Background: an optimization exercise with open tools, aiming at small area and a short achievable clock period. Do not read the settings as production practice.
Where RTL was checked, it was by simulation tests only, not by an equivalence proof against the original.
The series may have gaps, and a smaller design here may also do less where the tests do not look.
Function not checked in runs 2 to 13 and 16: the RTL went through the layout flow alone.

Run 1, clock routing:
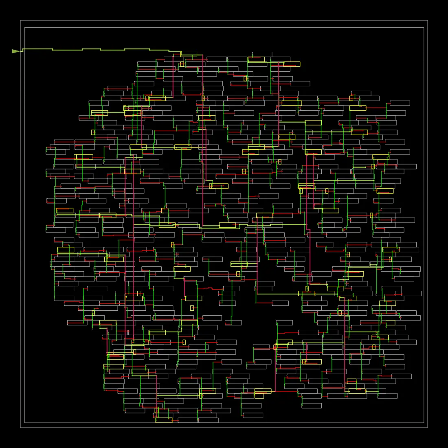
Run 1, zoomed window:
Region (150, 37) to (190, 77) um. Cells in grey, sequential cells in the stronger grey; small squares are vias.
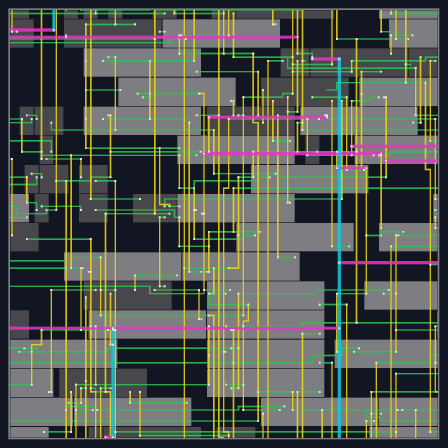
Run 1, routing congestion map:
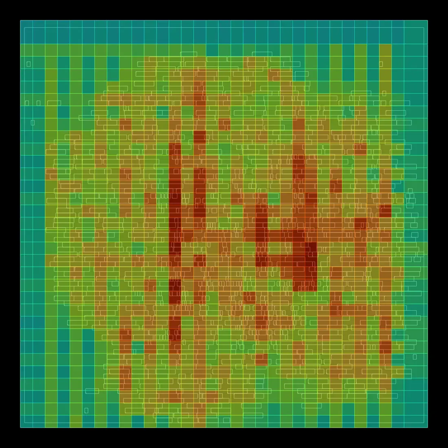
--- flow/config.mk ---
export PLATFORM = sky130hd
export DESIGN_NAME = fifo
export DESIGN_NICKNAME = fifo
export VERILOG_FILES = /design/flow/design.v
export SDC_FILE = /design/flow/constraint.sdc
export NUM_CORES = 4
export LEC_CHECK = 0
export CAP_MARGIN = 20
export CORE_MARGIN = 2
export CORE_UTILIZATION = 40
export SLEW_MARGIN = 20
--- flow/constraint.sdc ---
create_clock -name core_clock -period 3.2 [get_ports {clk}]
set_input_delay 0.6400 -clock core_clock [delete_from_list [all_inputs] [get_ports {clk}]]
set_output_delay 0.6400 -clock core_clock [all_outputs]
set_load 0.01 [all_outputs]
--- flow/design.v ---
`timescale 1ns / 1ps
module fifo
#
(
	parameter		depth = 60,
	parameter		width = 8
)
(
	input				clk,
	input				rst_n,
	input				wr_en,
	input	[width-1:0]	data_in,
	input				rd_en,
	output	[width-1:0]	data_out,
	output				full,
	output				empty
);
localparam		aw = $clog2(depth);
reg	[width-1:0]	mem	[depth-1:0];
reg	[aw:0]		waddr;			 
reg	[aw:0]		raddr;			 
reg	[width-1:0]	temp_rdata;
function [aw:0] next_addr;
	input [aw:0] a;
	begin
		if(a[aw-1:0] == depth-1)
			next_addr = { ~a[aw], { aw{ 1'b0}}};
		else
			next_addr = a + 1'b1;
	end
endfunction
always@(posedge clk or negedge rst_n)
begin
	if(!rst_n)
		waddr <= 0;
	else if(wr_en == 1'b1 && !full)
		waddr <= next_addr(waddr);
	else
		waddr <= waddr;
end
always@(posedge clk or negedge rst_n)
begin
	if(!rst_n)
		raddr <= 0;
	else if(rd_en == 1'b1 && !empty)
		raddr <= next_addr(raddr);
	else
		raddr <= raddr;
end
always@(posedge clk)
begin
	if(!full )
		mem[waddr[aw-1:0]] <= data_in;
	else
		mem[waddr[aw-1:0]] <= mem[waddr[aw-1:0]];
end
assign	data_out = temp_rdata;
always@(posedge clk or negedge rst_n)
begin
	if(!rst_n)
		temp_rdata <= { width{ 1'b0}};
	else if(!empty)
		temp_rdata <= mem[raddr[aw-1:0]];
	else
		temp_rdata <= temp_rdata ;
end
assign	empty = (waddr == raddr)?1'b1:1'b0;
assign	full = ({ ~waddr[aw],waddr[aw-1:0]} == raddr)?1'b1:1'b0;
endmodule
--- flow/run.sh ---
#!/bin/bash
# synth_recipe.tcl (not shown) runs the flow's synth.tcl, then flattens the netlist and writes it again
# the make line also repeats each setting of config.mk as NAME=value (left out here)
make -C /OpenROAD-flow-scripts/flow DESIGN_CONFIG=/design/flow/config.mk WORK_HOME=/design/flow/orfs CLKGATE_MAP_FILE= SYNTH_SCRIPT=/design/flow/synth_recipe.tcl finish
==> flow_metrics.py, run 1 <==
metrics = {
    "setup_path": {
        "cp.arrival_ns": 2.44,
        "r2r_start": "raddr[0]$_DFFE_PN0P_",
        "cp_max_fo": 11,
        "cp_slowest_stage_delay_ns": 0.62,
    },
    "die": {
        "tapCellCount": 664,
    },
    "job": {
        "drv_cap": 0,
    },
    "synthesis": {
        "synth_adder_area_share_pct": 0.1258,
        "ys_ff_latch": 502,
        "synth_top_family_by_area": "multiplexers",
        "yosysSeqAreaShare_pct": 75.20,
        "synth_area_leaders": "edfxtp_1, mux4_2, dfrtp_1",
        "synth-simple-area-share_pct": 4.320,
        "ys_warn_count": 1,
        "synth_compound_area_share_pct": 2.905,
    },
    "grt": {
        "overflow": 0,
        "use_met3_pct": 3.123,
        "grt_pass1_wl_um": 67800,
        "use_met2_pct": 28.87,
    },
    "final_layout": {
        "clk_share_pct": 6.817,
        "fin_nets": 1119,
        "seqCellArea_mm2": 0.01498,
        "largest_class": "flip-flops and latches",
        "sh_seq_area_pct": 65.33,
        "final_common_cell": "edfxtp_1",
        "nFillCells": 4187,
    },
    "sta": {
        "fin_crit_sh_pct": 96.32,
        "min_period_ns": 3.082,
        "fmax_ghz": 0.3244,
        "hold_viol": 0,
    },
    "route": {
        "ant_nets": 0,
        "avgRoutedWirePerCell_um": 25.25,
        "drc_errors": 0,
        "drt_wl_total_um": 45630,
    },
    "placement": {
        "place_ws_ns": 0.3643,
    },
    "cts": {
        "clkSlewWorstSetupHoldPaths_ns": 0.06,
    },
    "outcome": {
        "status": "finished clean",
    },
}
-- 'clock routing' (at the start) --
worst-skew pair later-pin latency: 0.59 ns
clock skew: 0.02264 ns
Layout clock buffers: 72
CTS Sinks: 502

-- 'zoomed window' (at the start) --
legend:
  green:
    layer: met1
  cyan:
    layer: met4
  yellow:
    layer: met2
  magenta:
    layer: met3
most frequent: edfxtp_1 (26), buf_4 (6)
cells with their middle in the window: 45
sequential cells in the window: 26
netlist names of flops here include: mem (26)

-- 'routing congestion map' (at the start) --
Final Core Density: 46.74%
GR Layer Usage met1: 25.97%
Most Crowded Layer GR: met2

==> run 2: changes to the inputs <==
==> flow/design.v (replaced) <==
`timescale 1ns / 1ps
module fifo
#
(
	parameter		depth = 60,
	parameter		width = 8
)
(
	input				clk,
	input				rst_n,
	input				wr_en,
	input	[width-1:0]	data_in,
	input				rd_en,
	output	[width-1:0]	data_out,
	output				full,
	output				empty
);
localparam		aw = $clog2(depth);
reg	[width-1:0]	mem	[depth-1:0];
reg	[aw-1:0]	waddr;
reg	[aw-1:0]	raddr;
reg	[width-1:0]	rdata;
reg				full_r;
reg				empty_r;
wire	push = wr_en & ~full_r;
wire	pop  = rd_en & ~empty_r;
wire	[aw-1:0]	waddr_n = (waddr == depth-1) ? { aw{ 1'b0}} : waddr + 1'b1;
wire	[aw-1:0]	raddr_n = (raddr == depth-1) ? { aw{ 1'b0}} : raddr + 1'b1;
always@(posedge clk or negedge rst_n)
begin
	if(!rst_n) begin
		waddr   <= { aw{ 1'b0}};
		raddr   <= { aw{ 1'b0}};
		full_r  <= 1'b0;
		empty_r <= 1'b1;
	end else begin
		if(push)
			waddr <= waddr_n;
		if(pop)
			raddr <= raddr_n;
		empty_r <= push ? 1'b0 : (pop ? (raddr_n == waddr) : empty_r);
		full_r  <= pop  ? 1'b0 : (push ? (waddr_n == raddr) : full_r);
	end
end
always@(posedge clk)
begin
	if(!full_r)
		mem[waddr] <= data_in;
end
always@(posedge clk)
	rdata <= mem[raddr];
assign	data_out = rdata;
assign	empty    = empty_r;
assign	full     = full_r;
endmodule
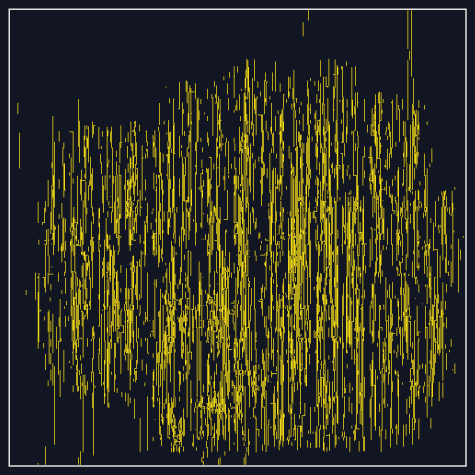
Run 2: metal 2
Drawn at 2 px/um.
longest straight run: 75.1 um
wire length on this layer: 21.6 mm
share of all routed wire: 48%
nets with wire on the layer: 982
main direction: vertical

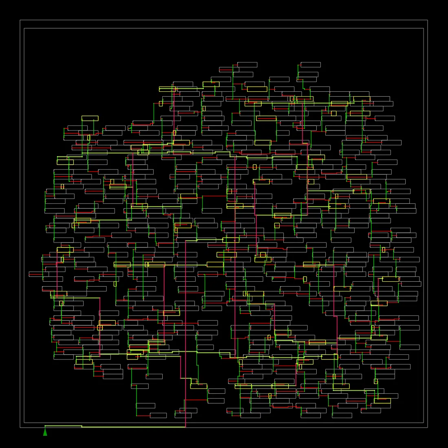
Run 2: clock routing
clock skew: 0.02090 ns
CTS buffer count: 50
seq_cells: 502
Layout clock buffers: 61

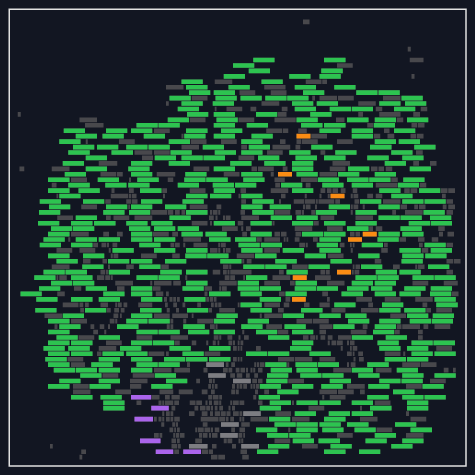
Run 2: where the registers sit
Drawn at 2 px/um. Other sequential cells in the stronger grey, the rest of the logic in the fainter grey.
legend:
  purple:
    name_in_the_netlist: raddr
    placed_flops: 6
  green:
    name_in_the_netlist: mem
    placed_flops: 480
  orange:
    name_in_the_netlist: rdata
    placed_flops: 8
not coloured: 8

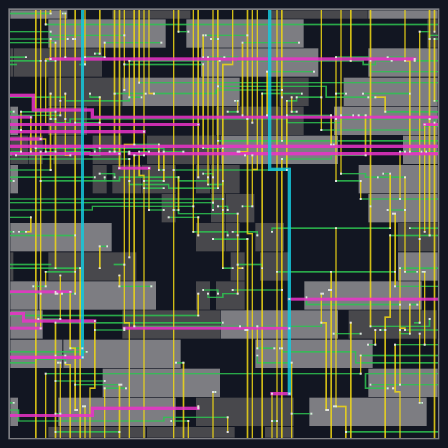
Run 2: zoomed window
Region (151, 37) to (191, 77) um. Cells in grey, sequential cells in the stronger grey; small squares are vias.
legend:
  green:
    layer: met1
  cyan:
    layer: met4
  yellow:
    layer: met2
  magenta:
    layer: met3
most frequent: edfxtp_1 (20), buf_4 (10), nor2_1 (8)
sequential cells in the window: 20
netlist names of flops here include: mem (20)
cells with their middle in the window: 49

==> run 2 against run 1 <==
Final area rose by 0.13%. Die area rose by 0.54%. Critical path depth rose by 1. First-iteration DRC count rose by 6.0%. Hold slack improved by 0.14 ns. Synthesized cell count rose by 1.4%. Final cell count rose by 0.77%. Non-clock buffer count rose by 2. Critical endpoint is now rdata[6]$_DFF_P_.
==> flow_metrics.py, run 2 <==
metrics = {
    "grt": {
        "use_met2_pct": 28.87,
        "grtUsageMet1_pct": 24.68,
        "overflow": 0,
        "grt-busiest-layer": "met2",
        "use_met3_pct": 4.126,
    },
    "final_layout": {
        "clk_share_pct": 7.179,
        "largest_class": "flip-flops and latches",
        "multi_input_area_share_pct": 20.13,
        "seqCellArea_mm2": 0.01493,
        "fin_nets": 1132,
        "nFillCells": 4092,
        "inv_count": 2,
        "sh_seq_area_pct": 65.06,
    },
    "synthesis": {
        "synth_top_family_by_area": "multiplexers",
        "yosysSeqAreaShare_pct": 74.60,
        "yosysMostFrequentCell": "edfxtp_1",
        "synth_area_leaders": "edfxtp_1, mux4_2, dfrtp_1",
        "synth-simple-area-share_pct": 4.365,
        "ys_ff_latch": 502,
        "ys_warn_count": 1,
        "synth_adder_area_share_pct": 0.1251,
        "synth_compound_area_share_pct": 4.740,
    },
    "job": {
        "drv_cap": 0,
    },
    "cts": {
        "clkSlewWorstSetupHoldPaths_ns": 0.06,
        "numClockSinks": 502,
    },
    "placement": {
        "place_ws_ns": 0.4278,
    },
    "outcome": {
        "status": "finished clean",
    },
    "sta": {
        "hold_viol": 0,
        "fin_crit_sh_pct": 86.29,
        "fmax_ghz": 0.3621,
    },
    "setup_path": {
        "crit_start": "raddr[1]$_DFFE_PN0P_",
        "r2r_start": "raddr[1]$_DFFE_PN0P_",
        "cp.arrival_ns": 3.21,
        "cp_slowest_stage_delay_ns": 0.82,
    },
    "route": {
        "drc_errors": 0,
        "drt_wl_total_um": 45240,
        "ant_nets": 0,
    },
    "die": {
        "tapCellCount": 664,
    },
}
==> run 3: changes to the inputs <==
--- a/flow/config.mk
+++ b/flow/config.mk
@@ -8,4 +8,5 @@
 export CAP_MARGIN = 20
 export CORE_MARGIN = 2
 export CORE_UTILIZATION = 40
+export SETUP_SLACK_MARGIN = 1.4
 export SLEW_MARGIN = 20
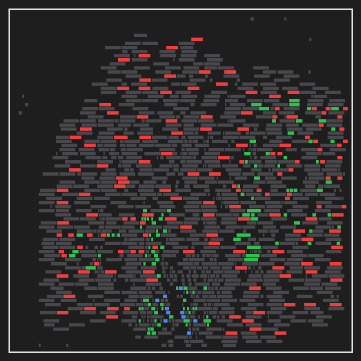
Run 3: gate families picked out
Drawn at 1.5 px/um.
legend:
  green:
    family: inverting AOI/OAI gates
    cells: 112
  red:
    family: multiplexers
    cells: 145
  blue:
    family: XOR/XNOR gates
    cells: 10
    where: bottom middle

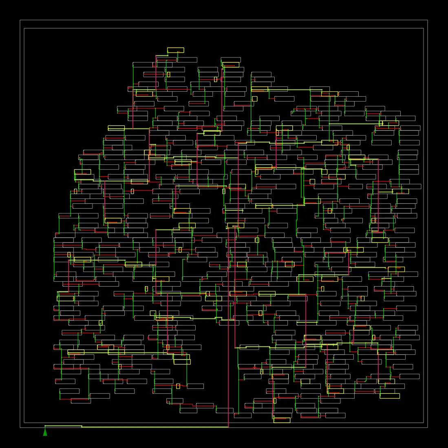
Run 3: clock routing
clock skew: 0.01635 ns

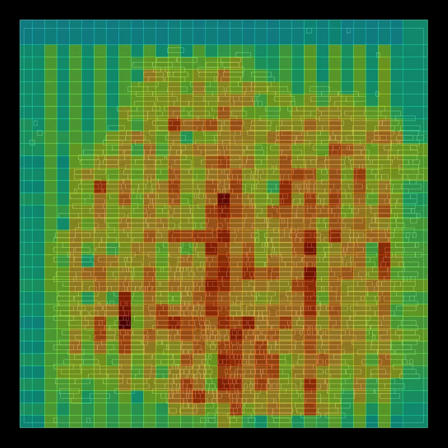
Run 3: routing congestion map
Final Core Density: 49.67%
GR Layer Usage met3: 4.037%

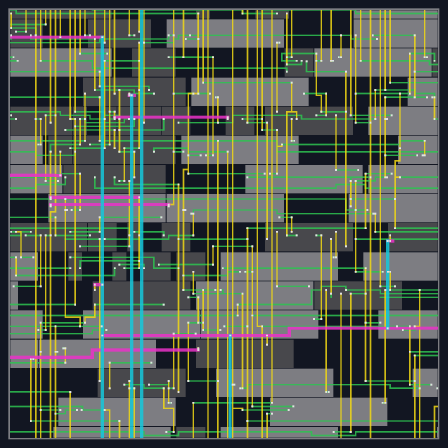
Run 3: zoomed window
Region (151, 37) to (191, 77) um. Cells in grey, sequential cells in the stronger grey; small squares are vias.
legend:
  yellow:
    layer: met2
  magenta:
    layer: met3
  cyan:
    layer: met4
  green:
    layer: met1
cells with their middle in the window: 52
most frequent: edfxtp_1 (22), buf_4 (7)
netlist names of flops here include: mem (22)
sequential cells in the window: 22

==> run 3 against run 2 <==
First-iteration DRC count is 7.1% lower. Setup slack better by 0.61 ns. Clock-buffer cell count is 4 higher. Final cell count is 2.9% higher. Global-route usage is 1.1 points higher. Die area stayed put. Wire length is 6.6% higher. Maximum frequency is 28% higher. Utilization is 3.0 points higher. Clock skew is 0.0045 ns lower. Largest cell class unchanged.
==> flow_metrics.py, run 3 <==
metrics = {
    "grt": {
        "use_met2_pct": 31.01,
        "overflow": 0,
        "grt_pass1_wl_um": 70860,
        "grtUsageMet1_pct": 26.18,
    },
    "sta": {
        "fmax_ghz": 0.4640,
        "min_period_ns": 2.155,
        "hold_viol": 0,
        "fin_crit_sh_pct": 67.35,
    },
    "final_layout": {
        "sh_seq_area_pct": 61.25,
        "seqCellArea_mm2": 0.01495,
        "nFlopsAndLatches": 502,
        "fin_nets": 1188,
        "nClkBuffers": 65,
        "largest_class": "flip-flops and latches",
        "clk_share_pct": 6.170,
    },
    "synthesis": {
        "yosysMostFrequentCell": "edfxtp_1",
        "yosysSeqAreaShare_pct": 74.60,
        "synth-simple-area-share_pct": 4.365,
        "ys_warn_count": 1,
        "synth_top_family_by_area": "multiplexers",
    },
    "cts": {
        "clk_latency_ns": 0.59,
        "cts_buffers": 51,
    },
    "setup_path": {
        "cp_slowest_stage_delay_ns": 0.52,
        "cp.arrival_ns": 2.62,
        "r2r_start": "raddr[0]$_DFFE_PN0P_",
        "crit_start": "raddr[0]$_DFFE_PN0P_",
        "cp_max_fo": 7,
    },
    "die": {
        "tapCellCount": 664,
    },
    "placement": {
        "place_ws_ns": 0.6040,
    },
    "outcome": {
        "status": "finished clean",
    },
    "route": {
        "ant_nets": 0,
    },
    "job": {
        "drv_cap": 0,
    },
}
==> run 4: changes to the inputs <==
==> flow/design.v (replaced) <==
`timescale 1ns / 1ps
module fifo
#
(
	parameter		depth = 60,
	parameter		width = 8
)
(
	input				clk,
	input				rst_n,
	input				wr_en,
	input	[width-1:0]	data_in,
	input				rd_en,
	output	[width-1:0]	data_out,
	output				full,
	output				empty
);
localparam		rows = depth / 4;		 
reg	[width-1:0]	bank0	[rows-1:0];
reg	[width-1:0]	bank1	[rows-1:0];
reg	[width-1:0]	bank2	[rows-1:0];
reg	[width-1:0]	bank3	[rows-1:0];
reg	[3:0]		wrow;			 
reg	[1:0]		wbank;			 
reg	[3:0]		rrow0, rrow1, rrow2, rrow3;	 
reg	[1:0]		rbank;			 
reg	[5:0]		count;
reg				full_r;
reg				empty_r;
reg	[width-1:0]	bq0, bq1, bq2, bq3;	 
reg	[width-1:0]	last_in;		 
reg				fresh;			 
reg	[width-1:0]	rdata;
wire	push = wr_en & ~full_r;
wire	pop  = rd_en & ~empty_r;
function [3:0] next_row;
	input [3:0] r;
	begin
		next_row = (r == rows-1) ? 4'd0 : r + 4'd1;
	end
endfunction
always@(posedge clk or negedge rst_n)
begin
	if(!rst_n) begin
		wrow    <= 4'd0;
		wbank   <= 2'd0;
		rrow0   <= 4'd0;
		rrow1   <= 4'd0;
		rrow2   <= 4'd0;
		rrow3   <= 4'd0;
		rbank   <= 2'd0;
		count   <= 6'd0;
		full_r  <= 1'b0;
		empty_r <= 1'b1;
	end else begin
		if(push) begin
			wbank <= wbank + 2'd1;
			if(wbank == 2'd3)
				wrow <= next_row(wrow);
		end
		if(pop) begin
			rbank <= rbank + 2'd1;
			case(rbank)
			2'd0: rrow0 <= next_row(rrow0);
			2'd1: rrow1 <= next_row(rrow1);
			2'd2: rrow2 <= next_row(rrow2);
			2'd3: rrow3 <= next_row(rrow3);
			endcase
		end
		if(push & ~pop)
			count <= count + 6'd1;
		else if(pop & ~push)
			count <= count - 6'd1;
		empty_r <= push ? 1'b0 : (pop ? (count == 6'd1) : empty_r);
		full_r  <= pop ? 1'b0 : (push ? (count == depth-1) : full_r);
	end
end
always@(posedge clk)
begin
	if(!full_r) begin
		case(wbank)
		2'd0: bank0[wrow] <= data_in;
		2'd1: bank1[wrow] <= data_in;
		2'd2: bank2[wrow] <= data_in;
		2'd3: bank3[wrow] <= data_in;
		endcase
	end
end
always@(posedge clk)
begin
	bq0     <= bank0[rrow0];
	bq1     <= bank1[rrow1];
	bq2     <= bank2[rrow2];
	bq3     <= bank3[rrow3];
	last_in <= data_in;
	fresh   <= push & (empty_r | (pop & (count == 6'd1)));
end
always@(posedge clk)
begin
	if(fresh)
		rdata <= last_in;
	else
		case(rbank)
		2'd0: rdata <= bq0;
		2'd1: rdata <= bq1;
		2'd2: rdata <= bq2;
		2'd3: rdata <= bq3;
		endcase
end
assign	data_out = rdata;
assign	empty    = empty_r;
assign	full     = full_r;
endmodule
--- a/flow/config.mk
+++ b/flow/config.mk
@@ -8,5 +8,5 @@
 export CAP_MARGIN = 20
 export CORE_MARGIN = 2
 export CORE_UTILIZATION = 40
-export SETUP_SLACK_MARGIN = 1.4
+export SETUP_SLACK_MARGIN = 1.6
 export SLEW_MARGIN = 20
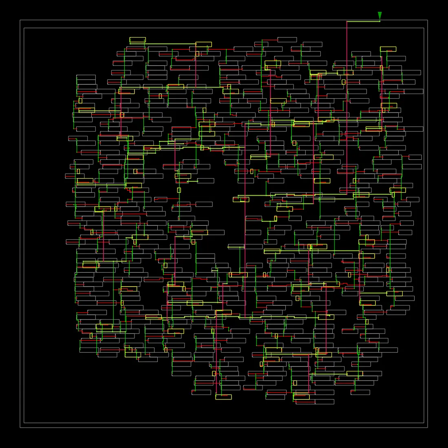
Run 4: clock routing
Layout clock buffers: 72
CTS Sinks: 561
CTS buffer count: 56
seq_cells: 561

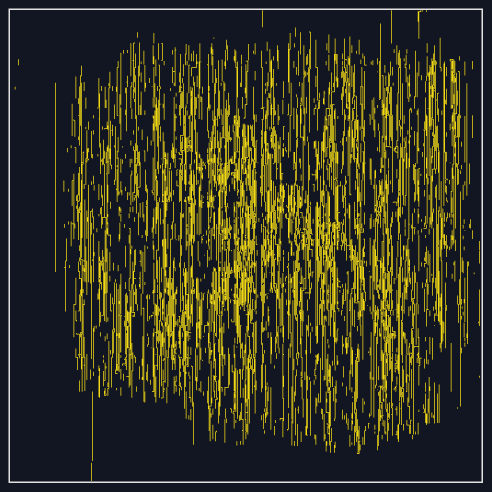
Run 4: metal 2
Drawn at 2 px/um.
longest straight run: 107 um
main direction: vertical

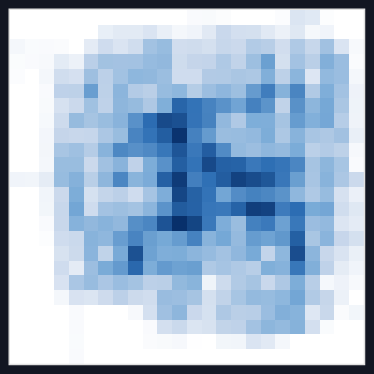
Run 4: wire density map
Drawn at 1.5 px/um. 24 x 24 tiles, from white (low) to dark blue (high), scaled to the fullest tile. Values are wire area over tile area, all layers added.
tiles over half the peak: 19%
fullest tile: 0.49
emptiest ninth of the die: bottom left
densest ninth of the die: middle

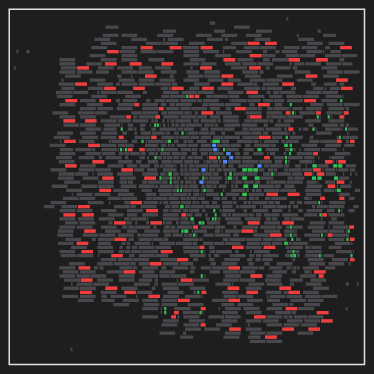
Run 4: gate families picked out
Drawn at 1.5 px/um.
legend:
  green:
    family: inverting AOI/OAI gates
    cells: 89
  red:
    family: multiplexers
    cells: 139
    where: widely spread
  blue:
    family: XOR/XNOR gates
    cells: 8
    where: middle

==> run 4 against run 3 <==
Utilization is 2.1 points higher. Non-clock buffer count rose by 60. Sequential share of layout area is 2.0 points lower. Via count up 11%. Setup slack gained 0.21 ns.
==> flow_metrics.py, run 4 <==
metrics = {
    "setup_path": {
        "crit_start": "empty_r$_DFFE_PN1P_",
        "cp_slowest_stage_delay_ns": 0.58,
    },
    "route": {
        "drt_wl_total_um": 51570,
        "avgRoutedWirePerCell_um": 24.61,
        "ant_nets": 0,
        "drc_errors": 0,
    },
    "synthesis": {
        "synth_compound_area_share_pct": 5.547,
        "yosysSeqAreaShare_pct": 75.35,
        "synth_adder_area_share_pct": 0.8149,
        "ys_ff_latch": 561,
        "synth_area_leaders": "edfxtp_1, mux4_2, dfxtp_1",
        "yosysMostFrequentCell": "edfxtp_1",
        "synth_top_family_by_area": "multiplexers",
        "ys_warn_count": 1,
    },
    "sta": {
        "min_period_ns": 1.947,
        "fmax_ghz": 0.5137,
    },
    "final_layout": {
        "fin_nets": 1389,
        "nFillCells": 4115,
        "multi_input_area_share_pct": 21.09,
        "clk_share_pct": 6.067,
        "sh_seq_area_pct": 59.27,
        "seqCellArea_mm2": 0.01623,
        "final_common_cell": "edfxtp_1",
        "largest_class": "flip-flops and latches",
    },
    "grt": {
        "grt_pass1_wl_um": 75090,
        "use_met3_pct": 3.160,
        "overflow": 0,
        "grt-busiest-layer": "met2",
        "grtUsageMet1_pct": 25.44,
        "use_met2_pct": 29.51,
    },
    "placement": {
        "place_ws_ns": 0.7795,
    },
    "outcome": {
        "status": "finished clean",
    },
    "die": {
        "tapCellCount": 688,
    },
    "job": {
        "drv_cap": 0,
    },
    "cts": {
        "clkSlewWorstSetupHoldPaths_ns": 0.07,
        "clk_latency_ns": 0.60,
    },
}
==> run 5: changes to the inputs <==
--- a/flow/config.mk
+++ b/flow/config.mk
@@ -8,5 +8,5 @@
 export CAP_MARGIN = 20
 export CORE_MARGIN = 2
 export CORE_UTILIZATION = 40
-export SETUP_SLACK_MARGIN = 1.6
+export SETUP_SLACK_MARGIN = 1.4
 export SLEW_MARGIN = 20
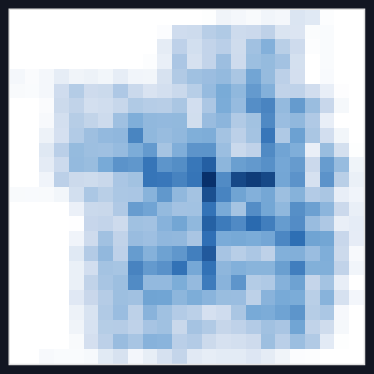
Run 5: wire density map
Drawn at 1.5 px/um. 24 x 24 tiles, from white (low) to dark blue (high), scaled to the fullest tile. Values are wire area over tile area, all layers added.
nearly empty tiles: 23%
tiles over half the peak: 16%
densest ninth of the die: middle
mean over tiles: 0.14
fullest tile: 0.51

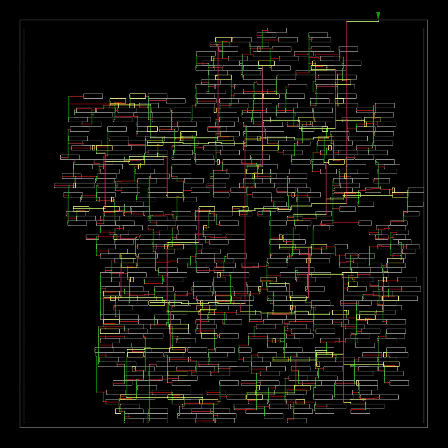
Run 5: clock routing
worst-skew pair later-pin latency: 0.60 ns
clock skew: 0.02104 ns
Layout clock buffers: 82

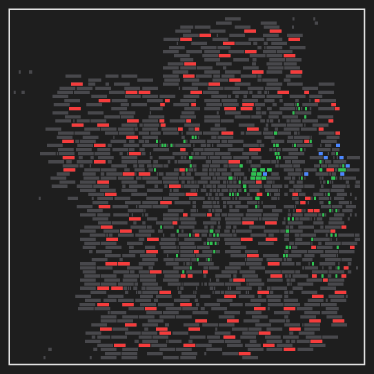
Run 5: gate families picked out
Drawn at 1.5 px/um.
legend:
  red:
    family: multiplexers
    cells: 139
    where: widely spread
  green:
    family: inverting AOI/OAI gates
    cells: 89
  blue:
    family: XOR/XNOR gates
    cells: 8
    where: right middle

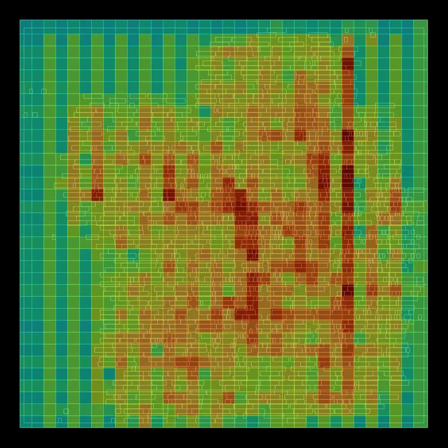
Run 5: routing congestion map
GR Layer Usage met1: 24.78%
Final Core Density: 48.33%
WL per Instance: 24.08 um

==> run 5 against run 4 <==
Synthesized area stayed put. Critical path type is now reg -> reg. Synthesized cell count stayed put. Final cell count is 3.9% lower. Setup slack better by 0.018 ns. Final area is 6.7% lower. First-iteration DRC count is 4.1% lower. Global-route usage is 0.74 points lower.
==> flow_metrics.py, run 5 <==
metrics = {
    "outcome": {
        "status": "finished clean",
    },
    "synthesis": {
        "ys_warn_count": 1,
        "ys_ff_latch": 561,
        "synth_adder_area_share_pct": 0.8149,
        "yosysSeqAreaShare_pct": 75.35,
        "synth_top_family_by_area": "multiplexers",
        "synth-simple-area-share_pct": 3.883,
        "muxShareOfSynthArea_pct": 12.13,
        "synth_area_leaders": "edfxtp_1, mux4_2, dfxtp_1",
        "synth_compound_area_share_pct": 5.547,
    },
    "setup_path": {
        "cp_max_fo": 8,
        "worstPathCellList": "buf_12, mux4_2, a22o_1, a221o_1",
        "cp_slowest_stage_delay_ns": 0.52,
        "r2r_start": "rrow0[0]$_DFFE_PN0P_",
        "cp.arrival_ns": 2.40,
        "crit_start": "rrow0[0]$_DFFE_PN0P_",
    },
    "die": {
        "tapCellCount": 688,
        "num_io_pins": 22,
    },
    "placement": {
        "place_ws_ns": 0.8302,
    },
    "route": {
        "drt_wl_total_um": 48510,
        "drc_errors": 0,
        "ant_nets": 0,
    },
    "final_layout": {
        "sh_seq_area_pct": 63.50,
        "multi_input_area_share_pct": 20.70,
        "inv_count": 18,
        "final_common_cell": "edfxtp_1",
        "nFillCells": 4320,
        "signal_buffers": 139,
        "nFlopsAndLatches": 561,
        "fin_nets": 1306,
        "largest_class": "flip-flops and latches",
        "seqCellArea_mm2": 0.01622,
    },
    "grt": {
        "use_met2_pct": 27.61,
        "grt-busiest-layer": "met2",
        "use_met3_pct": 3.546,
        "overflow": 0,
        "grt_pass1_wl_um": 72140,
    },
    "sta": {
        "fin_crit_sh_pct": 60.25,
        "hold_viol": 0,
        "slew_headroom_pct": 39.93,
        "min_period_ns": 1.928,
        "fmax_ghz": 0.5187,
        "drv_slew": 0,
    },
    "cts": {
        "clkSlewWorstSetupHoldPaths_ns": 0.06,
        "cts_buffers": 56,
        "numClockSinks": 561,
    },
    "job": {
        "drv_cap": 0,
    },
}
==> run 6: changes to the inputs <==
==> flow/design.v (replaced) <==
`timescale 1ns / 1ps
module fifo
#
(
	parameter		depth = 60,
	parameter		width = 8
)
(
	input				clk,
	input				rst_n,
	input				wr_en,
	input	[width-1:0]	data_in,
	input				rd_en,
	output	[width-1:0]	data_out,
	output				full,
	output				empty
);
localparam		rows = depth / 4;		 
reg	[width-1:0]	bank0	[rows-1:0];
reg	[width-1:0]	bank1	[rows-1:0];
reg	[width-1:0]	bank2	[rows-1:0];
reg	[width-1:0]	bank3	[rows-1:0];
reg	[3:0]		wrow;			 
reg	[1:0]		wbank;			 
reg	[3:0]		rrow0, rrow1, rrow2, rrow3;	 
reg	[1:0]		rbank;			 
reg	[5:0]		count;
reg				full_r;			 
reg				empty_r;		 
reg				nfull;			 
reg				nempty;			 
reg	[3:0]		wen;			 
reg	[3:0]		rsel0, rsel1, rsel2, rsel3;	 
reg	[width-1:0]	bq0, bq1, bq2, bq3;	 
reg	[width-1:0]	last_in;		 
reg				fresh;			 
reg	[width-1:0]	rdata;
function [3:0] next_row;
	input [3:0] r;
	begin
		next_row = (r == rows-1) ? 4'd0 : r + 4'd1;
	end
endfunction
wire	push = wr_en & nfull;
wire	pop  = rd_en & nempty;
wire	[1:0]	wbank_n = push ? wbank + 2'd1 : wbank;
wire	[3:0]	rrow0_n = (pop && rbank == 2'd0) ? next_row(rrow0) : rrow0;
wire	[3:0]	rrow1_n = (pop && rbank == 2'd1) ? next_row(rrow1) : rrow1;
wire	[3:0]	rrow2_n = (pop && rbank == 2'd2) ? next_row(rrow2) : rrow2;
wire	[3:0]	rrow3_n = (pop && rbank == 2'd3) ? next_row(rrow3) : rrow3;
wire			empty_n = push ? 1'b0 : (pop ? (count == 6'd1) : ~nempty);
wire			full_n  = pop  ? 1'b0 : (push ? (count == depth-1) : ~nfull);
always@(posedge clk or negedge rst_n)
begin
	if(!rst_n) begin
		wrow    <= 4'd0;
		wbank   <= 2'd0;
		wen     <= 4'b0001;
		rrow0   <= 4'd0;
		rrow1   <= 4'd0;
		rrow2   <= 4'd0;
		rrow3   <= 4'd0;
		rbank   <= 2'd0;
		count   <= 6'd0;
		full_r  <= 1'b0;
		empty_r <= 1'b1;
		nfull   <= 1'b1;
		nempty  <= 1'b0;
	end else begin
		wbank <= wbank_n;
		if(push && wbank == 2'd3)
			wrow <= next_row(wrow);
		wen   <= full_n ? 4'b0000 : (4'b0001 << wbank_n);
		if(pop)
			rbank <= rbank + 2'd1;
		rrow0 <= rrow0_n;
		rrow1 <= rrow1_n;
		rrow2 <= rrow2_n;
		rrow3 <= rrow3_n;
		if(push & ~pop)
			count <= count + 6'd1;
		else if(pop & ~push)
			count <= count - 6'd1;
		empty_r <= empty_n;
		nempty  <= ~empty_n;
		full_r  <= full_n;
		nfull   <= ~full_n;
	end
end
always@(posedge clk)
begin
	rsel0 <= rrow0_n;
	rsel1 <= rrow1_n;
	rsel2 <= rrow2_n;
	rsel3 <= rrow3_n;
end
always@(posedge clk)
begin
	if(wen[0]) bank0[wrow] <= data_in;
	if(wen[1]) bank1[wrow] <= data_in;
	if(wen[2]) bank2[wrow] <= data_in;
	if(wen[3]) bank3[wrow] <= data_in;
end
always@(posedge clk)
begin
	bq0     <= bank0[rsel0];
	bq1     <= bank1[rsel1];
	bq2     <= bank2[rsel2];
	bq3     <= bank3[rsel3];
	last_in <= data_in;
	fresh   <= push & (~nempty | (pop & (count == 6'd1)));
end
always@(posedge clk)
begin
	if(fresh)
		rdata <= last_in;
	else
		case(rbank)
		2'd0: rdata <= bq0;
		2'd1: rdata <= bq1;
		2'd2: rdata <= bq2;
		2'd3: rdata <= bq3;
		endcase
end
assign	data_out = rdata;
assign	empty    = empty_r;
assign	full     = full_r;
endmodule
--- a/flow/config.mk
+++ b/flow/config.mk
@@ -8,5 +8,7 @@
 export CAP_MARGIN = 20
 export CORE_MARGIN = 2
 export CORE_UTILIZATION = 40
-export SETUP_SLACK_MARGIN = 1.4
+export CTS_CLUSTER_DIAMETER = 80
+export CTS_CLUSTER_SIZE = 24
+export SETUP_SLACK_MARGIN = 1.45
 export SLEW_MARGIN = 20
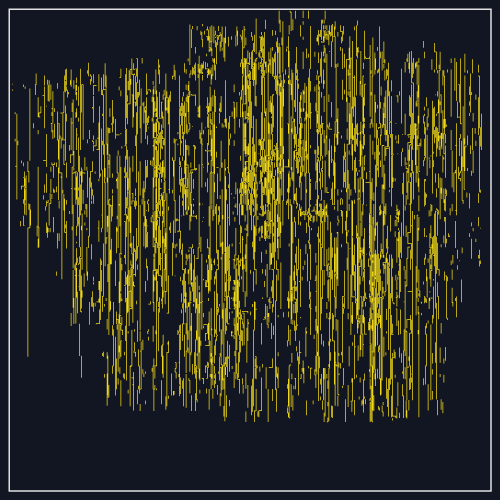
Run 6: metal 2
Drawn at 2 px/um.
longest straight run: 94.5 um
share of all routed wire: 47%
main direction: vertical
wire length on this layer: 22.7 mm

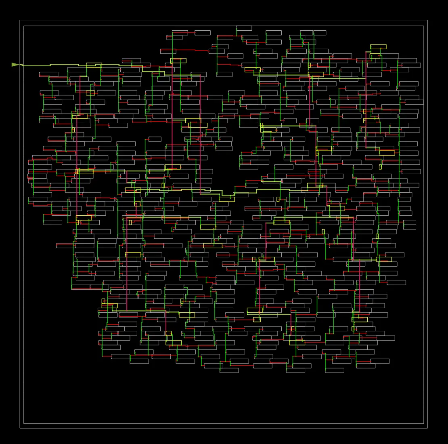
Run 6: clock routing
CTS buffer count: 29
Layout clock buffers: 47
CTS Sinks: 583
seq_cells: 583

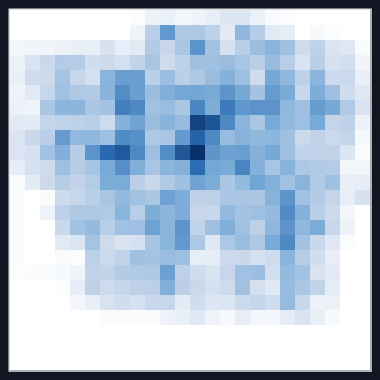
Run 6: wire density map
Drawn at 1.5 px/um. 24 x 24 tiles, from white (low) to dark blue (high), scaled to the fullest tile. Values are wire area over tile area, all layers added.
densest ninth of the die: middle
tiles over half the peak: 10%
fullest tile: 0.55

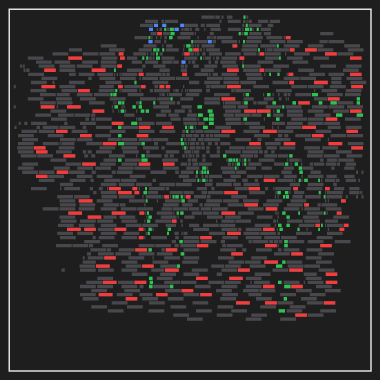
Run 6: gate families picked out
Drawn at 1.5 px/um.
legend:
  green:
    family: inverting AOI/OAI gates
    cells: 156
  red:
    family: multiplexers
    cells: 132
    where: widely spread
  blue:
    family: XOR/XNOR gates
    cells: 8
    where: top middle

==> run 6 against run 5 <==
Wire length shrank 0.48%. Critical path depth up 1. Final cell count grew 0.45%. Maximum frequency is 1.4% higher. Die area grew 3.7%. Setup slack better by 0.027 ns. Via count down 0.35%. First-iteration DRC count down 4.9%. Utilization decreased by 3.4 points.
==> flow_metrics.py, run 6 <==
metrics = {
    "grt": {
        "grt_pass1_wl_um": 70990,
        "use_met3_pct": 2.032,
        "grt-busiest-layer": "met2",
        "use_met2_pct": 26.59,
        "overflow": 0,
    },
    "setup_path": {
        "cp.arrival_ns": 2.40,
        "crit_start": "rbank[0]$_DFFE_PN0P_",
        "r2r_start": "rbank[0]$_DFFE_PN0P_",
        "worstPathCellList": "inv_4, ha_4, a222oi_1, a211oi_1, a21o_1",
        "cp_max_fo": 9,
        "cp_slowest_stage_delay_ns": 0.65,
    },
    "synthesis": {
        "muxShareOfSynthArea_pct": 11.93,
        "synth-simple-area-share_pct": 5.152,
        "synth_top_family_by_area": "multiplexers",
        "yosysMostFrequentCell": "edfxtp_1",
        "ys_warn_count": 1,
        "synth_area_leaders": "edfxtp_1, mux4_2, dfxtp_1",
        "ys_ff_latch": 583,
        "synth_compound_area_share_pct": 5.079,
    },
    "final_layout": {
        "nFillCells": 4738,
        "signal_buffers": 78,
        "multi_input_area_share_pct": 22.01,
        "clk_share_pct": 3.690,
        "fin_nets": 1274,
        "final_common_cell": "edfxtp_1",
        "utilization_pct": 44.93,
        "seqCellArea_mm2": 0.01669,
        "sh_seq_area_pct": 67.44,
    },
    "route": {
        "drt_wl_total_um": 48280,
        "ant_nets": 0,
        "avgRoutedWirePerCell_um": 23.85,
        "drc_errors": 0,
    },
    "cts": {
        "clk_latency_ns": 0.61,
        "clkSlewWorstSetupHoldPaths_ns": 0.09,
    },
    "sta": {
        "finalClockSkew_ns": 0.02238,
        "fin_crit_sh_pct": 59.40,
        "hold_viol": 0,
        "min_period_ns": 1.901,
        "slew_headroom_pct": 37.26,
        "fmax_ghz": 0.5261,
    },
    "die": {
        "num_io_pins": 22,
    },
    "outcome": {
        "status": "finished clean",
    },
}
==> run 7: changes to the inputs <==
--- a/flow/config.mk
+++ b/flow/config.mk
@@ -8,7 +8,5 @@
 export CAP_MARGIN = 20
 export CORE_MARGIN = 2
 export CORE_UTILIZATION = 40
-export CTS_CLUSTER_DIAMETER = 80
-export CTS_CLUSTER_SIZE = 24
 export SETUP_SLACK_MARGIN = 1.45
 export SLEW_MARGIN = 20
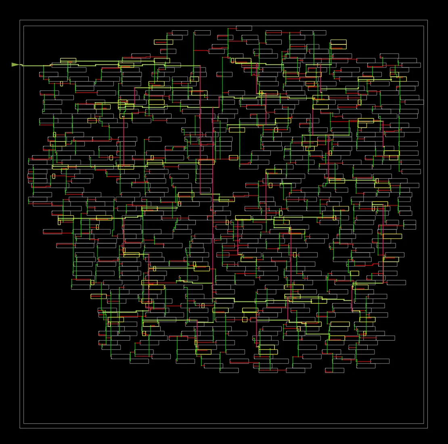
Run 7: clock routing
clock skew: 0.03152 ns
worst-skew pair later-pin latency: 0.63 ns

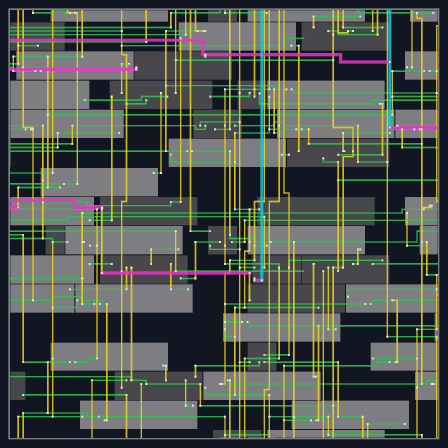
Run 7: zoomed window
Region (160, 40) to (200, 80) um. Cells in grey, sequential cells in the stronger grey; small squares are vias.
legend:
  green:
    layer: met1
  magenta:
    layer: met3
  cyan:
    layer: met4
  yellow:
    layer: met2
netlist names of flops here include: bank0 (21)
most frequent: edfxtp_1 (21), mux4_2 (4), clkbuf_16 (4)
cells with their middle in the window: 38
sequential cells in the window: 21

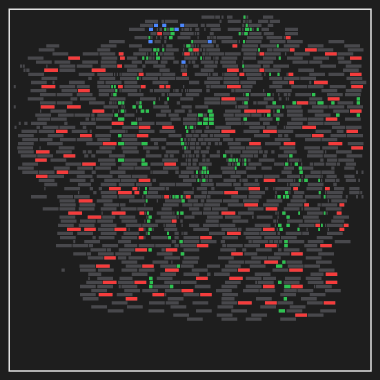
Run 7: gate families picked out
Drawn at 1.5 px/um.
legend:
  blue:
    family: XOR/XNOR gates
    cells: 8
    where: top middle
  green:
    family: inverting AOI/OAI gates
    cells: 156
  red:
    family: multiplexers
    cells: 132

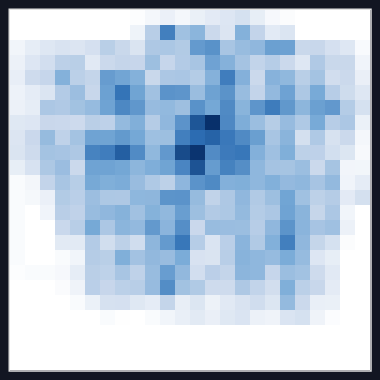
Run 7: wire density map
Drawn at 1.5 px/um. 24 x 24 tiles, from white (low) to dark blue (high), scaled to the fullest tile. Values are wire area over tile area, all layers added.
mean over tiles: 0.14
fullest tile: 0.53
tiles over half the peak: 14%
densest ninth of the die: middle
nearly empty tiles: 24%

==> run 7 against run 6 <==
Synthesized area stayed put. Register-to-register slack worse by 0.02 ns. Global-route usage is 0.66 points higher. Critical path depth stayed put. First-iteration DRC count is 6.3% higher. Flip-flop and latch count stayed put. Utilization is 1.8 points higher. Setup slack worse by 0.016 ns.
==> flow_metrics.py, run 7 <==
metrics = {
    "final_layout": {
        "fin_nets": 1299,
        "nClkBuffers": 81,
        "utilization_pct": 46.78,
        "signal_buffers": 75,
        "seqCellArea_mm2": 0.01669,
        "nFillCells": 4636,
        "clk_share_pct": 7.594,
        "inv_count": 10,
        "multi_input_area_share_pct": 21.14,
        "largest_class": "flip-flops and latches",
        "nFlopsAndLatches": 583,
        "sh_seq_area_pct": 64.77,
    },
    "cts": {
        "cts_buffers": 57,
        "postCtsResizedCells": 177,
    },
    "sta": {
        "hold_viol": 0,
        "slew_headroom_pct": 37.98,
        "min_period_ns": 1.917,
        "drv_slew": 0,
        "fmax_ghz": 0.5217,
        "fin_crit_sh_pct": 59.90,
    },
    "synthesis": {
        "synth_top_family_by_area": "multiplexers",
        "synth_compound_area_share_pct": 5.079,
        "synth_area_leaders": "edfxtp_1, mux4_2, dfxtp_1",
        "ys_warn_count": 1,
        "yosysMostFrequentCell": "edfxtp_1",
        "synth-simple-area-share_pct": 5.152,
        "synth_adder_area_share_pct": 0.5051,
        "ys_ff_latch": 583,
    },
    "grt": {
        "use_met2_pct": 26.90,
        "overflow": 0,
        "grtUsageMet1_pct": 25.19,
        "grt_pass1_wl_um": 73010,
    },
    "outcome": {
        "status": "finished clean",
    },
    "die": {
        "tapCellCount": 748,
        "num_io_pins": 22,
    },
    "setup_path": {
        "cp_slowest_stage_delay_ns": 0.70,
        "crit_start": "rbank[0]$_DFFE_PN0P_",
        "worstPathCellList": "inv_4, ha_4, a222oi_1, a211oi_1, a21o_1",
        "cp_max_fo": 9,
        "cp.arrival_ns": 2.44,
    },
    "route": {
        "drc_errors": 0,
        "ant_nets": 0,
        "avgRoutedWirePerCell_um": 23.79,
    },
    "job": {
        "drv_cap": 0,
    },
}
==> run 8: changes to the inputs <==
--- a/flow/design.v
+++ b/flow/design.v
@@ -25,15 +25,16 @@
 reg	[3:0]		rrow0, rrow1, rrow2, rrow3;	 
 reg	[1:0]		rbank;			 
 reg	[5:0]		count;
-reg				full_r;			 
-reg				empty_r;		 
-reg				nfull;			 
+reg				full_o;			 
+reg				nempty_o;		 
+reg				full_i;			 
 reg				nempty;			 
 reg	[3:0]		wen;			 
 reg	[3:0]		rsel0, rsel1, rsel2, rsel3;	 
 reg	[width-1:0]	bq0, bq1, bq2, bq3;	 
 reg	[width-1:0]	last_in;		 
 reg				fresh;			 
+reg	[3:0]		osel;			 
 reg	[width-1:0]	rdata;
 function [3:0] next_row;
 	input [3:0] r;
@@ -41,7 +42,7 @@
 		next_row = (r == rows-1) ? 4'd0 : r + 4'd1;
 	end
 endfunction
-wire	push = wr_en & nfull;
+wire	push = wr_en & ~full_i;
 wire	pop  = rd_en & nempty;
 wire	[1:0]	wbank_n = push ? wbank + 2'd1 : wbank;
 wire	[3:0]	rrow0_n = (pop && rbank == 2'd0) ? next_row(rrow0) : rrow0;
@@ -49,7 +50,11 @@
 wire	[3:0]	rrow2_n = (pop && rbank == 2'd2) ? next_row(rrow2) : rrow2;
 wire	[3:0]	rrow3_n = (pop && rbank == 2'd3) ? next_row(rrow3) : rrow3;
 wire			empty_n = push ? 1'b0 : (pop ? (count == 6'd1) : ~nempty);
-wire			full_n  = pop  ? 1'b0 : (push ? (count == depth-1) : ~nfull);
+wire			full_n  = pop  ? 1'b0 : (push ? (count == depth-1) : full_i);
+wire			fresh_n = push & (~nempty | (pop & (count == 6'd1)));
+wire	[1:0]	rbank_n = pop ? rbank + 2'd1 : rbank;
+wire	[5:0]	count_n = (push & ~pop) ? count + 6'd1 :
+			  (pop & ~push) ? count - 6'd1 : count;
 always@(posedge clk or negedge rst_n)
 begin
 	if(!rst_n) begin
@@ -62,29 +67,25 @@
 		rrow3   <= 4'd0;
 		rbank   <= 2'd0;
 		count   <= 6'd0;
-		full_r  <= 1'b0;
-		empty_r <= 1'b1;
-		nfull   <= 1'b1;
+		full_o  <= 1'b0;
+		nempty_o <= 1'b0;
+		full_i  <= 1'b0;
 		nempty  <= 1'b0;
 	end else begin
 		wbank <= wbank_n;
 		if(push && wbank == 2'd3)
 			wrow <= next_row(wrow);
 		wen   <= full_n ? 4'b0000 : (4'b0001 << wbank_n);
-		if(pop)
-			rbank <= rbank + 2'd1;
+		rbank <= rbank_n;
 		rrow0 <= rrow0_n;
 		rrow1 <= rrow1_n;
 		rrow2 <= rrow2_n;
 		rrow3 <= rrow3_n;
-		if(push & ~pop)
-			count <= count + 6'd1;
-		else if(pop & ~push)
-			count <= count - 6'd1;
-		empty_r <= empty_n;
+		count <= count_n;
+		nempty_o <= (count_n != 6'd0);
 		nempty  <= ~empty_n;
-		full_r  <= full_n;
-		nfull   <= ~full_n;
+		full_o  <= (count_n == depth);
+		full_i  <= full_n;
 	end
 end
 always@(posedge clk)
@@ -108,21 +109,16 @@
 	bq2     <= bank2[rsel2];
 	bq3     <= bank3[rsel3];
 	last_in <= data_in;
-	fresh   <= push & (~nempty | (pop & (count == 6'd1)));
+	fresh   <= fresh_n;
+	osel    <= fresh_n ? 4'b0000 : (4'b0001 << rbank_n);
 end
 always@(posedge clk)
 begin
-	if(fresh)
-		rdata <= last_in;
-	else
-		case(rbank)
-		2'd0: rdata <= bq0;
-		2'd1: rdata <= bq1;
-		2'd2: rdata <= bq2;
-		2'd3: rdata <= bq3;
-		endcase
+	rdata <= ({ width{ fresh}} & last_in)
+	       | ({ width{ osel[0]}} & bq0) | ({ width{ osel[1]}} & bq1)
+	       | ({ width{ osel[2]}} & bq2) | ({ width{ osel[3]}} & bq3);
 end
 assign	data_out = rdata;
-assign	empty    = empty_r;
-assign	full     = full_r;
+assign	empty    = ~nempty_o;
+assign	full     = full_o;
 endmodule
--- a/flow/config.mk
+++ b/flow/config.mk
@@ -7,6 +7,8 @@
 export LEC_CHECK = 0
 export CAP_MARGIN = 20
 export CORE_MARGIN = 2
-export CORE_UTILIZATION = 40
+export CORE_UTILIZATION = 65
+export CTS_CLUSTER_DIAMETER = 80
+export CTS_CLUSTER_SIZE = 24
 export SETUP_SLACK_MARGIN = 1.45
 export SLEW_MARGIN = 20
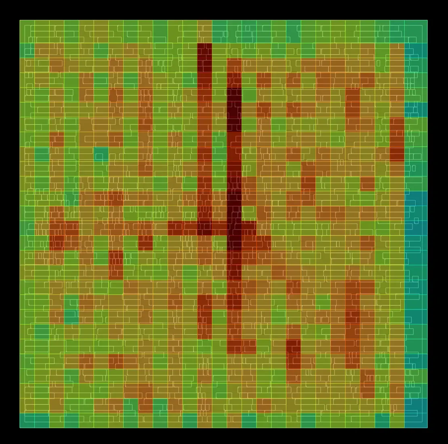
Run 8: routing congestion map
GR Layer Usage met1: 39.86%
GRT Total Usage: 25.73%
GR Layer Usage met3: 3.560%
Final Core Density: 71.99%

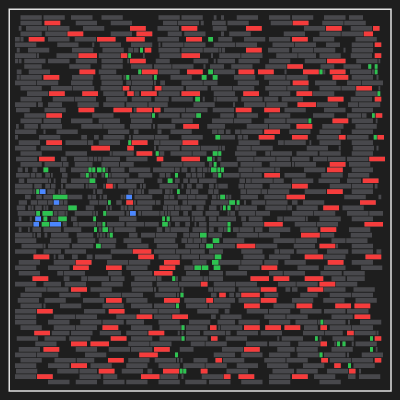
Run 8: gate families picked out
Drawn at 2 px/um.
legend:
  blue:
    family: XOR/XNOR gates
    cells: 7
    where: left middle
  green:
    family: inverting AOI/OAI gates
    cells: 92
    where: widely spread
  red:
    family: multiplexers
    cells: 162
    where: widely spread

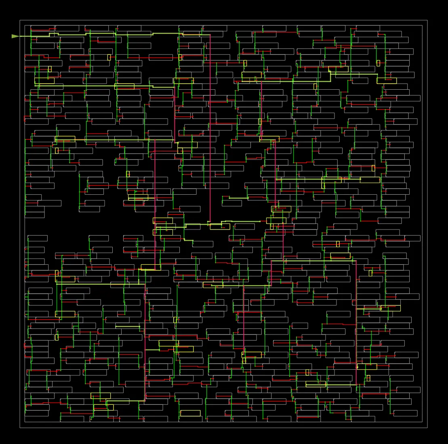
Run 8: clock routing
worst-skew pair later-pin latency: 0.58 ns
clock skew: 0.01617 ns

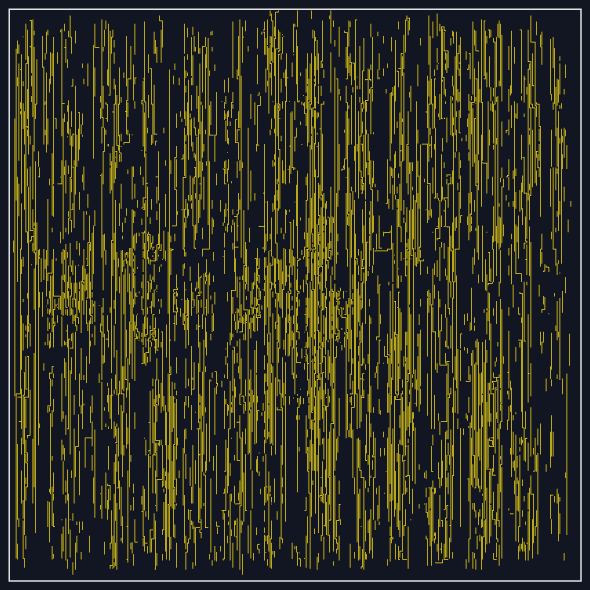
Run 8: metal 2
Drawn at 3 px/um.
longest straight run: 101 um
wire length on this layer: 22.2 mm
main direction: vertical
share of all routed wire: 48%

==> run 8 against run 7 <==
Hold slack better by 0.044 ns. Largest cell class unchanged. Still clean. Critical path depth down 2. Die area down 37%. Via count decreased by 4.0%. Sequential share of layout area is 3.2 points higher. Final area shrank 4.2%.
==> flow_metrics.py, run 8 <==
metrics = {
    "outcome": {
        "status": "finished clean",
    },
    "synthesis": {
        "muxShareOfSynthArea_pct": 15.85,
        "synth-simple-area-share_pct": 4.481,
        "ys_ff_latch": 587,
        "synth_compound_area_share_pct": 2.774,
    },
    "final_layout": {
        "final_common_cell": "edfxtp_1",
        "nFlopsAndLatches": 587,
        "clk_share_pct": 3.472,
        "signal_buffers": 91,
        "seqCellArea_mm2": 0.01678,
    },
    "sta": {
        "fmax_ghz": 0.5464,
        "slew_headroom_pct": 37.17,
        "fin_crit_sh_pct": 57.20,
    },
    "setup_path": {
        "cp_slowest_stage_delay_ns": 0.51,
        "cp_max_fo": 5,
        "crit_start": "rsel3[0]$_DFF_P_",
        "cp.arrival_ns": 2.27,
    },
    "grt": {
        "grt_pass1_wl_um": 67120,
        "grt-busiest-layer": "met2",
    },
    "die": {
        "tapCellCount": 455,
    },
    "cts": {
        "postCtsResizedCells": 241,
        "clkSlewWorstSetupHoldPaths_ns": 0.09,
    },
    "route": {
        "drt_wl_total_um": 46180,
        "ant_nets": 0,
        "avgRoutedWirePerCell_um": 27.64,
    },
    "job": {
        "drv_cap": 0,
    },
}
==> run 9: changes to the inputs <==
--- a/flow/config.mk
+++ b/flow/config.mk
@@ -7,7 +7,7 @@
 export LEC_CHECK = 0
 export CAP_MARGIN = 20
 export CORE_MARGIN = 2
-export CORE_UTILIZATION = 65
+export CORE_UTILIZATION = 40
 export CTS_CLUSTER_DIAMETER = 80
 export CTS_CLUSTER_SIZE = 24
 export SETUP_SLACK_MARGIN = 1.45
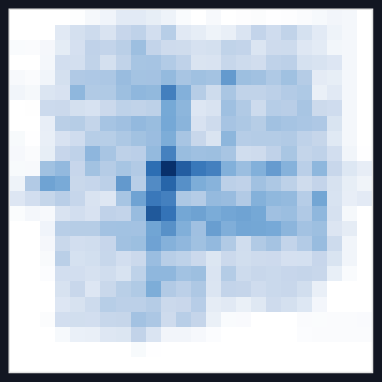
Run 9: wire density map
Drawn at 1.5 px/um. 24 x 24 tiles, from white (low) to dark blue (high), scaled to the fullest tile. Values are wire area over tile area, all layers added.
emptiest ninth of the die: bottom right
tiles over half the peak: 5.9%
nearly empty tiles: 21%
fullest tile: 0.62
mean over tiles: 0.13

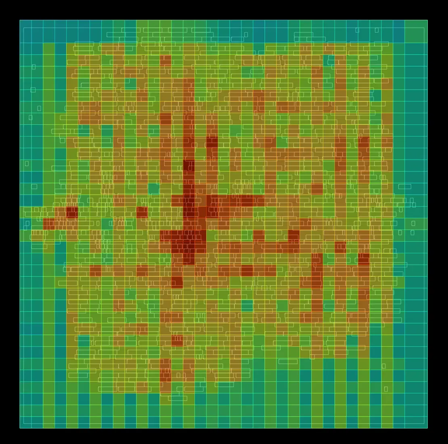
Run 9: routing congestion map
WL per Instance: 24.89 um
GRT Total Usage: 16.87%
GR Layer Usage met3: 3.134%

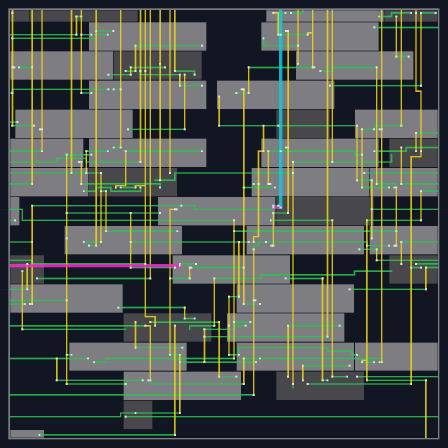
Run 9: zoomed window
Region (161, 40) to (201, 80) um. Cells in grey, sequential cells in the stronger grey; small squares are vias.
legend:
  yellow:
    layer: met2
  magenta:
    layer: met3
  green:
    layer: met1
  cyan:
    layer: met4
most frequent: edfxtp_1 (26), mux4_2 (6)
netlist names of flops here include: bank1 (26)
sequential cells in the window: 26
cells with their middle in the window: 35

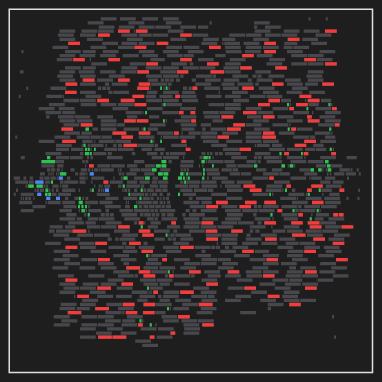
Run 9: gate families picked out
Drawn at 1.5 px/um.
legend:
  green:
    family: inverting AOI/OAI gates
    cells: 92
    where: a horizontal strip, middle
  red:
    family: multiplexers
    cells: 162
  blue:
    family: XOR/XNOR gates
    cells: 7
    where: left middle

==> run 9 against run 8 <==
Flip-flop and latch count unchanged. Via count fell by 2.1%. Register-to-register slack barely moved. Maximum frequency down 0.17%. Final area increased by 1.3%. Critical path type unchanged. Highest routed layer unchanged. Critical path depth up 1. Largest cell class unchanged. First-iteration DRC count rose by 4.1%. Setup slack worse by 0.0031 ns.
==> flow_metrics.py, run 9 <==
metrics = {
    "final_layout": {
        "final_common_cell": "edfxtp_1",
        "signal_buffers": 85,
        "inv_count": 12,
        "nClkBuffers": 48,
        "multi_input_area_share_pct": 21.66,
        "seqCellArea_mm2": 0.01677,
        "largest_class": "flip-flops and latches",
        "fin_area_mm2": 0.02501,
        "nFlopsAndLatches": 587,
        "utilization_pct": 45.13,
        "fin_nets": 1209,
        "nFillCells": 4692,
        "clk_share_pct": 3.577,
        "sh_seq_area_pct": 67.06,
    },
    "sta": {
        "hold_viol": 0,
        "finalClockSkew_ns": 0.01530,
        "fmax_ghz": 0.5454,
        "drv_slew": 0,
        "fin_crit_sh_pct": 57.29,
    },
    "grt": {
        "grtUsageMet1_pct": 24.89,
        "use_met2_pct": 25.91,
        "grt_pass1_wl_um": 71640,
    },
    "die": {
        "num_io_pins": 22,
        "tapCellCount": 748,
    },
    "cts": {
        "clk_latency_ns": 0.59,
        "numClockSinks": 587,
        "clkSlewWorstSetupHoldPaths_ns": 0.09,
    },
    "synthesis": {
        "muxShareOfSynthArea_pct": 15.85,
        "synth-simple-area-share_pct": 4.481,
        "synth_top_family_by_area": "multiplexers",
        "ys_ff_latch": 587,
        "synth_commonest_cells": "edfxtp_1, mux4_1, dfxtp_1, nand2_1, and2_1",
        "synth_compound_area_share_pct": 2.774,
        "yosysSeqAreaShare_pct": 74.41,
        "ys_warn_count": 1,
        "synth_top_cell_area_share_pct": 64.04,
        "synth_adder_area_share_pct": 0.4447,
        "yosysMostFrequentCell": "edfxtp_1",
        "synth_area_leaders": "edfxtp_1, mux4_1, dfxtp_1",
    },
    "route": {
        "ant_nets": 0,
        "drt_wl_total_um": 48760,
    },
    "job": {
        "drv_cap": 0,
    },
    "setup_path": {
        "endpoint": "bq2[2]$_DFF_P_",
        "cp_max_fo": 6,
        "r2r_start": "rsel2[0]$_DFF_P_",
        "worstPathCellList": "buf_6, buf_16, mux4_1, mux4_2",
        "cp.arrival_ns": 2.31,
        "cp_slowest_stage_delay_ns": 0.57,
    },
    "placement": {
        "place_inst": 1865,
        "place_ws_ns": 0.7526,
    },
    "outcome": {
        "status": "finished clean",
    },
}
==> run 10: changes to the inputs <==
==> flow/design.v (replaced) <==
`timescale 1ns / 1ps
module fifo
#
(
	parameter		depth = 60,
	parameter		width = 8
)
(
	input				clk,
	input				rst_n,
	input				wr_en,
	input	[width-1:0]	data_in,
	input				rd_en,
	output	[width-1:0]	data_out,
	output				full,
	output				empty
);
localparam		rows = depth / 4;		 
reg	[width-1:0]	bank0	[rows-1:0];
reg	[width-1:0]	bank1	[rows-1:0];
reg	[width-1:0]	bank2	[rows-1:0];
reg	[width-1:0]	bank3	[rows-1:0];
reg	[3:0]		wrow;			 
reg	[1:0]		wbank;			 
reg	[3:0]		wen;			 
reg	[3:0]		rrow;			 
reg	[1:0]		rbank;			 
reg	[5:0]		count;
reg				full_o;			 
reg				nempty_o;		 
reg				full_i;			 
reg				nempty;			 
reg	[3:0]		rsel0, rsel1, rsel2, rsel3;	 
reg	[1:0]		rseln0, rseln1, rseln2, rseln3;	 
reg	[width-1:0]	bq0, bq1, bq2, bq3;	 
reg	[width-1:0]	last_in;		 
reg				fresh;			 
reg	[3:0]		osel;			 
reg	[width-1:0]	rdata;
function [3:0] next_row;
	input [3:0] r;
	begin
		next_row = (r == rows-1) ? 4'd0 : r + 4'd1;
	end
endfunction
wire			push = wr_en & ~full_i;
wire			pop  = rd_en & nempty;
wire	[1:0]	wbank_n = push ? wbank + 2'd1 : wbank;
wire	[1:0]	rbank_n = pop ? rbank + 2'd1 : rbank;
wire	[3:0]	rrow_n  = (pop && rbank == 2'd3) ? next_row(rrow) : rrow;
wire	[3:0]	rrow_n1 = next_row(rrow_n);
wire	[5:0]	count_n = (push & ~pop) ? count + 6'd1 :
			  (pop & ~push) ? count - 6'd1 : count;
wire			empty_n = push ? 1'b0 : (pop ? (count == 6'd1) : ~nempty);
wire			full_n  = pop  ? 1'b0 : (push ? (count == depth-1) : full_i);
wire			fresh_n = push & (~nempty | (pop & (count == 6'd1)));
wire	[3:0]	rsel0_n = (rbank_n == 2'd0) ? rrow_n : rrow_n1;
wire	[3:0]	rsel1_n = (rbank_n <= 2'd1) ? rrow_n : rrow_n1;
wire	[3:0]	rsel2_n = (rbank_n <= 2'd2) ? rrow_n : rrow_n1;
wire	[3:0]	rsel3_n = rrow_n;
always@(posedge clk or negedge rst_n)
begin
	if(!rst_n) begin
		wrow     <= 4'd0;
		wbank    <= 2'd0;
		wen      <= 4'b0001;
		rrow     <= 4'd0;
		rbank    <= 2'd0;
		count    <= 6'd0;
		full_o   <= 1'b0;
		nempty_o <= 1'b0;
		full_i   <= 1'b0;
		nempty   <= 1'b0;
	end else begin
		wbank    <= wbank_n;
		if(push && wbank == 2'd3)
			wrow <= next_row(wrow);
		wen      <= full_n ? 4'b0000 : (4'b0001 << wbank_n);
		rbank    <= rbank_n;
		rrow     <= rrow_n;
		count    <= count_n;
		full_o   <= (count_n == depth);
		nempty_o <= (count_n != 6'd0);
		full_i   <= full_n;
		nempty   <= ~empty_n;
	end
end
always@(posedge clk)
begin
	if(wen[0]) bank0[wrow] <= data_in;
	if(wen[1]) bank1[wrow] <= data_in;
	if(wen[2]) bank2[wrow] <= data_in;
	if(wen[3]) bank3[wrow] <= data_in;
end
always@(posedge clk)
begin
	rsel0   <= rsel0_n;
	rsel1   <= rsel1_n;
	rsel2   <= rsel2_n;
	rsel3   <= rsel3_n;
	rseln0  <= ~rsel0_n[1:0];
	rseln1  <= ~rsel1_n[1:0];
	rseln2  <= ~rsel2_n[1:0];
	rseln3  <= ~rsel3_n[1:0];
	bq0     <= { bank0[{ rsel0[3:2], ~rseln0}][7:4], bank0[rsel0][3:0]};
	bq1     <= { bank1[{ rsel1[3:2], ~rseln1}][7:4], bank1[rsel1][3:0]};
	bq2     <= { bank2[{ rsel2[3:2], ~rseln2}][7:4], bank2[rsel2][3:0]};
	bq3     <= { bank3[{ rsel3[3:2], ~rseln3}][7:4], bank3[rsel3][3:0]};
	last_in <= data_in;
	fresh   <= fresh_n;
	osel    <= fresh_n ? 4'b0000 : (4'b0001 << rbank_n);
end
always@(posedge clk)
begin
	rdata <= ({ width{ fresh}} & last_in)
	       | ({ width{ osel[0]}} & bq0) | ({ width{ osel[1]}} & bq1)
	       | ({ width{ osel[2]}} & bq2) | ({ width{ osel[3]}} & bq3);
end
assign	data_out = rdata;
assign	empty    = ~nempty_o;
assign	full     = full_o;
endmodule
--- a/flow/config.mk
+++ b/flow/config.mk
@@ -7,7 +7,7 @@
 export LEC_CHECK = 0
 export CAP_MARGIN = 20
 export CORE_MARGIN = 2
-export CORE_UTILIZATION = 40
+export CORE_UTILIZATION = 65
 export CTS_CLUSTER_DIAMETER = 80
 export CTS_CLUSTER_SIZE = 24
 export SETUP_SLACK_MARGIN = 1.45
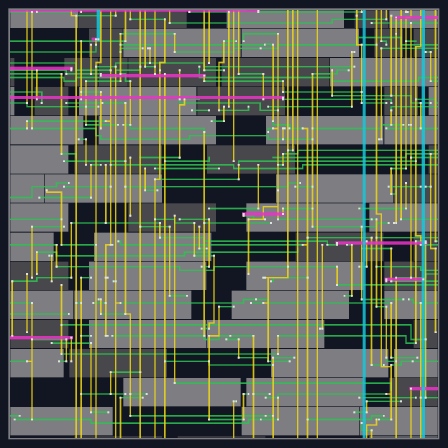
Run 10: zoomed window
Region (121, 27) to (161, 67) um. Cells in grey, sequential cells in the stronger grey; small squares are vias.
legend:
  magenta:
    layer: met3
  green:
    layer: met1
  yellow:
    layer: met2
  cyan:
    layer: met4
netlist names of flops here include: bank1 (27)
most frequent: edfxtp_1 (27), mux4_2 (9), and2_4 (5)
cells with their middle in the window: 48
sequential cells in the window: 27

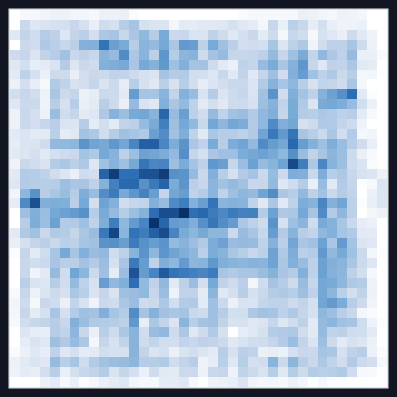
Run 10: wire density map
Drawn at 2 px/um. 38 x 38 tiles, from white (low) to dark blue (high), scaled to the fullest tile. Values are wire area over tile area, all layers added.
fullest tile: 0.70
nearly empty tiles: 4.9%
mean over tiles: 0.21
tiles over half the peak: 13%
densest ninth of the die: middle

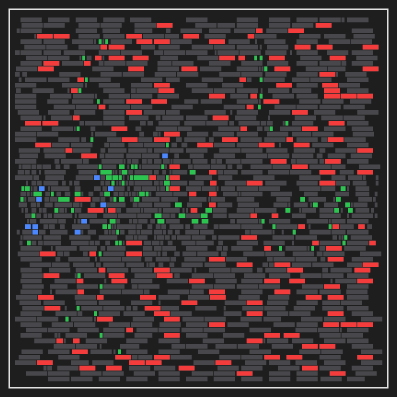
Run 10: gate families picked out
Drawn at 2 px/um.
legend:
  red:
    family: multiplexers
    cells: 173
    where: widely spread
  green:
    family: inverting AOI/OAI gates
    cells: 90
  blue:
    family: XOR/XNOR gates
    cells: 11
    where: left middle

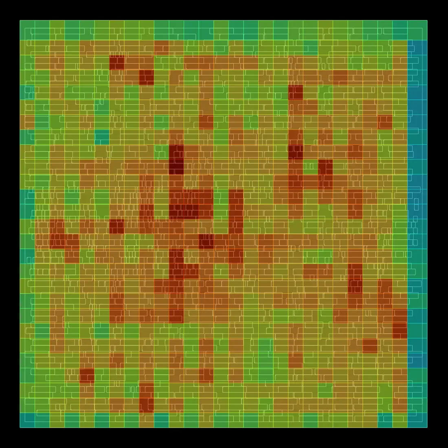
Run 10: routing congestion map
GRT Total Usage: 26.68%
WL per Instance: 27.58 um
global routing usage on met2: 41.77%
Final Core Density: 74.03%
GR Layer Usage met3: 2.514%

==> run 10 against run 9 <==
Setup slack lost 0.31 ns. Largest cell class unchanged. Flip-flop and latch count down 4. Register-to-register slack worse by 0.31 ns. Critical endpoint is now rsel0[2]$_DFF_P_. Global-route usage is 9.8 points higher. Final area down 0.75%. Synthesized cell count rose by 2.0%. Maximum frequency is 14% lower. Still clean on timing, DRC and antenna.
==> flow_metrics.py, run 10 <==
metrics = {
    "final_layout": {
        "seqCellArea_mm2": 0.01667,
        "clk_share_pct": 3.453,
        "nFillCells": 1948,
        "fin_nets": 1239,
        "sh_seq_area_pct": 67.15,
        "nFlopsAndLatches": 583,
        "nClkBuffers": 49,
    },
    "cts": {
        "numClockSinks": 583,
        "clkSlewWorstSetupHoldPaths_ns": 0.09,
        "postCtsResizedCells": 230,
        "clk_latency_ns": 0.58,
    },
    "sta": {
        "drv_slew": 0,
        "fmax_ghz": 0.4670,
        "min_period_ns": 2.141,
        "slew_headroom_pct": 48.01,
    },
    "setup_path": {
        "endpoint": "rsel0[2]$_DFF_P_",
        "cp.arrival_ns": 2.61,
        "cp_max_fo": 6,
        "crit_start": "rbank[0]$_DFF_PN0_",
        "worstPathCellList": "ha_4, and3_4, nand2_2, o21a_4, inv_4, ha_4, xor2_1, a21oi_1, nor2_1, nor3_2, mux2_4",
        "cp_slowest_stage_delay_ns": 0.40,
        "r2r_start": "rbank[0]$_DFF_PN0_",
    },
    "route": {
        "drt_wl_total_um": 46600,
        "ant_nets": 0,
        "drc_errors": 0,
    },
    "die": {
        "tapCellCount": 448,
        "num_io_pins": 22,
    },
    "grt": {
        "grt_pass1_wl_um": 69060,
        "overflow": 0,
        "grt-busiest-layer": "met2",
    },
    "outcome": {
        "status": "finished clean",
    },
    "synthesis": {
        "synth_top_cell_area_share_pct": 65.10,
        "yosysSeqAreaShare_pct": 75.01,
        "synth_area_leaders": "edfxtp_1, mux4_2, dfxtp_1",
        "muxShareOfSynthArea_pct": 15.09,
        "yosysMostFrequentCell": "edfxtp_1",
        "synth_compound_area_share_pct": 2.848,
        "synth_commonest_cells": "edfxtp_1, mux4_2, dfxtp_1, and2_1, nand2_1",
        "synth-simple-area-share_pct": 4.781,
        "synth_top_family_by_area": "multiplexers",
        "synth_adder_area_share_pct": 0.3956,
    },
    "placement": {
        "place_ws_ns": 0.1458,
        "place_inst": 1580,
    },
}
==> run 11: changes to the inputs <==
--- a/flow/config.mk
+++ b/flow/config.mk
@@ -10,5 +10,5 @@
 export CORE_UTILIZATION = 65
 export CTS_CLUSTER_DIAMETER = 80
 export CTS_CLUSTER_SIZE = 24
-export SETUP_SLACK_MARGIN = 1.45
+export SETUP_SLACK_MARGIN = 1.55
 export SLEW_MARGIN = 20
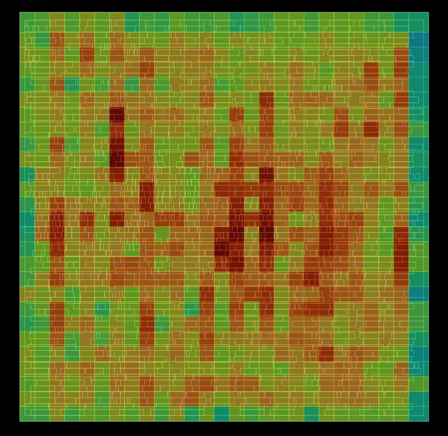
Run 11: routing congestion map
WL per Instance: 27.40 um
GR Layer Usage met3: 3.204%
Final Core Density: 75.18%

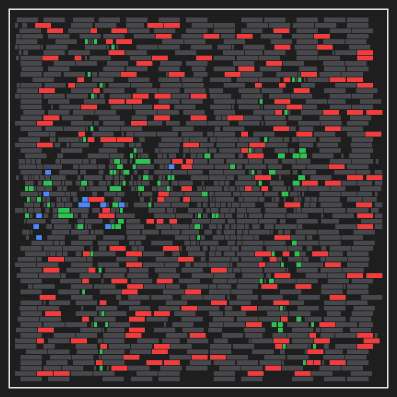
Run 11: gate families picked out
Drawn at 2 px/um.
legend:
  blue:
    family: XOR/XNOR gates
    cells: 11
    where: left middle
  green:
    family: inverting AOI/OAI gates
    cells: 90
  red:
    family: multiplexers
    cells: 173
    where: widely spread

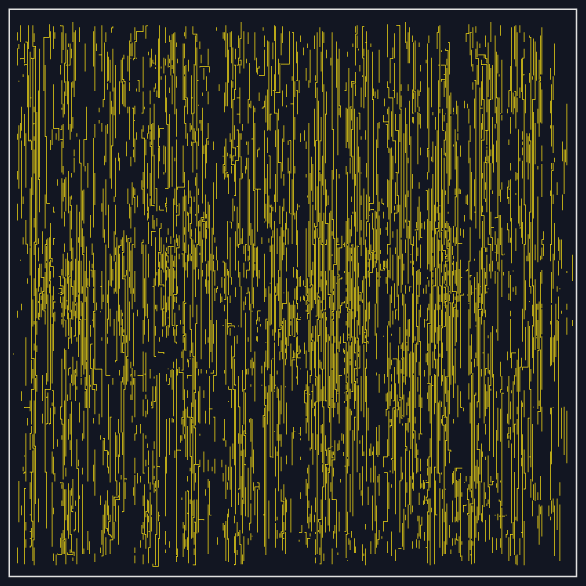
Run 11: metal 2
Drawn at 3 px/um.
longest straight run: 65.3 um
nets with wire on the layer: 1136
wire length on this layer: 22.5 mm

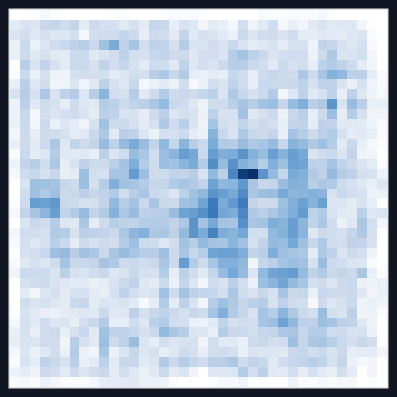
Run 11: wire density map
Drawn at 2 px/um. 38 x 38 tiles, from white (low) to dark blue (high), scaled to the fullest tile. Values are wire area over tile area, all layers added.
densest ninth of the die: middle
fullest tile: 0.93
mean over tiles: 0.21

==> run 11 against run 10 <==
Largest cell class unchanged. Sequential share of layout area is 0.99 points lower. Highest routed layer is now met5. Synthesized area stayed put. Maximum frequency is 0.59% higher. Critical path type unchanged. Still clean on timing, DRC and antenna.
==> flow_metrics.py, run 11 <==
metrics = {
    "outcome": {
        "status": "finished clean",
    },
    "setup_path": {
        "cp_slowest_stage_delay_ns": 0.49,
        "cp.arrival_ns": 2.59,
        "worstPathCellList": "nand2b_2, or4_4, o211ai_2, a21bo_1, or4_1",
        "cp_max_fo": 7,
        "r2r_start": "full_i$_DFF_PN0_",
        "crit_start": "full_i$_DFF_PN0_",
        "endpoint": "nempty_o$_DFF_PN0_",
    },
    "synthesis": {
        "synth_area_leaders": "edfxtp_1, mux4_2, dfxtp_1",
        "synth-simple-area-share_pct": 4.781,
        "synth_adder_area_share_pct": 0.3956,
        "synth_top_cell_area_share_pct": 65.10,
    },
    "cts": {
        "clkSlewWorstSetupHoldPaths_ns": 0.09,
        "clk_latency_ns": 0.58,
        "cts_buffers": 28,
        "postCtsResizedCells": 255,
    },
    "grt": {
        "grt_usage_pct": 27.02,
        "grt-busiest-layer": "met2",
        "use_met2_pct": 43.13,
        "overflow": 0,
    },
    "die": {
        "num_io_pins": 22,
    },
    "final_layout": {
        "nFillCells": 1902,
        "fin_area_mm2": 0.02521,
        "nClkBuffers": 50,
        "clk_share_pct": 3.276,
        "signal_buffers": 131,
        "nFlopsAndLatches": 583,
        "final_common_cell": "edfxtp_1",
        "inv_count": 9,
        "sh_seq_area_pct": 66.16,
    },
    "route": {
        "ant_nets": 0,
    },
    "sta": {
        "drv_slew": 0,
        "min_period_ns": 2.129,
        "fmax_ghz": 0.4697,
        "finalClockSkew_ns": 0.02128,
        "fin_crit_sh_pct": 66.53,
    },
    "job": {
        "drv_cap": 0,
    },
    "placement": {
        "place_inst": 1578,
        "place_ws_ns": 0.1909,
    },
}
==> run 12: changes to the inputs <==
--- a/flow/design.v
+++ b/flow/design.v
@@ -25,7 +25,6 @@
 reg	[3:0]		wen;			 
 reg	[3:0]		rrow;			 
 reg	[1:0]		rbank;			 
-reg	[5:0]		count;
 reg				full_o;			 
 reg				nempty_o;		 
 reg				full_i;			 
@@ -47,17 +46,20 @@
 wire			pop  = rd_en & nempty;
 wire	[1:0]	wbank_n = push ? wbank + 2'd1 : wbank;
 wire	[1:0]	rbank_n = pop ? rbank + 2'd1 : rbank;
-wire	[3:0]	rrow_n  = (pop && rbank == 2'd3) ? next_row(rrow) : rrow;
-wire	[3:0]	rrow_n1 = next_row(rrow_n);
-wire	[5:0]	count_n = (push & ~pop) ? count + 6'd1 :
-			  (pop & ~push) ? count - 6'd1 : count;
-wire			empty_n = push ? 1'b0 : (pop ? (count == 6'd1) : ~nempty);
-wire			full_n  = pop  ? 1'b0 : (push ? (count == depth-1) : full_i);
-wire			fresh_n = push & (~nempty | (pop & (count == 6'd1)));
-wire	[3:0]	rsel0_n = (rbank_n == 2'd0) ? rrow_n : rrow_n1;
-wire	[3:0]	rsel1_n = (rbank_n <= 2'd1) ? rrow_n : rrow_n1;
-wire	[3:0]	rsel2_n = (rbank_n <= 2'd2) ? rrow_n : rrow_n1;
-wire	[3:0]	rsel3_n = rrow_n;
+wire	[3:0]	rrow_1  = next_row(rrow);
+wire	[3:0]	rrow_n  = (pop && rbank == 2'd3) ? rrow_1 : rrow;
+wire	[3:0]	wrow_1  = next_row(wrow);
+wire			one     = (rbank == 2'd3) ? (wbank == 2'd0 && wrow == rrow_1)
+				                  : (wbank == rbank + 2'd1 && wrow == rrow);
+wire			most    = (wbank == 2'd3) ? (rbank == 2'd0 && rrow == wrow_1)
+				                  : (rbank == wbank + 2'd1 && rrow == wrow);
+wire			empty_n = push ? 1'b0 : (pop ? one : ~nempty);
+wire			full_n  = pop  ? 1'b0 : (push ? most : full_i);
+wire			fresh_n = push & (~nempty | (pop & one));
+wire	[3:0]	rsel0_n = (rbank != 2'd0 || pop) ? rrow_1 : rrow;
+wire	[3:0]	rsel1_n = (rbank >= 2'd2 || (pop && rbank == 2'd1)) ? rrow_1 : rrow;
+wire	[3:0]	rsel2_n = (rbank == 2'd3 || (pop && rbank == 2'd2)) ? rrow_1 : rrow;
+wire	[3:0]	rsel3_n = (pop && rbank == 2'd3) ? rrow_1 : rrow;
 always@(posedge clk or negedge rst_n)
 begin
 	if(!rst_n) begin
@@ -66,7 +68,6 @@
 		wen      <= 4'b0001;
 		rrow     <= 4'd0;
 		rbank    <= 2'd0;
-		count    <= 6'd0;
 		full_o   <= 1'b0;
 		nempty_o <= 1'b0;
 		full_i   <= 1'b0;
@@ -78,9 +79,8 @@
 		wen      <= full_n ? 4'b0000 : (4'b0001 << wbank_n);
 		rbank    <= rbank_n;
 		rrow     <= rrow_n;
-		count    <= count_n;
-		full_o   <= (count_n == depth);
-		nempty_o <= (count_n != 6'd0);
+		full_o   <= ~pop & (push ? most : full_o);
+		nempty_o <= push | (pop ? ~one : nempty_o);
 		full_i   <= full_n;
 		nempty   <= ~empty_n;
 	end
--- a/flow/config.mk
+++ b/flow/config.mk
@@ -10,5 +10,5 @@
 export CORE_UTILIZATION = 65
 export CTS_CLUSTER_DIAMETER = 80
 export CTS_CLUSTER_SIZE = 24
-export SETUP_SLACK_MARGIN = 1.55
+export SETUP_SLACK_MARGIN = 1.5
 export SLEW_MARGIN = 20
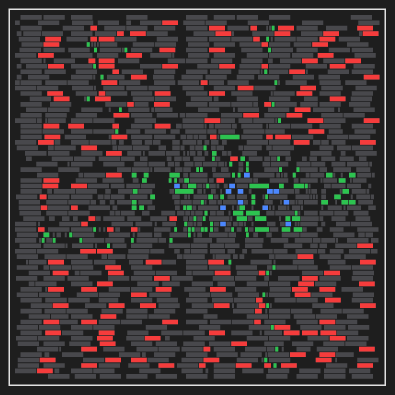
Run 12: gate families picked out
Drawn at 2 px/um.
legend:
  red:
    family: multiplexers
    cells: 163
    where: widely spread
  green:
    family: inverting AOI/OAI gates
    cells: 110
  blue:
    family: XOR/XNOR gates
    cells: 13
    where: middle

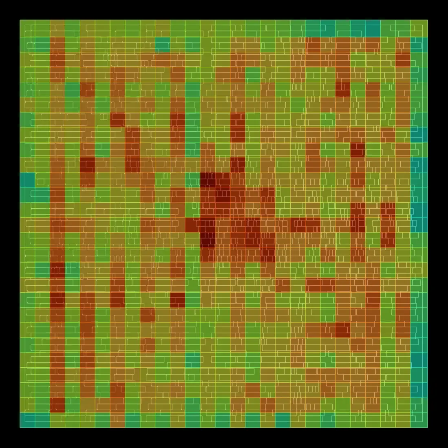
Run 12: routing congestion map
global routing usage on met2: 40.19%
GR Layer Usage met3: 4.315%
Final Core Density: 73.89%

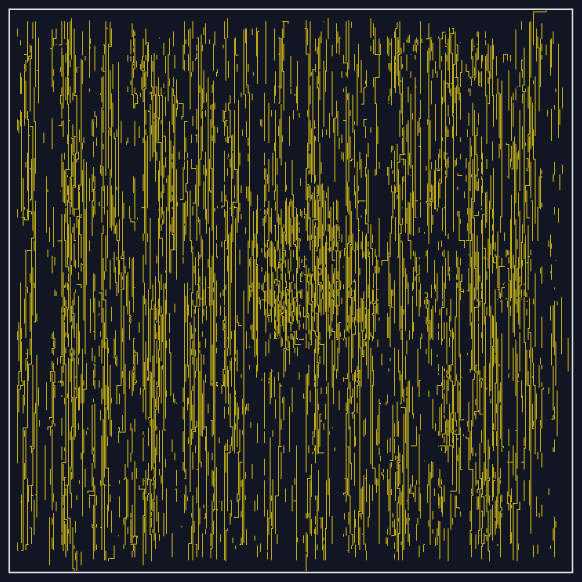
Run 12: metal 2
Drawn at 3 px/um.
wire length on this layer: 21.0 mm
main direction: vertical
nets with wire on the layer: 1064
longest straight run: 84.0 um
share of all routed wire: 47%

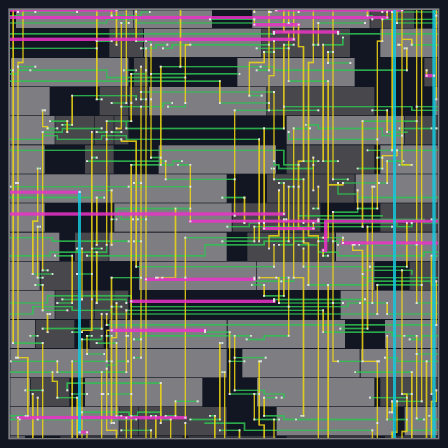
Run 12: zoomed window
Region (120, 27) to (160, 67) um. Cells in grey, sequential cells in the stronger grey; small squares are vias.
legend:
  yellow:
    layer: met2
  cyan:
    layer: met4
  green:
    layer: met1
  magenta:
    layer: met3
cells with their middle in the window: 56
most frequent: edfxtp_1 (27), mux4_2 (8), mux2i_1 (5)
sequential cells in the window: 28
netlist names of flops here include: bank3 (27), rsel3 (1)

==> run 12 against run 11 <==
Still clean. Maximum frequency is 7.2% higher. Hold slack improved by 0.023 ns. Die area is 1.4% lower. Utilization shrank 1.3 points. First-iteration DRC count shrank 4.6%. Synthesized cell count fell by 2.3%. Register-to-register slack better by 0.14 ns. Via count decreased by 3.3%. Critical path type unchanged. Highest routed layer is now met4.
==> flow_metrics.py, run 12 <==
metrics = {
    "route": {
        "drt_wl_total_um": 45140,
        "drc_errors": 0,
        "ant_nets": 0,
    },
    "synthesis": {
        "ys_ff_latch": 577,
        "synth_area_leaders": "edfxtp_1, mux4_2, dfxtp_1",
        "synth_adder_area_share_pct": 0.3439,
        "ys_warn_count": 1,
        "synth_top_cell_area_share_pct": 66.03,
        "yosysSeqAreaShare_pct": 75.39,
        "synth-simple-area-share_pct": 3.921,
    },
    "final_layout": {
        "sh_seq_area_pct": 67.21,
        "nFillCells": 2006,
        "seqCellArea_mm2": 0.01653,
        "fin_nets": 1216,
        "nFlopsAndLatches": 577,
    },
    "cts": {
        "cts_buffers": 28,
        "postCtsResizedCells": 210,
    },
    "job": {
        "drv_cap": 0,
    },
    "placement": {
        "place_ws_ns": 0.7092,
        "place_inst": 1552,
    },
    "outcome": {
        "status": "finished clean",
    },
    "sta": {
        "fin_crit_sh_pct": 62.07,
        "fmax_ghz": 0.5035,
    },
    "setup_path": {
        "endpoint": "nempty_o$_DFF_PN0_",
    },
}
==> run 13: changes to the inputs <==
--- a/flow/config.mk
+++ b/flow/config.mk
@@ -8,7 +8,7 @@
 export CAP_MARGIN = 20
 export CORE_MARGIN = 2
 export CORE_UTILIZATION = 65
-export CTS_CLUSTER_DIAMETER = 80
-export CTS_CLUSTER_SIZE = 24
+export CTS_CLUSTER_DIAMETER = 100
+export CTS_CLUSTER_SIZE = 32
 export SETUP_SLACK_MARGIN = 1.5
 export SLEW_MARGIN = 20
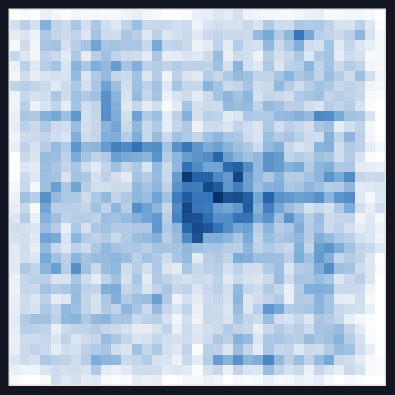
Run 13: wire density map
Drawn at 2 px/um. 37 x 37 tiles, from white (low) to dark blue (high), scaled to the fullest tile. Values are wire area over tile area, all layers added.
mean over tiles: 0.20
nearly empty tiles: 2.6%
fullest tile: 0.70
tiles over half the peak: 10%
densest ninth of the die: middle

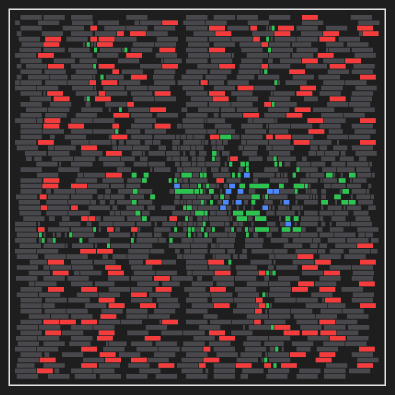
Run 13: gate families picked out
Drawn at 2 px/um.
legend:
  red:
    family: multiplexers
    cells: 163
    where: widely spread
  blue:
    family: XOR/XNOR gates
    cells: 13
    where: middle
  green:
    family: inverting AOI/OAI gates
    cells: 110

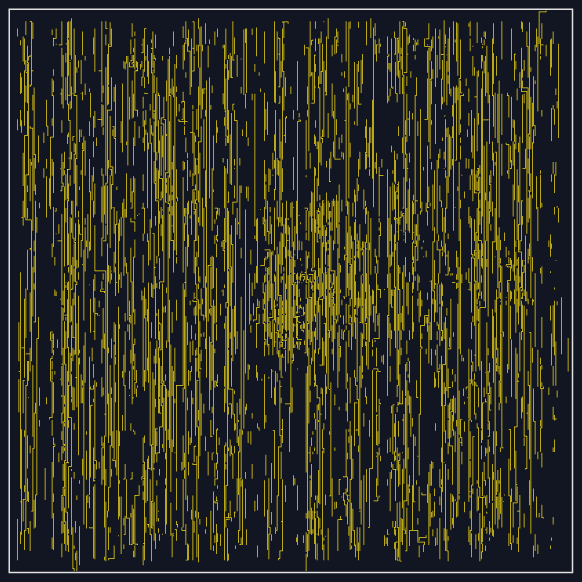
Run 13: metal 2
Drawn at 3 px/um.
main direction: vertical
nets with wire on the layer: 1061
wire length on this layer: 21.6 mm
longest straight run: 72.1 um
share of all routed wire: 48%

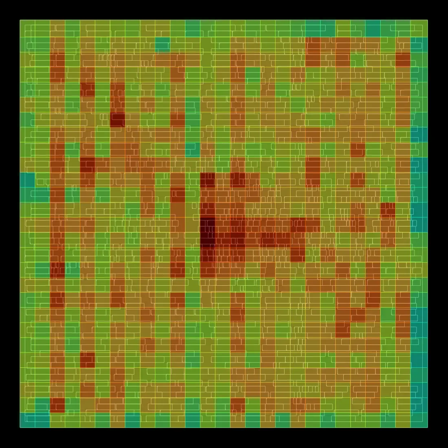
Run 13: routing congestion map
GR Layer Usage met3: 3.002%
Final Core Density: 73.36%
global routing usage on met2: 41.25%
GRT Total Usage: 26.16%
GR Layer Usage met1: 40.93%

==> run 13 against run 12 <==
Still clean. Flip-flop and latch count unchanged. Die area stayed put. Wire length fell by 0.20%. Setup slack better by 0.010 ns. Clock-buffer cell count down 9. Global-route usage about the same. Maximum frequency increased by 0.51%. Clock skew up 0.022 ns. Synthesized area is the same. Critical path type unchanged. Highest routed layer unchanged.
==> flow_metrics.py, run 13 <==
metrics = {
    "route": {
        "drc_errors": 0,
        "avgRoutedWirePerCell_um": 27.29,
        "ant_nets": 0,
    },
    "sta": {
        "min_period_ns": 1.976,
        "slew_headroom_pct": 35.90,
        "hold_viol": 0,
        "fin_crit_sh_pct": 61.75,
        "fmax_ghz": 0.5060,
    },
    "synthesis": {
        "synth_area_leaders": "edfxtp_1, mux4_2, dfxtp_1",
        "ys_ff_latch": 577,
        "synth_top_cell_area_share_pct": 66.03,
        "synth_adder_area_share_pct": 0.3439,
        "synth_top_family_by_area": "multiplexers",
        "yosysMostFrequentCell": "edfxtp_1",
        "synth-simple-area-share_pct": 3.921,
        "yosysSeqAreaShare_pct": 75.39,
    },
    "final_layout": {
        "nFlopsAndLatches": 577,
        "fin_area_mm2": 0.02442,
        "inv_count": 19,
        "clk_share_pct": 2.783,
        "nClkBuffers": 38,
        "nFillCells": 2028,
        "sh_seq_area_pct": 67.68,
        "multi_input_area_share_pct": 22.31,
        "final_common_cell": "edfxtp_1",
        "seqCellArea_mm2": 0.01652,
    },
    "cts": {
        "clkSlewWorstSetupHoldPaths_ns": 0.12,
        "postCtsResizedCells": 201,
        "numClockSinks": 577,
        "clk_latency_ns": 0.57,
    },
    "die": {
        "num_io_pins": 22,
        "tapCellCount": 448,
    },
    "setup_path": {
        "r2r_start": "rrow[1]$_DFF_PN0_",
        "cp.arrival_ns": 2.43,
        "cp_max_fo": 7,
        "worstPathCellList": "buf_6, or3b_1, a311oi_2, o22ai_2, o41ai_4, buf_4, o221ai_2",
        "crit_start": "rrow[1]$_DFF_PN0_",
    },
    "grt": {
        "grt-busiest-layer": "met2",
    },
    "job": {
        "drv_cap": 0,
    },
    "placement": {
        "place_ws_ns": 0.7092,
    },
    "outcome": {
        "status": "finished clean",
    },
}
==> run 14: changes to the inputs <==
--- a/flow/design.v
+++ b/flow/design.v
@@ -25,6 +25,10 @@
 reg	[3:0]		wen;			 
 reg	[3:0]		rrow;			 
 reg	[1:0]		rbank;			 
+reg	[3:0]		p1row;			 
+reg	[1:0]		p1bank;
+reg	[3:0]		w1row;			 
+reg	[1:0]		w1bank;
 reg				full_o;			 
 reg				nempty_o;		 
 reg				full_i;			 
@@ -48,11 +52,8 @@
 wire	[1:0]	rbank_n = pop ? rbank + 2'd1 : rbank;
 wire	[3:0]	rrow_1  = next_row(rrow);
 wire	[3:0]	rrow_n  = (pop && rbank == 2'd3) ? rrow_1 : rrow;
-wire	[3:0]	wrow_1  = next_row(wrow);
-wire			one     = (rbank == 2'd3) ? (wbank == 2'd0 && wrow == rrow_1)
-				                  : (wbank == rbank + 2'd1 && wrow == rrow);
-wire			most    = (wbank == 2'd3) ? (rbank == 2'd0 && rrow == wrow_1)
-				                  : (rbank == wbank + 2'd1 && rrow == wrow);
+wire			one     = (wrow == p1row) && (wbank == p1bank);
+wire			most    = (w1row == rrow) && (w1bank == rbank);
 wire			empty_n = push ? 1'b0 : (pop ? one : ~nempty);
 wire			full_n  = pop  ? 1'b0 : (push ? most : full_i);
 wire			fresh_n = push & (~nempty | (pop & one));
@@ -68,6 +69,10 @@
 		wen      <= 4'b0001;
 		rrow     <= 4'd0;
 		rbank    <= 2'd0;
+		p1row    <= 4'd0;
+		p1bank   <= 2'd1;
+		w1row    <= 4'd0;
+		w1bank   <= 2'd1;
 		full_o   <= 1'b0;
 		nempty_o <= 1'b0;
 		full_i   <= 1'b0;
@@ -78,6 +83,16 @@
 			wrow <= next_row(wrow);
 		wen      <= full_n ? 4'b0000 : (4'b0001 << wbank_n);
 		rbank    <= rbank_n;
+		if(pop) begin
+			p1bank <= p1bank + 2'd1;
+			if(p1bank == 2'd3)
+				p1row <= next_row(p1row);
+		end
+		if(push) begin
+			w1bank <= w1bank + 2'd1;
+			if(w1bank == 2'd3)
+				w1row <= next_row(w1row);
+		end
 		rrow     <= rrow_n;
 		full_o   <= ~pop & (push ? most : full_o);
 		nempty_o <= push | (pop ? ~one : nempty_o);
--- a/flow/config.mk
+++ b/flow/config.mk
@@ -8,7 +8,7 @@
 export CAP_MARGIN = 20
 export CORE_MARGIN = 2
 export CORE_UTILIZATION = 65
-export CTS_CLUSTER_DIAMETER = 100
-export CTS_CLUSTER_SIZE = 32
-export SETUP_SLACK_MARGIN = 1.5
+export CTS_CLUSTER_DIAMETER = 80
+export CTS_CLUSTER_SIZE = 24
+export SETUP_SLACK_MARGIN = 1.6
 export SLEW_MARGIN = 20
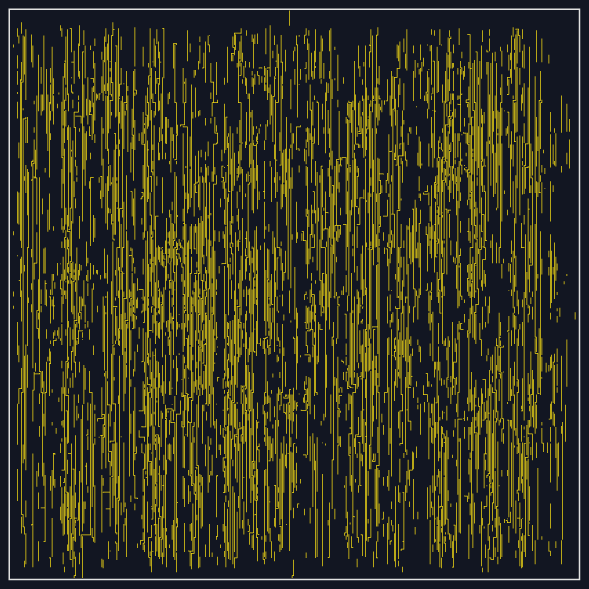
Run 14: metal 2
Drawn at 3 px/um.
wire length on this layer: 23.8 mm
nets with wire on the layer: 1190
main direction: vertical
share of all routed wire: 48%

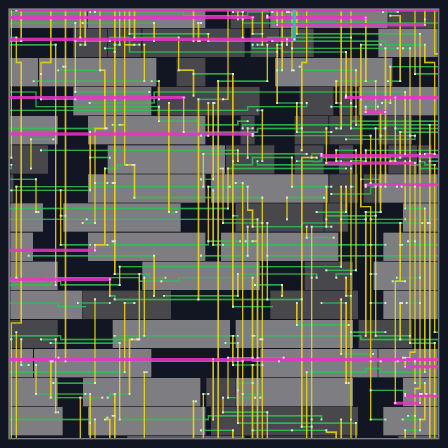
Run 14: zoomed window
Region (122, 27) to (162, 67) um. Cells in grey, sequential cells in the stronger grey; small squares are vias.
legend:
  green:
    layer: met1
  cyan:
    layer: met4
  yellow:
    layer: met2
  magenta:
    layer: met3
netlist names of flops here include: bank0 (26), bq0 (2)
sequential cells in the window: 28
cells with their middle in the window: 59
most frequent: edfxtp_1 (26), and2_4 (6), nand2_1 (5)

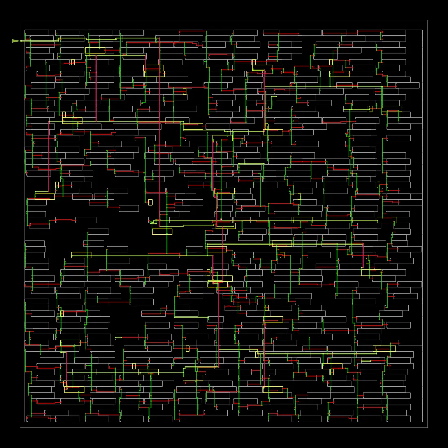
Run 14: clock routing
worst-skew pair later-pin latency: 0.60 ns
Layout clock buffers: 50
CTS Sinks: 589

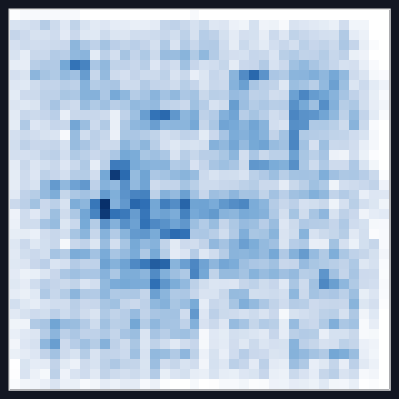
Run 14: wire density map
Drawn at 2 px/um. 38 x 38 tiles, from white (low) to dark blue (high), scaled to the fullest tile. Values are wire area over tile area, all layers added.
densest ninth of the die: middle
tiles over half the peak: 9.3%
nearly empty tiles: 4.5%

==> run 14 against run 13 <==
Still clean. Final area is 3.4% higher. Critical path depth is 6 lower. Maximum frequency up 13%. Critical endpoint is now full.
==> flow_metrics.py, run 14 <==
metrics = {
    "outcome": {
        "status": "finished clean",
    },
    "grt": {
        "grtUsageMet1_pct": 42.95,
        "grt-busiest-layer": "met2",
        "use_met3_pct": 4.224,
        "grt_usage_pct": 28.05,
        "grt_pass1_wl_um": 73040,
        "use_met2_pct": 44.41,
    },
    "final_layout": {
        "nFillCells": 1931,
        "largest_class": "flip-flops and latches",
        "final_common_cell": "edfxtp_1",
        "seqCellArea_mm2": 0.01682,
        "inv_count": 7,
        "signal_buffers": 125,
        "fin_area_mm2": 0.02524,
        "multi_input_area_share_pct": 22.74,
        "nFlopsAndLatches": 589,
        "fin_nets": 1343,
        "utilization_pct": 74.90,
    },
    "sta": {
        "drv_slew": 0,
        "finalClockSkew_ns": 0.02464,
        "min_period_ns": 1.755,
        "fin_crit_sh_pct": 54.84,
        "hold_viol": 0,
    },
    "route": {
        "ant_nets": 0,
        "avgRoutedWirePerCell_um": 27.44,
        "drc_errors": 0,
    },
    "setup_path": {
        "cp_slowest_stage_delay_ns": 0.39,
        "worstPathCellList": "buf_2",
        "cp.arrival_ns": 1.11,
        "endpoint": "full",
    },
    "job": {
        "drv_cap": 0,
    },
    "die": {
        "num_io_pins": 22,
        "tapCellCount": 448,
    },
    "synthesis": {
        "synth_commonest_cells": "edfxtp_1, mux4_2, dfxtp_1, nand2_1, and2_1",
        "synth_top_family_by_area": "multiplexers",
        "synth-simple-area-share_pct": 5.186,
        "yosysSeqAreaShare_pct": 74.85,
        "muxShareOfSynthArea_pct": 11.43,
        "ys_warn_count": 1,
        "synth_top_cell_area_share_pct": 64.38,
        "synth_area_leaders": "edfxtp_1, mux4_2, dfxtp_1",
        "yosysMostFrequentCell": "edfxtp_1",
        "synth_adder_area_share_pct": 0.3912,
    },
    "cts": {
        "clkSlewWorstSetupHoldPaths_ns": 0.10,
        "postCtsResizedCells": 226,
        "cts_buffers": 28,
    },
    "placement": {
        "place_ws_ns": 0.7815,
        "place_inst": 1673,
    },
}
==> run 15: changes to the inputs <==
--- a/flow/config.mk
+++ b/flow/config.mk
@@ -10,5 +10,5 @@
 export CORE_UTILIZATION = 65
 export CTS_CLUSTER_DIAMETER = 80
 export CTS_CLUSTER_SIZE = 24
-export SETUP_SLACK_MARGIN = 1.6
+export SETUP_SLACK_MARGIN = 1.5
 export SLEW_MARGIN = 20
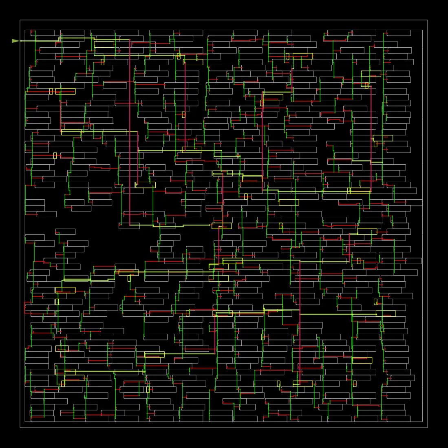
Run 15: clock routing
seq_cells: 589
worst-skew pair later-pin latency: 0.58 ns

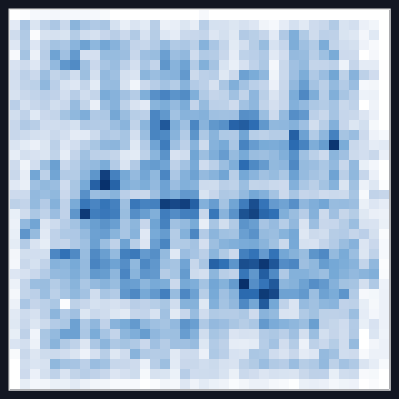
Run 15: wire density map
Drawn at 2 px/um. 38 x 38 tiles, from white (low) to dark blue (high), scaled to the fullest tile. Values are wire area over tile area, all layers added.
emptiest ninth of the die: top right
fullest tile: 0.64
densest ninth of the die: middle
tiles over half the peak: 16%

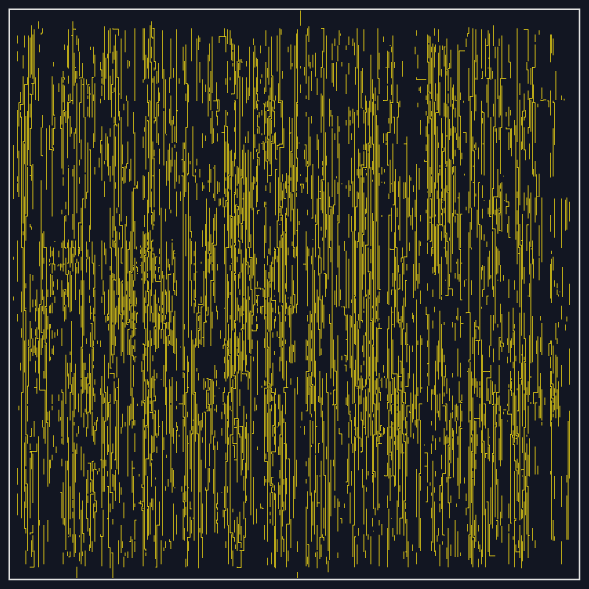
Run 15: metal 2
Drawn at 3 px/um.
longest straight run: 72.8 um
main direction: vertical

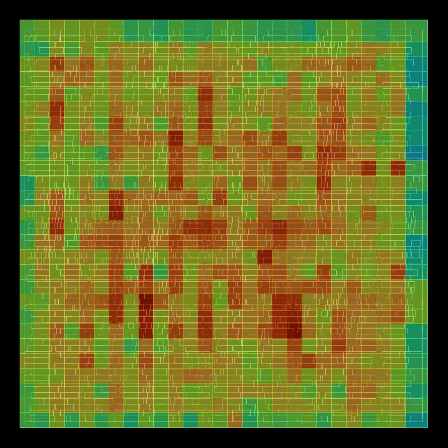
Run 15: routing congestion map
GR Layer Usage met1: 41.26%
WL per Instance: 26.78 um
global routing usage on met2: 41.48%
GRT Total Usage: 26.64%

==> run 15 against run 14 <==
Still clean on timing, DRC and antenna. Maximum frequency fell by 1.4%. Utilization fell by 2.2 points. Synthesized area is the same. Hold slack gained 0.037 ns. Final area down 2.9%. Via count fell by 2.3%.
==> flow_metrics.py, run 15 <==
metrics = {
    "outcome": {
        "status": "finished clean",
    },
    "die": {
        "tapCellCount": 448,
    },
    "sta": {
        "fmax_ghz": 0.5621,
        "min_period_ns": 1.779,
        "slew_headroom_pct": 54.40,
        "fin_crit_sh_pct": 55.60,
        "finalClockSkew_ns": 0.01217,
    },
    "final_layout": {
        "fin_nets": 1314,
        "inv_count": 7,
        "sh_seq_area_pct": 68.60,
        "signal_buffers": 96,
        "nFillCells": 2071,
        "clk_share_pct": 3.364,
        "fin_area_mm2": 0.02451,
        "largest_class": "flip-flops and latches",
        "nClkBuffers": 51,
        "final_common_cell": "edfxtp_1",
    },
    "synthesis": {
        "ys_warn_count": 1,
        "synth_top_cell_area_share_pct": 64.38,
        "synth_area_leaders": "edfxtp_1, mux4_2, dfxtp_1",
        "yosysMostFrequentCell": "edfxtp_1",
        "synth_compound_area_share_pct": 5.482,
        "synth_commonest_cells": "edfxtp_1, mux4_2, dfxtp_1, nand2_1, and2_1",
        "synth_adder_area_share_pct": 0.3912,
        "yosysSeqAreaShare_pct": 74.85,
    },
    "placement": {
        "place_ws_ns": 0.7733,
        "place_inst": 1679,
        "gp_congestion": 0.8575,
    },
    "setup_path": {
        "cp_slowest_stage_delay_ns": 0.37,
        "cp_max_fo": 2,
        "r2r_start": "rseln1[0]$_DFF_P_",
        "cp.arrival_ns": 1.14,
        "crit_start": "nempty_o$_DFF_PN0_",
        "worstPathCellList": "inv_1, buf_2",
        "endpoint": "empty",
    },
    "grt": {
        "use_met3_pct": 4.077,
        "grt_pass1_wl_um": 69390,
    },
    "cts": {
        "cts_buffers": 28,
        "postCtsResizedCells": 182,
        "clkSlewWorstSetupHoldPaths_ns": 0.10,
        "cts_max_level": 1,
    },
    "route": {
        "ant_nets": 0,
        "drc_errors": 0,
    },
    "job": {
        "drv_cap": 0,
    },
}
==> run 16: changes to the inputs <==
==> flow/design.v (replaced) <==
`timescale 1ns / 1ps
module fifo
#
(
	parameter		depth = 60,
	parameter		width = 8
)
(
	input				clk,
	input				rst_n,
	input				wr_en,
	input	[width-1:0]	data_in,
	input				rd_en,
	output	[width-1:0]	data_out,
	output				full,
	output				empty
);
localparam		rows = depth / 4;		 
reg	[width-1:0]	bank0	[rows-1:0];
reg	[width-1:0]	bank1	[rows-1:0];
reg	[width-1:0]	bank2	[rows-1:0];
reg	[width-1:0]	bank3	[rows-1:0];
reg	[1:0]		wbank;			 
reg	[1:0]		rbank;			 
reg	[3:0]		n0, n1, n2, n3;	 
reg				full_o;			 
reg				nempty_o;		 
reg				full_i;			 
reg				nempty;			 
reg	[width-1:0]	bq0, bq1, bq2, bq3;	 
reg	[width-1:0]	last_in;		 
reg				fresh;			 
reg	[3:0]		osel;			 
reg	[width-1:0]	rdata;
wire			push = wr_en & ~full_i;
wire			pop  = rd_en & nempty;
wire	[3:0]	wr_k = { 4{ push}} & (4'b0001 << wbank);	 
wire	[3:0]	rd_k = { 4{ pop}}  & (4'b0001 << rbank);	 
wire	[1:0]	wbank_n = push ? wbank + 2'd1 : wbank;
wire	[1:0]	rbank_n = pop  ? rbank + 2'd1 : rbank;
wire	[3:0]	n_r = (rbank == 2'd0) ? n0 : (rbank == 2'd1) ? n1 : (rbank == 2'd2) ? n2 : n3;
wire	[3:0]	n_w = (wbank == 2'd0) ? n0 : (wbank == 2'd1) ? n1 : (wbank == 2'd2) ? n2 : n3;
wire			one  = (wbank == rbank + 2'd1) && (n_r == 4'd1);
wire			most = (rbank == wbank + 2'd1) && (n_w == rows-1);
wire			empty_n = push ? 1'b0 : (pop ? one : ~nempty);
wire			full_n  = pop  ? 1'b0 : (push ? most : full_i);
wire			fresh_n = push & (~nempty | (pop & one));
function [3:0] count_k;
	input [3:0] n;
	input       up;
	input       dn;
	begin
		count_k = (up & ~dn) ? n + 4'd1 : (dn & ~up) ? n - 4'd1 : n;
	end
endfunction
always@(posedge clk or negedge rst_n)
begin
	if(!rst_n) begin
		wbank    <= 2'd0;
		rbank    <= 2'd0;
		n0       <= 4'd0;
		n1       <= 4'd0;
		n2       <= 4'd0;
		n3       <= 4'd0;
		full_o   <= 1'b0;
		nempty_o <= 1'b0;
		full_i   <= 1'b0;
		nempty   <= 1'b0;
	end else begin
		wbank    <= wbank_n;
		rbank    <= rbank_n;
		n0       <= count_k(n0, wr_k[0], rd_k[0]);
		n1       <= count_k(n1, wr_k[1], rd_k[1]);
		n2       <= count_k(n2, wr_k[2], rd_k[2]);
		n3       <= count_k(n3, wr_k[3], rd_k[3]);
		full_o   <= ~pop & (push ? most : full_o);
		nempty_o <= push | (pop ? ~one : nempty_o);
		full_i   <= full_n;
		nempty   <= ~empty_n;
	end
end
integer i;
always@(posedge clk)
begin
	if(wr_k[0]) begin
		for(i = rows-1; i > 0; i = i - 1)
			bank0[i] <= bank0[i-1];
		bank0[0] <= data_in;
	end
	if(wr_k[1]) begin
		for(i = rows-1; i > 0; i = i - 1)
			bank1[i] <= bank1[i-1];
		bank1[0] <= data_in;
	end
	if(wr_k[2]) begin
		for(i = rows-1; i > 0; i = i - 1)
			bank2[i] <= bank2[i-1];
		bank2[0] <= data_in;
	end
	if(wr_k[3]) begin
		for(i = rows-1; i > 0; i = i - 1)
			bank3[i] <= bank3[i-1];
		bank3[0] <= data_in;
	end
end
wire	[16*width-1:0]	flat0, flat1, flat2, flat3;
genvar g;
generate
	for(g = 0; g < 16; g = g + 1) begin : flat
		assign flat0[g*width +: width] = bank0[(g == 0) ? 0 : g-1];
		assign flat1[g*width +: width] = bank1[(g == 0) ? 0 : g-1];
		assign flat2[g*width +: width] = bank2[(g == 0) ? 0 : g-1];
		assign flat3[g*width +: width] = bank3[(g == 0) ? 0 : g-1];
	end
endgenerate
wire	[width-1:0]	rd0 = flat0[n0*width +: width];
wire	[width-1:0]	rd1 = flat1[n1*width +: width];
wire	[width-1:0]	rd2 = flat2[n2*width +: width];
wire	[width-1:0]	rd3 = flat3[n3*width +: width];
always@(posedge clk)
begin
	bq0     <= rd0;
	bq1     <= rd1;
	bq2     <= rd2;
	bq3     <= rd3;
	last_in <= data_in;
	fresh   <= fresh_n;
	osel    <= fresh_n ? 4'b0000 : (4'b0001 << rbank_n);
end
always@(posedge clk)
begin
	rdata <= ({ width{ fresh}} & last_in)
	       | ({ width{ osel[0]}} & bq0) | ({ width{ osel[1]}} & bq1)
	       | ({ width{ osel[2]}} & bq2) | ({ width{ osel[3]}} & bq3);
end
assign	data_out = rdata;
assign	empty    = ~nempty_o;
assign	full     = full_o;
endmodule
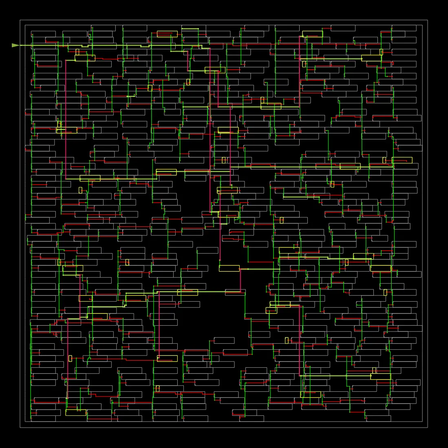
Run 16: clock routing
seq_cells: 557
CTS Sinks: 557
CTS buffer count: 27

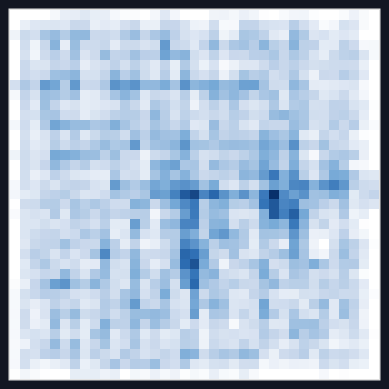
Run 16: wire density map
Drawn at 2 px/um. 37 x 37 tiles, from white (low) to dark blue (high), scaled to the fullest tile. Values are wire area over tile area, all layers added.
mean over tiles: 0.19
nearly empty tiles: 6.0%
densest ninth of the die: middle
tiles over half the peak: 6.6%

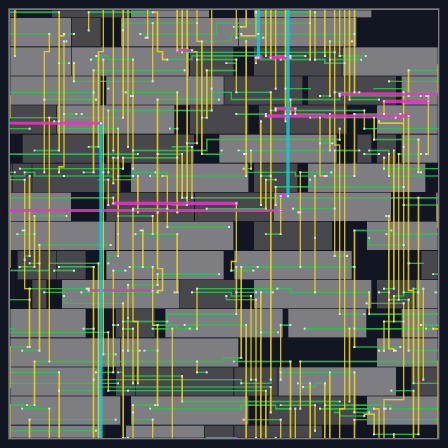
Run 16: zoomed window
Region (118, 26) to (158, 66) um. Cells in grey, sequential cells in the stronger grey; small squares are vias.
legend:
  green:
    layer: met1
  cyan:
    layer: met4
  yellow:
    layer: met2
  magenta:
    layer: met3
most frequent: edfxtp_1 (30), mux4_2 (7), buf_12 (4)
sequential cells in the window: 33
cells with their middle in the window: 61
netlist names of flops here include: bank0 (29)

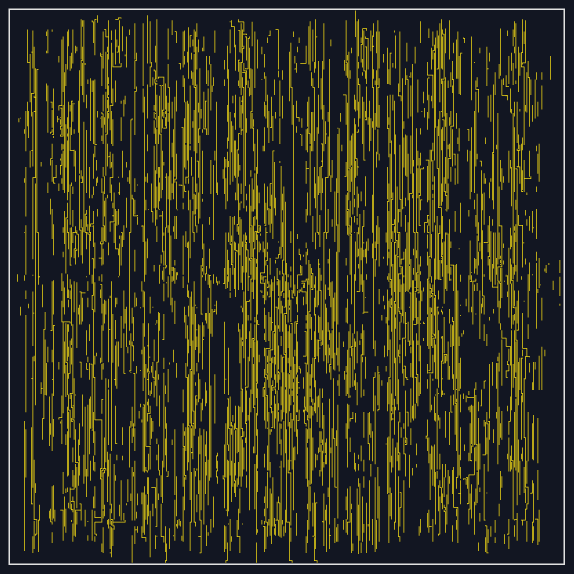
Run 16: metal 2
Drawn at 3 px/um.
longest straight run: 87.1 um
share of all routed wire: 50%

==> run 16 against run 15 <==
Still clean on timing, DRC and antenna. Synthesized area decreased by 5.4%. Final area fell by 0.26%. Utilization is 3.0 points higher. Critical endpoint is now n1[3]$_DFFE_PN0P_. Largest cell class unchanged.
==> flow_metrics.py, run 16 <==
metrics = {
    "final_layout": {
        "largest_class": "flip-flops and latches",
        "signal_buffers": 149,
        "multi_input_area_share_pct": 20.47,
        "utilization_pct": 75.71,
        "nClkBuffers": 47,
        "inv_count": 12,
        "final_common_cell": "edfxtp_1",
        "fin_nets": 1156,
        "sh_seq_area_pct": 65.91,
        "clk_share_pct": 3.199,
        "fin_area_mm2": 0.02444,
    },
    "cts": {
        "clkSlewWorstSetupHoldPaths_ns": 0.10,
        "clk_latency_ns": 0.56,
        "cts_max_level": 1,
    },
    "outcome": {
        "status": "finished clean",
    },
    "sta": {
        "finalClockSkew_ns": 0.01313,
        "drv_slew": 0,
        "slew_headroom_pct": 37.93,
    },
    "synthesis": {
        "synth_commonest_cells": "edfxtp_1, mux4_2, dfxtp_1, nor2_1, a21oi_1",
        "yosysSeqAreaShare_pct": 75.88,
        "synth_area_leaders": "edfxtp_1, mux4_2, dfxtp_1",
        "synth_top_family_by_area": "multiplexers",
        "ys_warn_count": 5,
        "ys_ff_latch": 557,
        "muxShareOfSynthArea_pct": 15.85,
        "synth_adder_area_share_pct": 1.559,
    },
    "setup_path": {
        "crit_start": "wbank[0]$_DFFE_PN0P_",
        "cp_max_fo": 3,
        "cp_slowest_stage_delay_ns": 0.42,
        "endpoint": "n1[3]$_DFFE_PN0P_",
        "r2r_start": "wbank[0]$_DFFE_PN0P_",
        "cp.arrival_ns": 2.55,
    },
    "placement": {
        "place_inst": 1424,
        "gp_congestion": 0.7699,
    },
    "route": {
        "avgRoutedWirePerCell_um": 26.19,
        "drt_wl_total_um": 41430,
        "drc_errors": 0,
    },
    "grt": {
        "use_met3_pct": 3.161,
        "grt_usage_pct": 24.23,
        "overflow": 0,
        "use_met2_pct": 38.62,
    },
    "die": {
        "num_io_pins": 22,
        "tapCellCount": 442,
    },
    "job": {
        "drv_cap": 0,
    },
}

## Gallery

Metal 2.
Plate I
Drawn at 2 px/um.
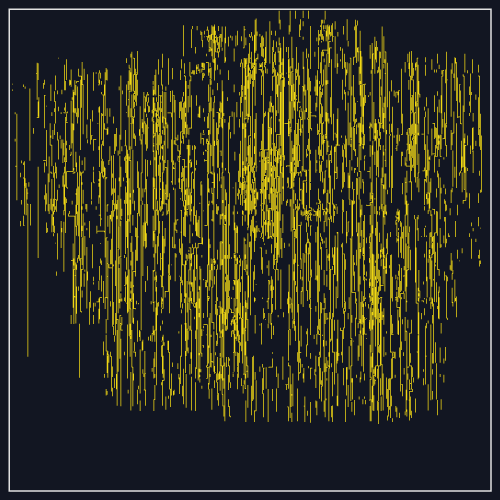
Plate II
Drawn at 2 px/um.
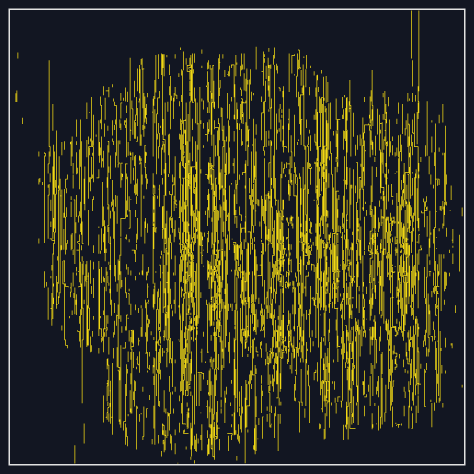
Plate III
Drawn at 3 px/um.
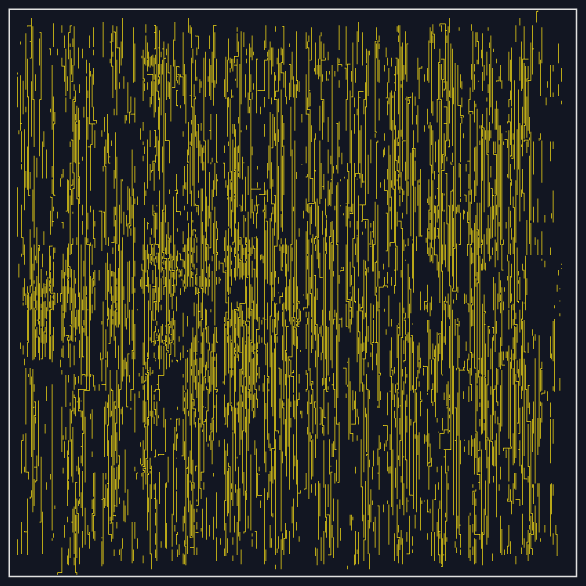
Plate IV
Drawn at 2 px/um.
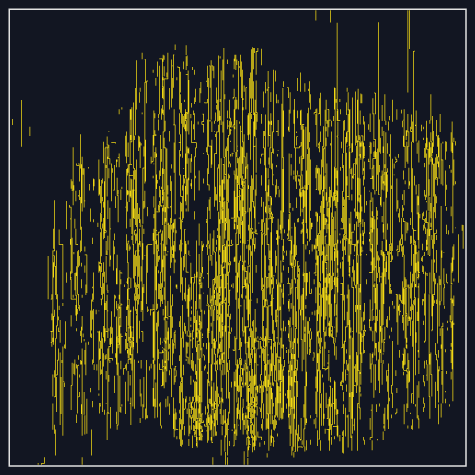
Plate V
Drawn at 2 px/um.
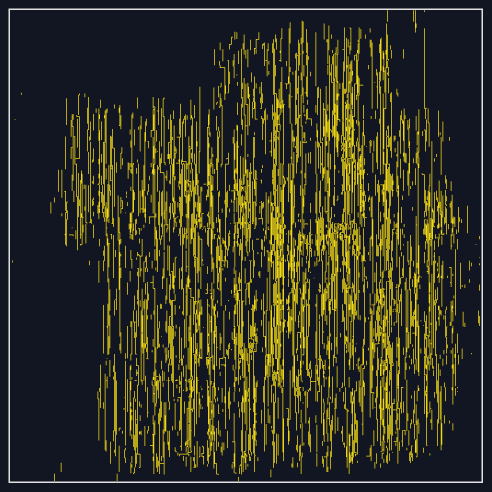
Plate VI
Drawn at 2 px/um.
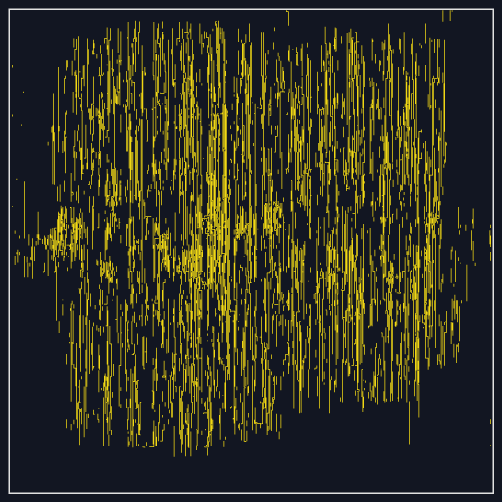
Of these, smallest die: Plate III
| from | picture |
|---|---|
| run 9 | Plate VI |
| run 5 | Plate V |
| run 3 | Plate IV |
| run 10 | Plate III |
| run 7 | Plate I |
| run 1 | Plate II |

Key to Plate IV:
wire length on this layer: 23.6 mm
main direction: vertical
share of all routed wire: 49%


==> layout pictures side by side <==
Clock routing.
panel A
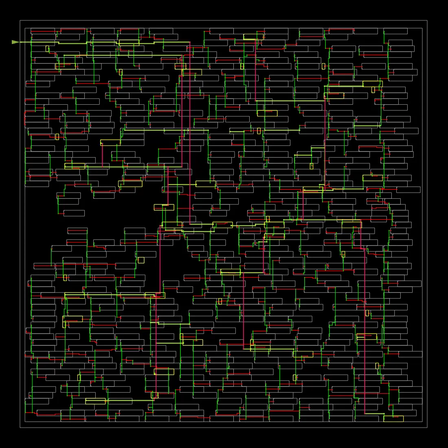
panel B
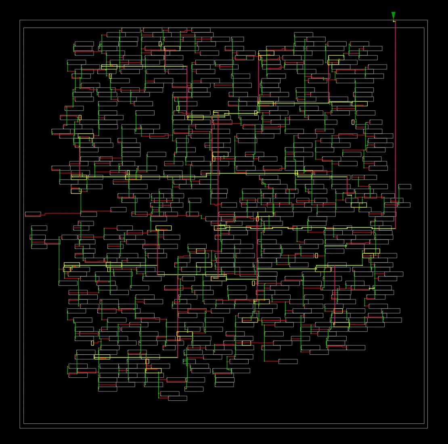
panel C
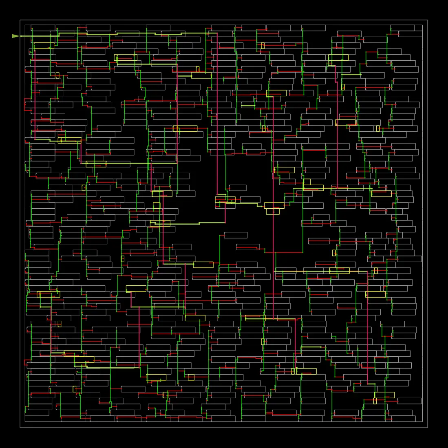
panel D
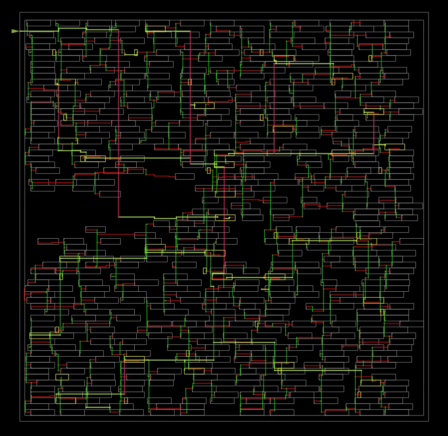
Panel D comes from run 11.
Panel B comes from run 9.
Panel C comes from run 12.
Panel A comes from run 10.

-- what the ideal ports hide --
The flow's constraints put no driver on any port. The routed layouts listed below were extracted and timed again, unchanged, in two steps. Step 1 assumes that a clkbuf_16 drives the clock port and a buf_2 every other input. Step 2 moves the port delays by t, midway between the first and last clock arrival at a register: inputs arrive t later, outputs are due t later. That takes back most of the time a late clock gives input paths. Slacks: ideal / step 1 / step 2; pairs: ideal / step 1.
| run | t, ns | setup WS [ns] | worst hold slack (ns) | worst setup path at the end | slew at the worst register clock pin (ns) |
|---|---|---|---|---|---|
| run 1 | 0.632 | 0.118 / 0.061 / 0.538 | 0.308 / 0.274 / 0.526 | register to register | 0.06 / 0.06 |
| run 2 | 0.633 | 0.439 / 0.439 / 0.439 | 0.451 / 0.421 / 0.575 | register to register | 0.06 / 0.06 |
| run 3 | 0.639 | 1.045 / 1.045 / 1.045 | 0.311 / 0.279 / 0.667 | register to register | 0.06 / 0.06 |
| run 4 | 0.649 | 1.253 / 1.200 / 0.884 | 0.140 / 0.115 / 0.433 | input to register | 0.07 / 0.07 |
| run 5 | 0.655 | 1.272 / 1.245 / 0.884 | 0.157 / 0.124 / 0.438 | input to register | 0.07 / 0.07 |
| run 6 | 0.651 | 1.299 / 1.275 / 0.920 | 0.170 / 0.140 / 0.439 | input to register | 0.10 / 0.10 |
| run 7 | 0.669 | 1.283 / 1.252 / 0.880 | 0.149 / 0.118 / 0.432 | input to register | 0.07 / 0.07 |
| run 8 | 0.631 | 1.370 / 1.370 / 0.988 | 0.193 / 0.167 / 0.499 | input to register | 0.10 / 0.10 |
| run 9 | 0.643 | 1.367 / 1.367 / 0.998 | 0.173 / 0.137 / 0.468 | input to register | 0.10 / 0.10 |
| run 10 | 0.629 | 1.059 / 1.059 / 0.712 | 0.426 / 0.396 / 0.458 | input to register | 0.10 / 0.10 |
| run 11 | 0.629 | 1.071 / 1.071 / 0.625 | 0.439 / 0.406 / 0.520 | input to register | 0.10 / 0.10 |
| run 12 | 0.633 | 1.214 / 1.214 / 0.778 | 0.462 / 0.462 / 0.462 | input to register | 0.10 / 0.10 |
| run 13 | 0.598 | 1.224 / 1.224 / 0.802 | 0.468 / 0.468 / 0.468 | input to register | 0.12 / 0.12 |
| run 14 | 0.637 | 1.445 / 1.392 / 1.052 | 0.425 / 0.390 / 0.496 | input to register | 0.10 / 0.10 |
| run 15 | 0.627 | 1.421 / 1.367 / 0.968 | 0.462 / 0.432 / 0.517 | input to register | 0.10 / 0.10 |
| run 16 | 0.606 | 1.070 / 1.070 / 0.572 | 0.441 / 0.441 / 0.441 | input to register | 0.10 / 0.10 |
After both steps every run listed still meets setup and hold. The setup slack of run 16, which loses most, moves by 0.000 ns with the drivers and by -0.498 ns with both steps.
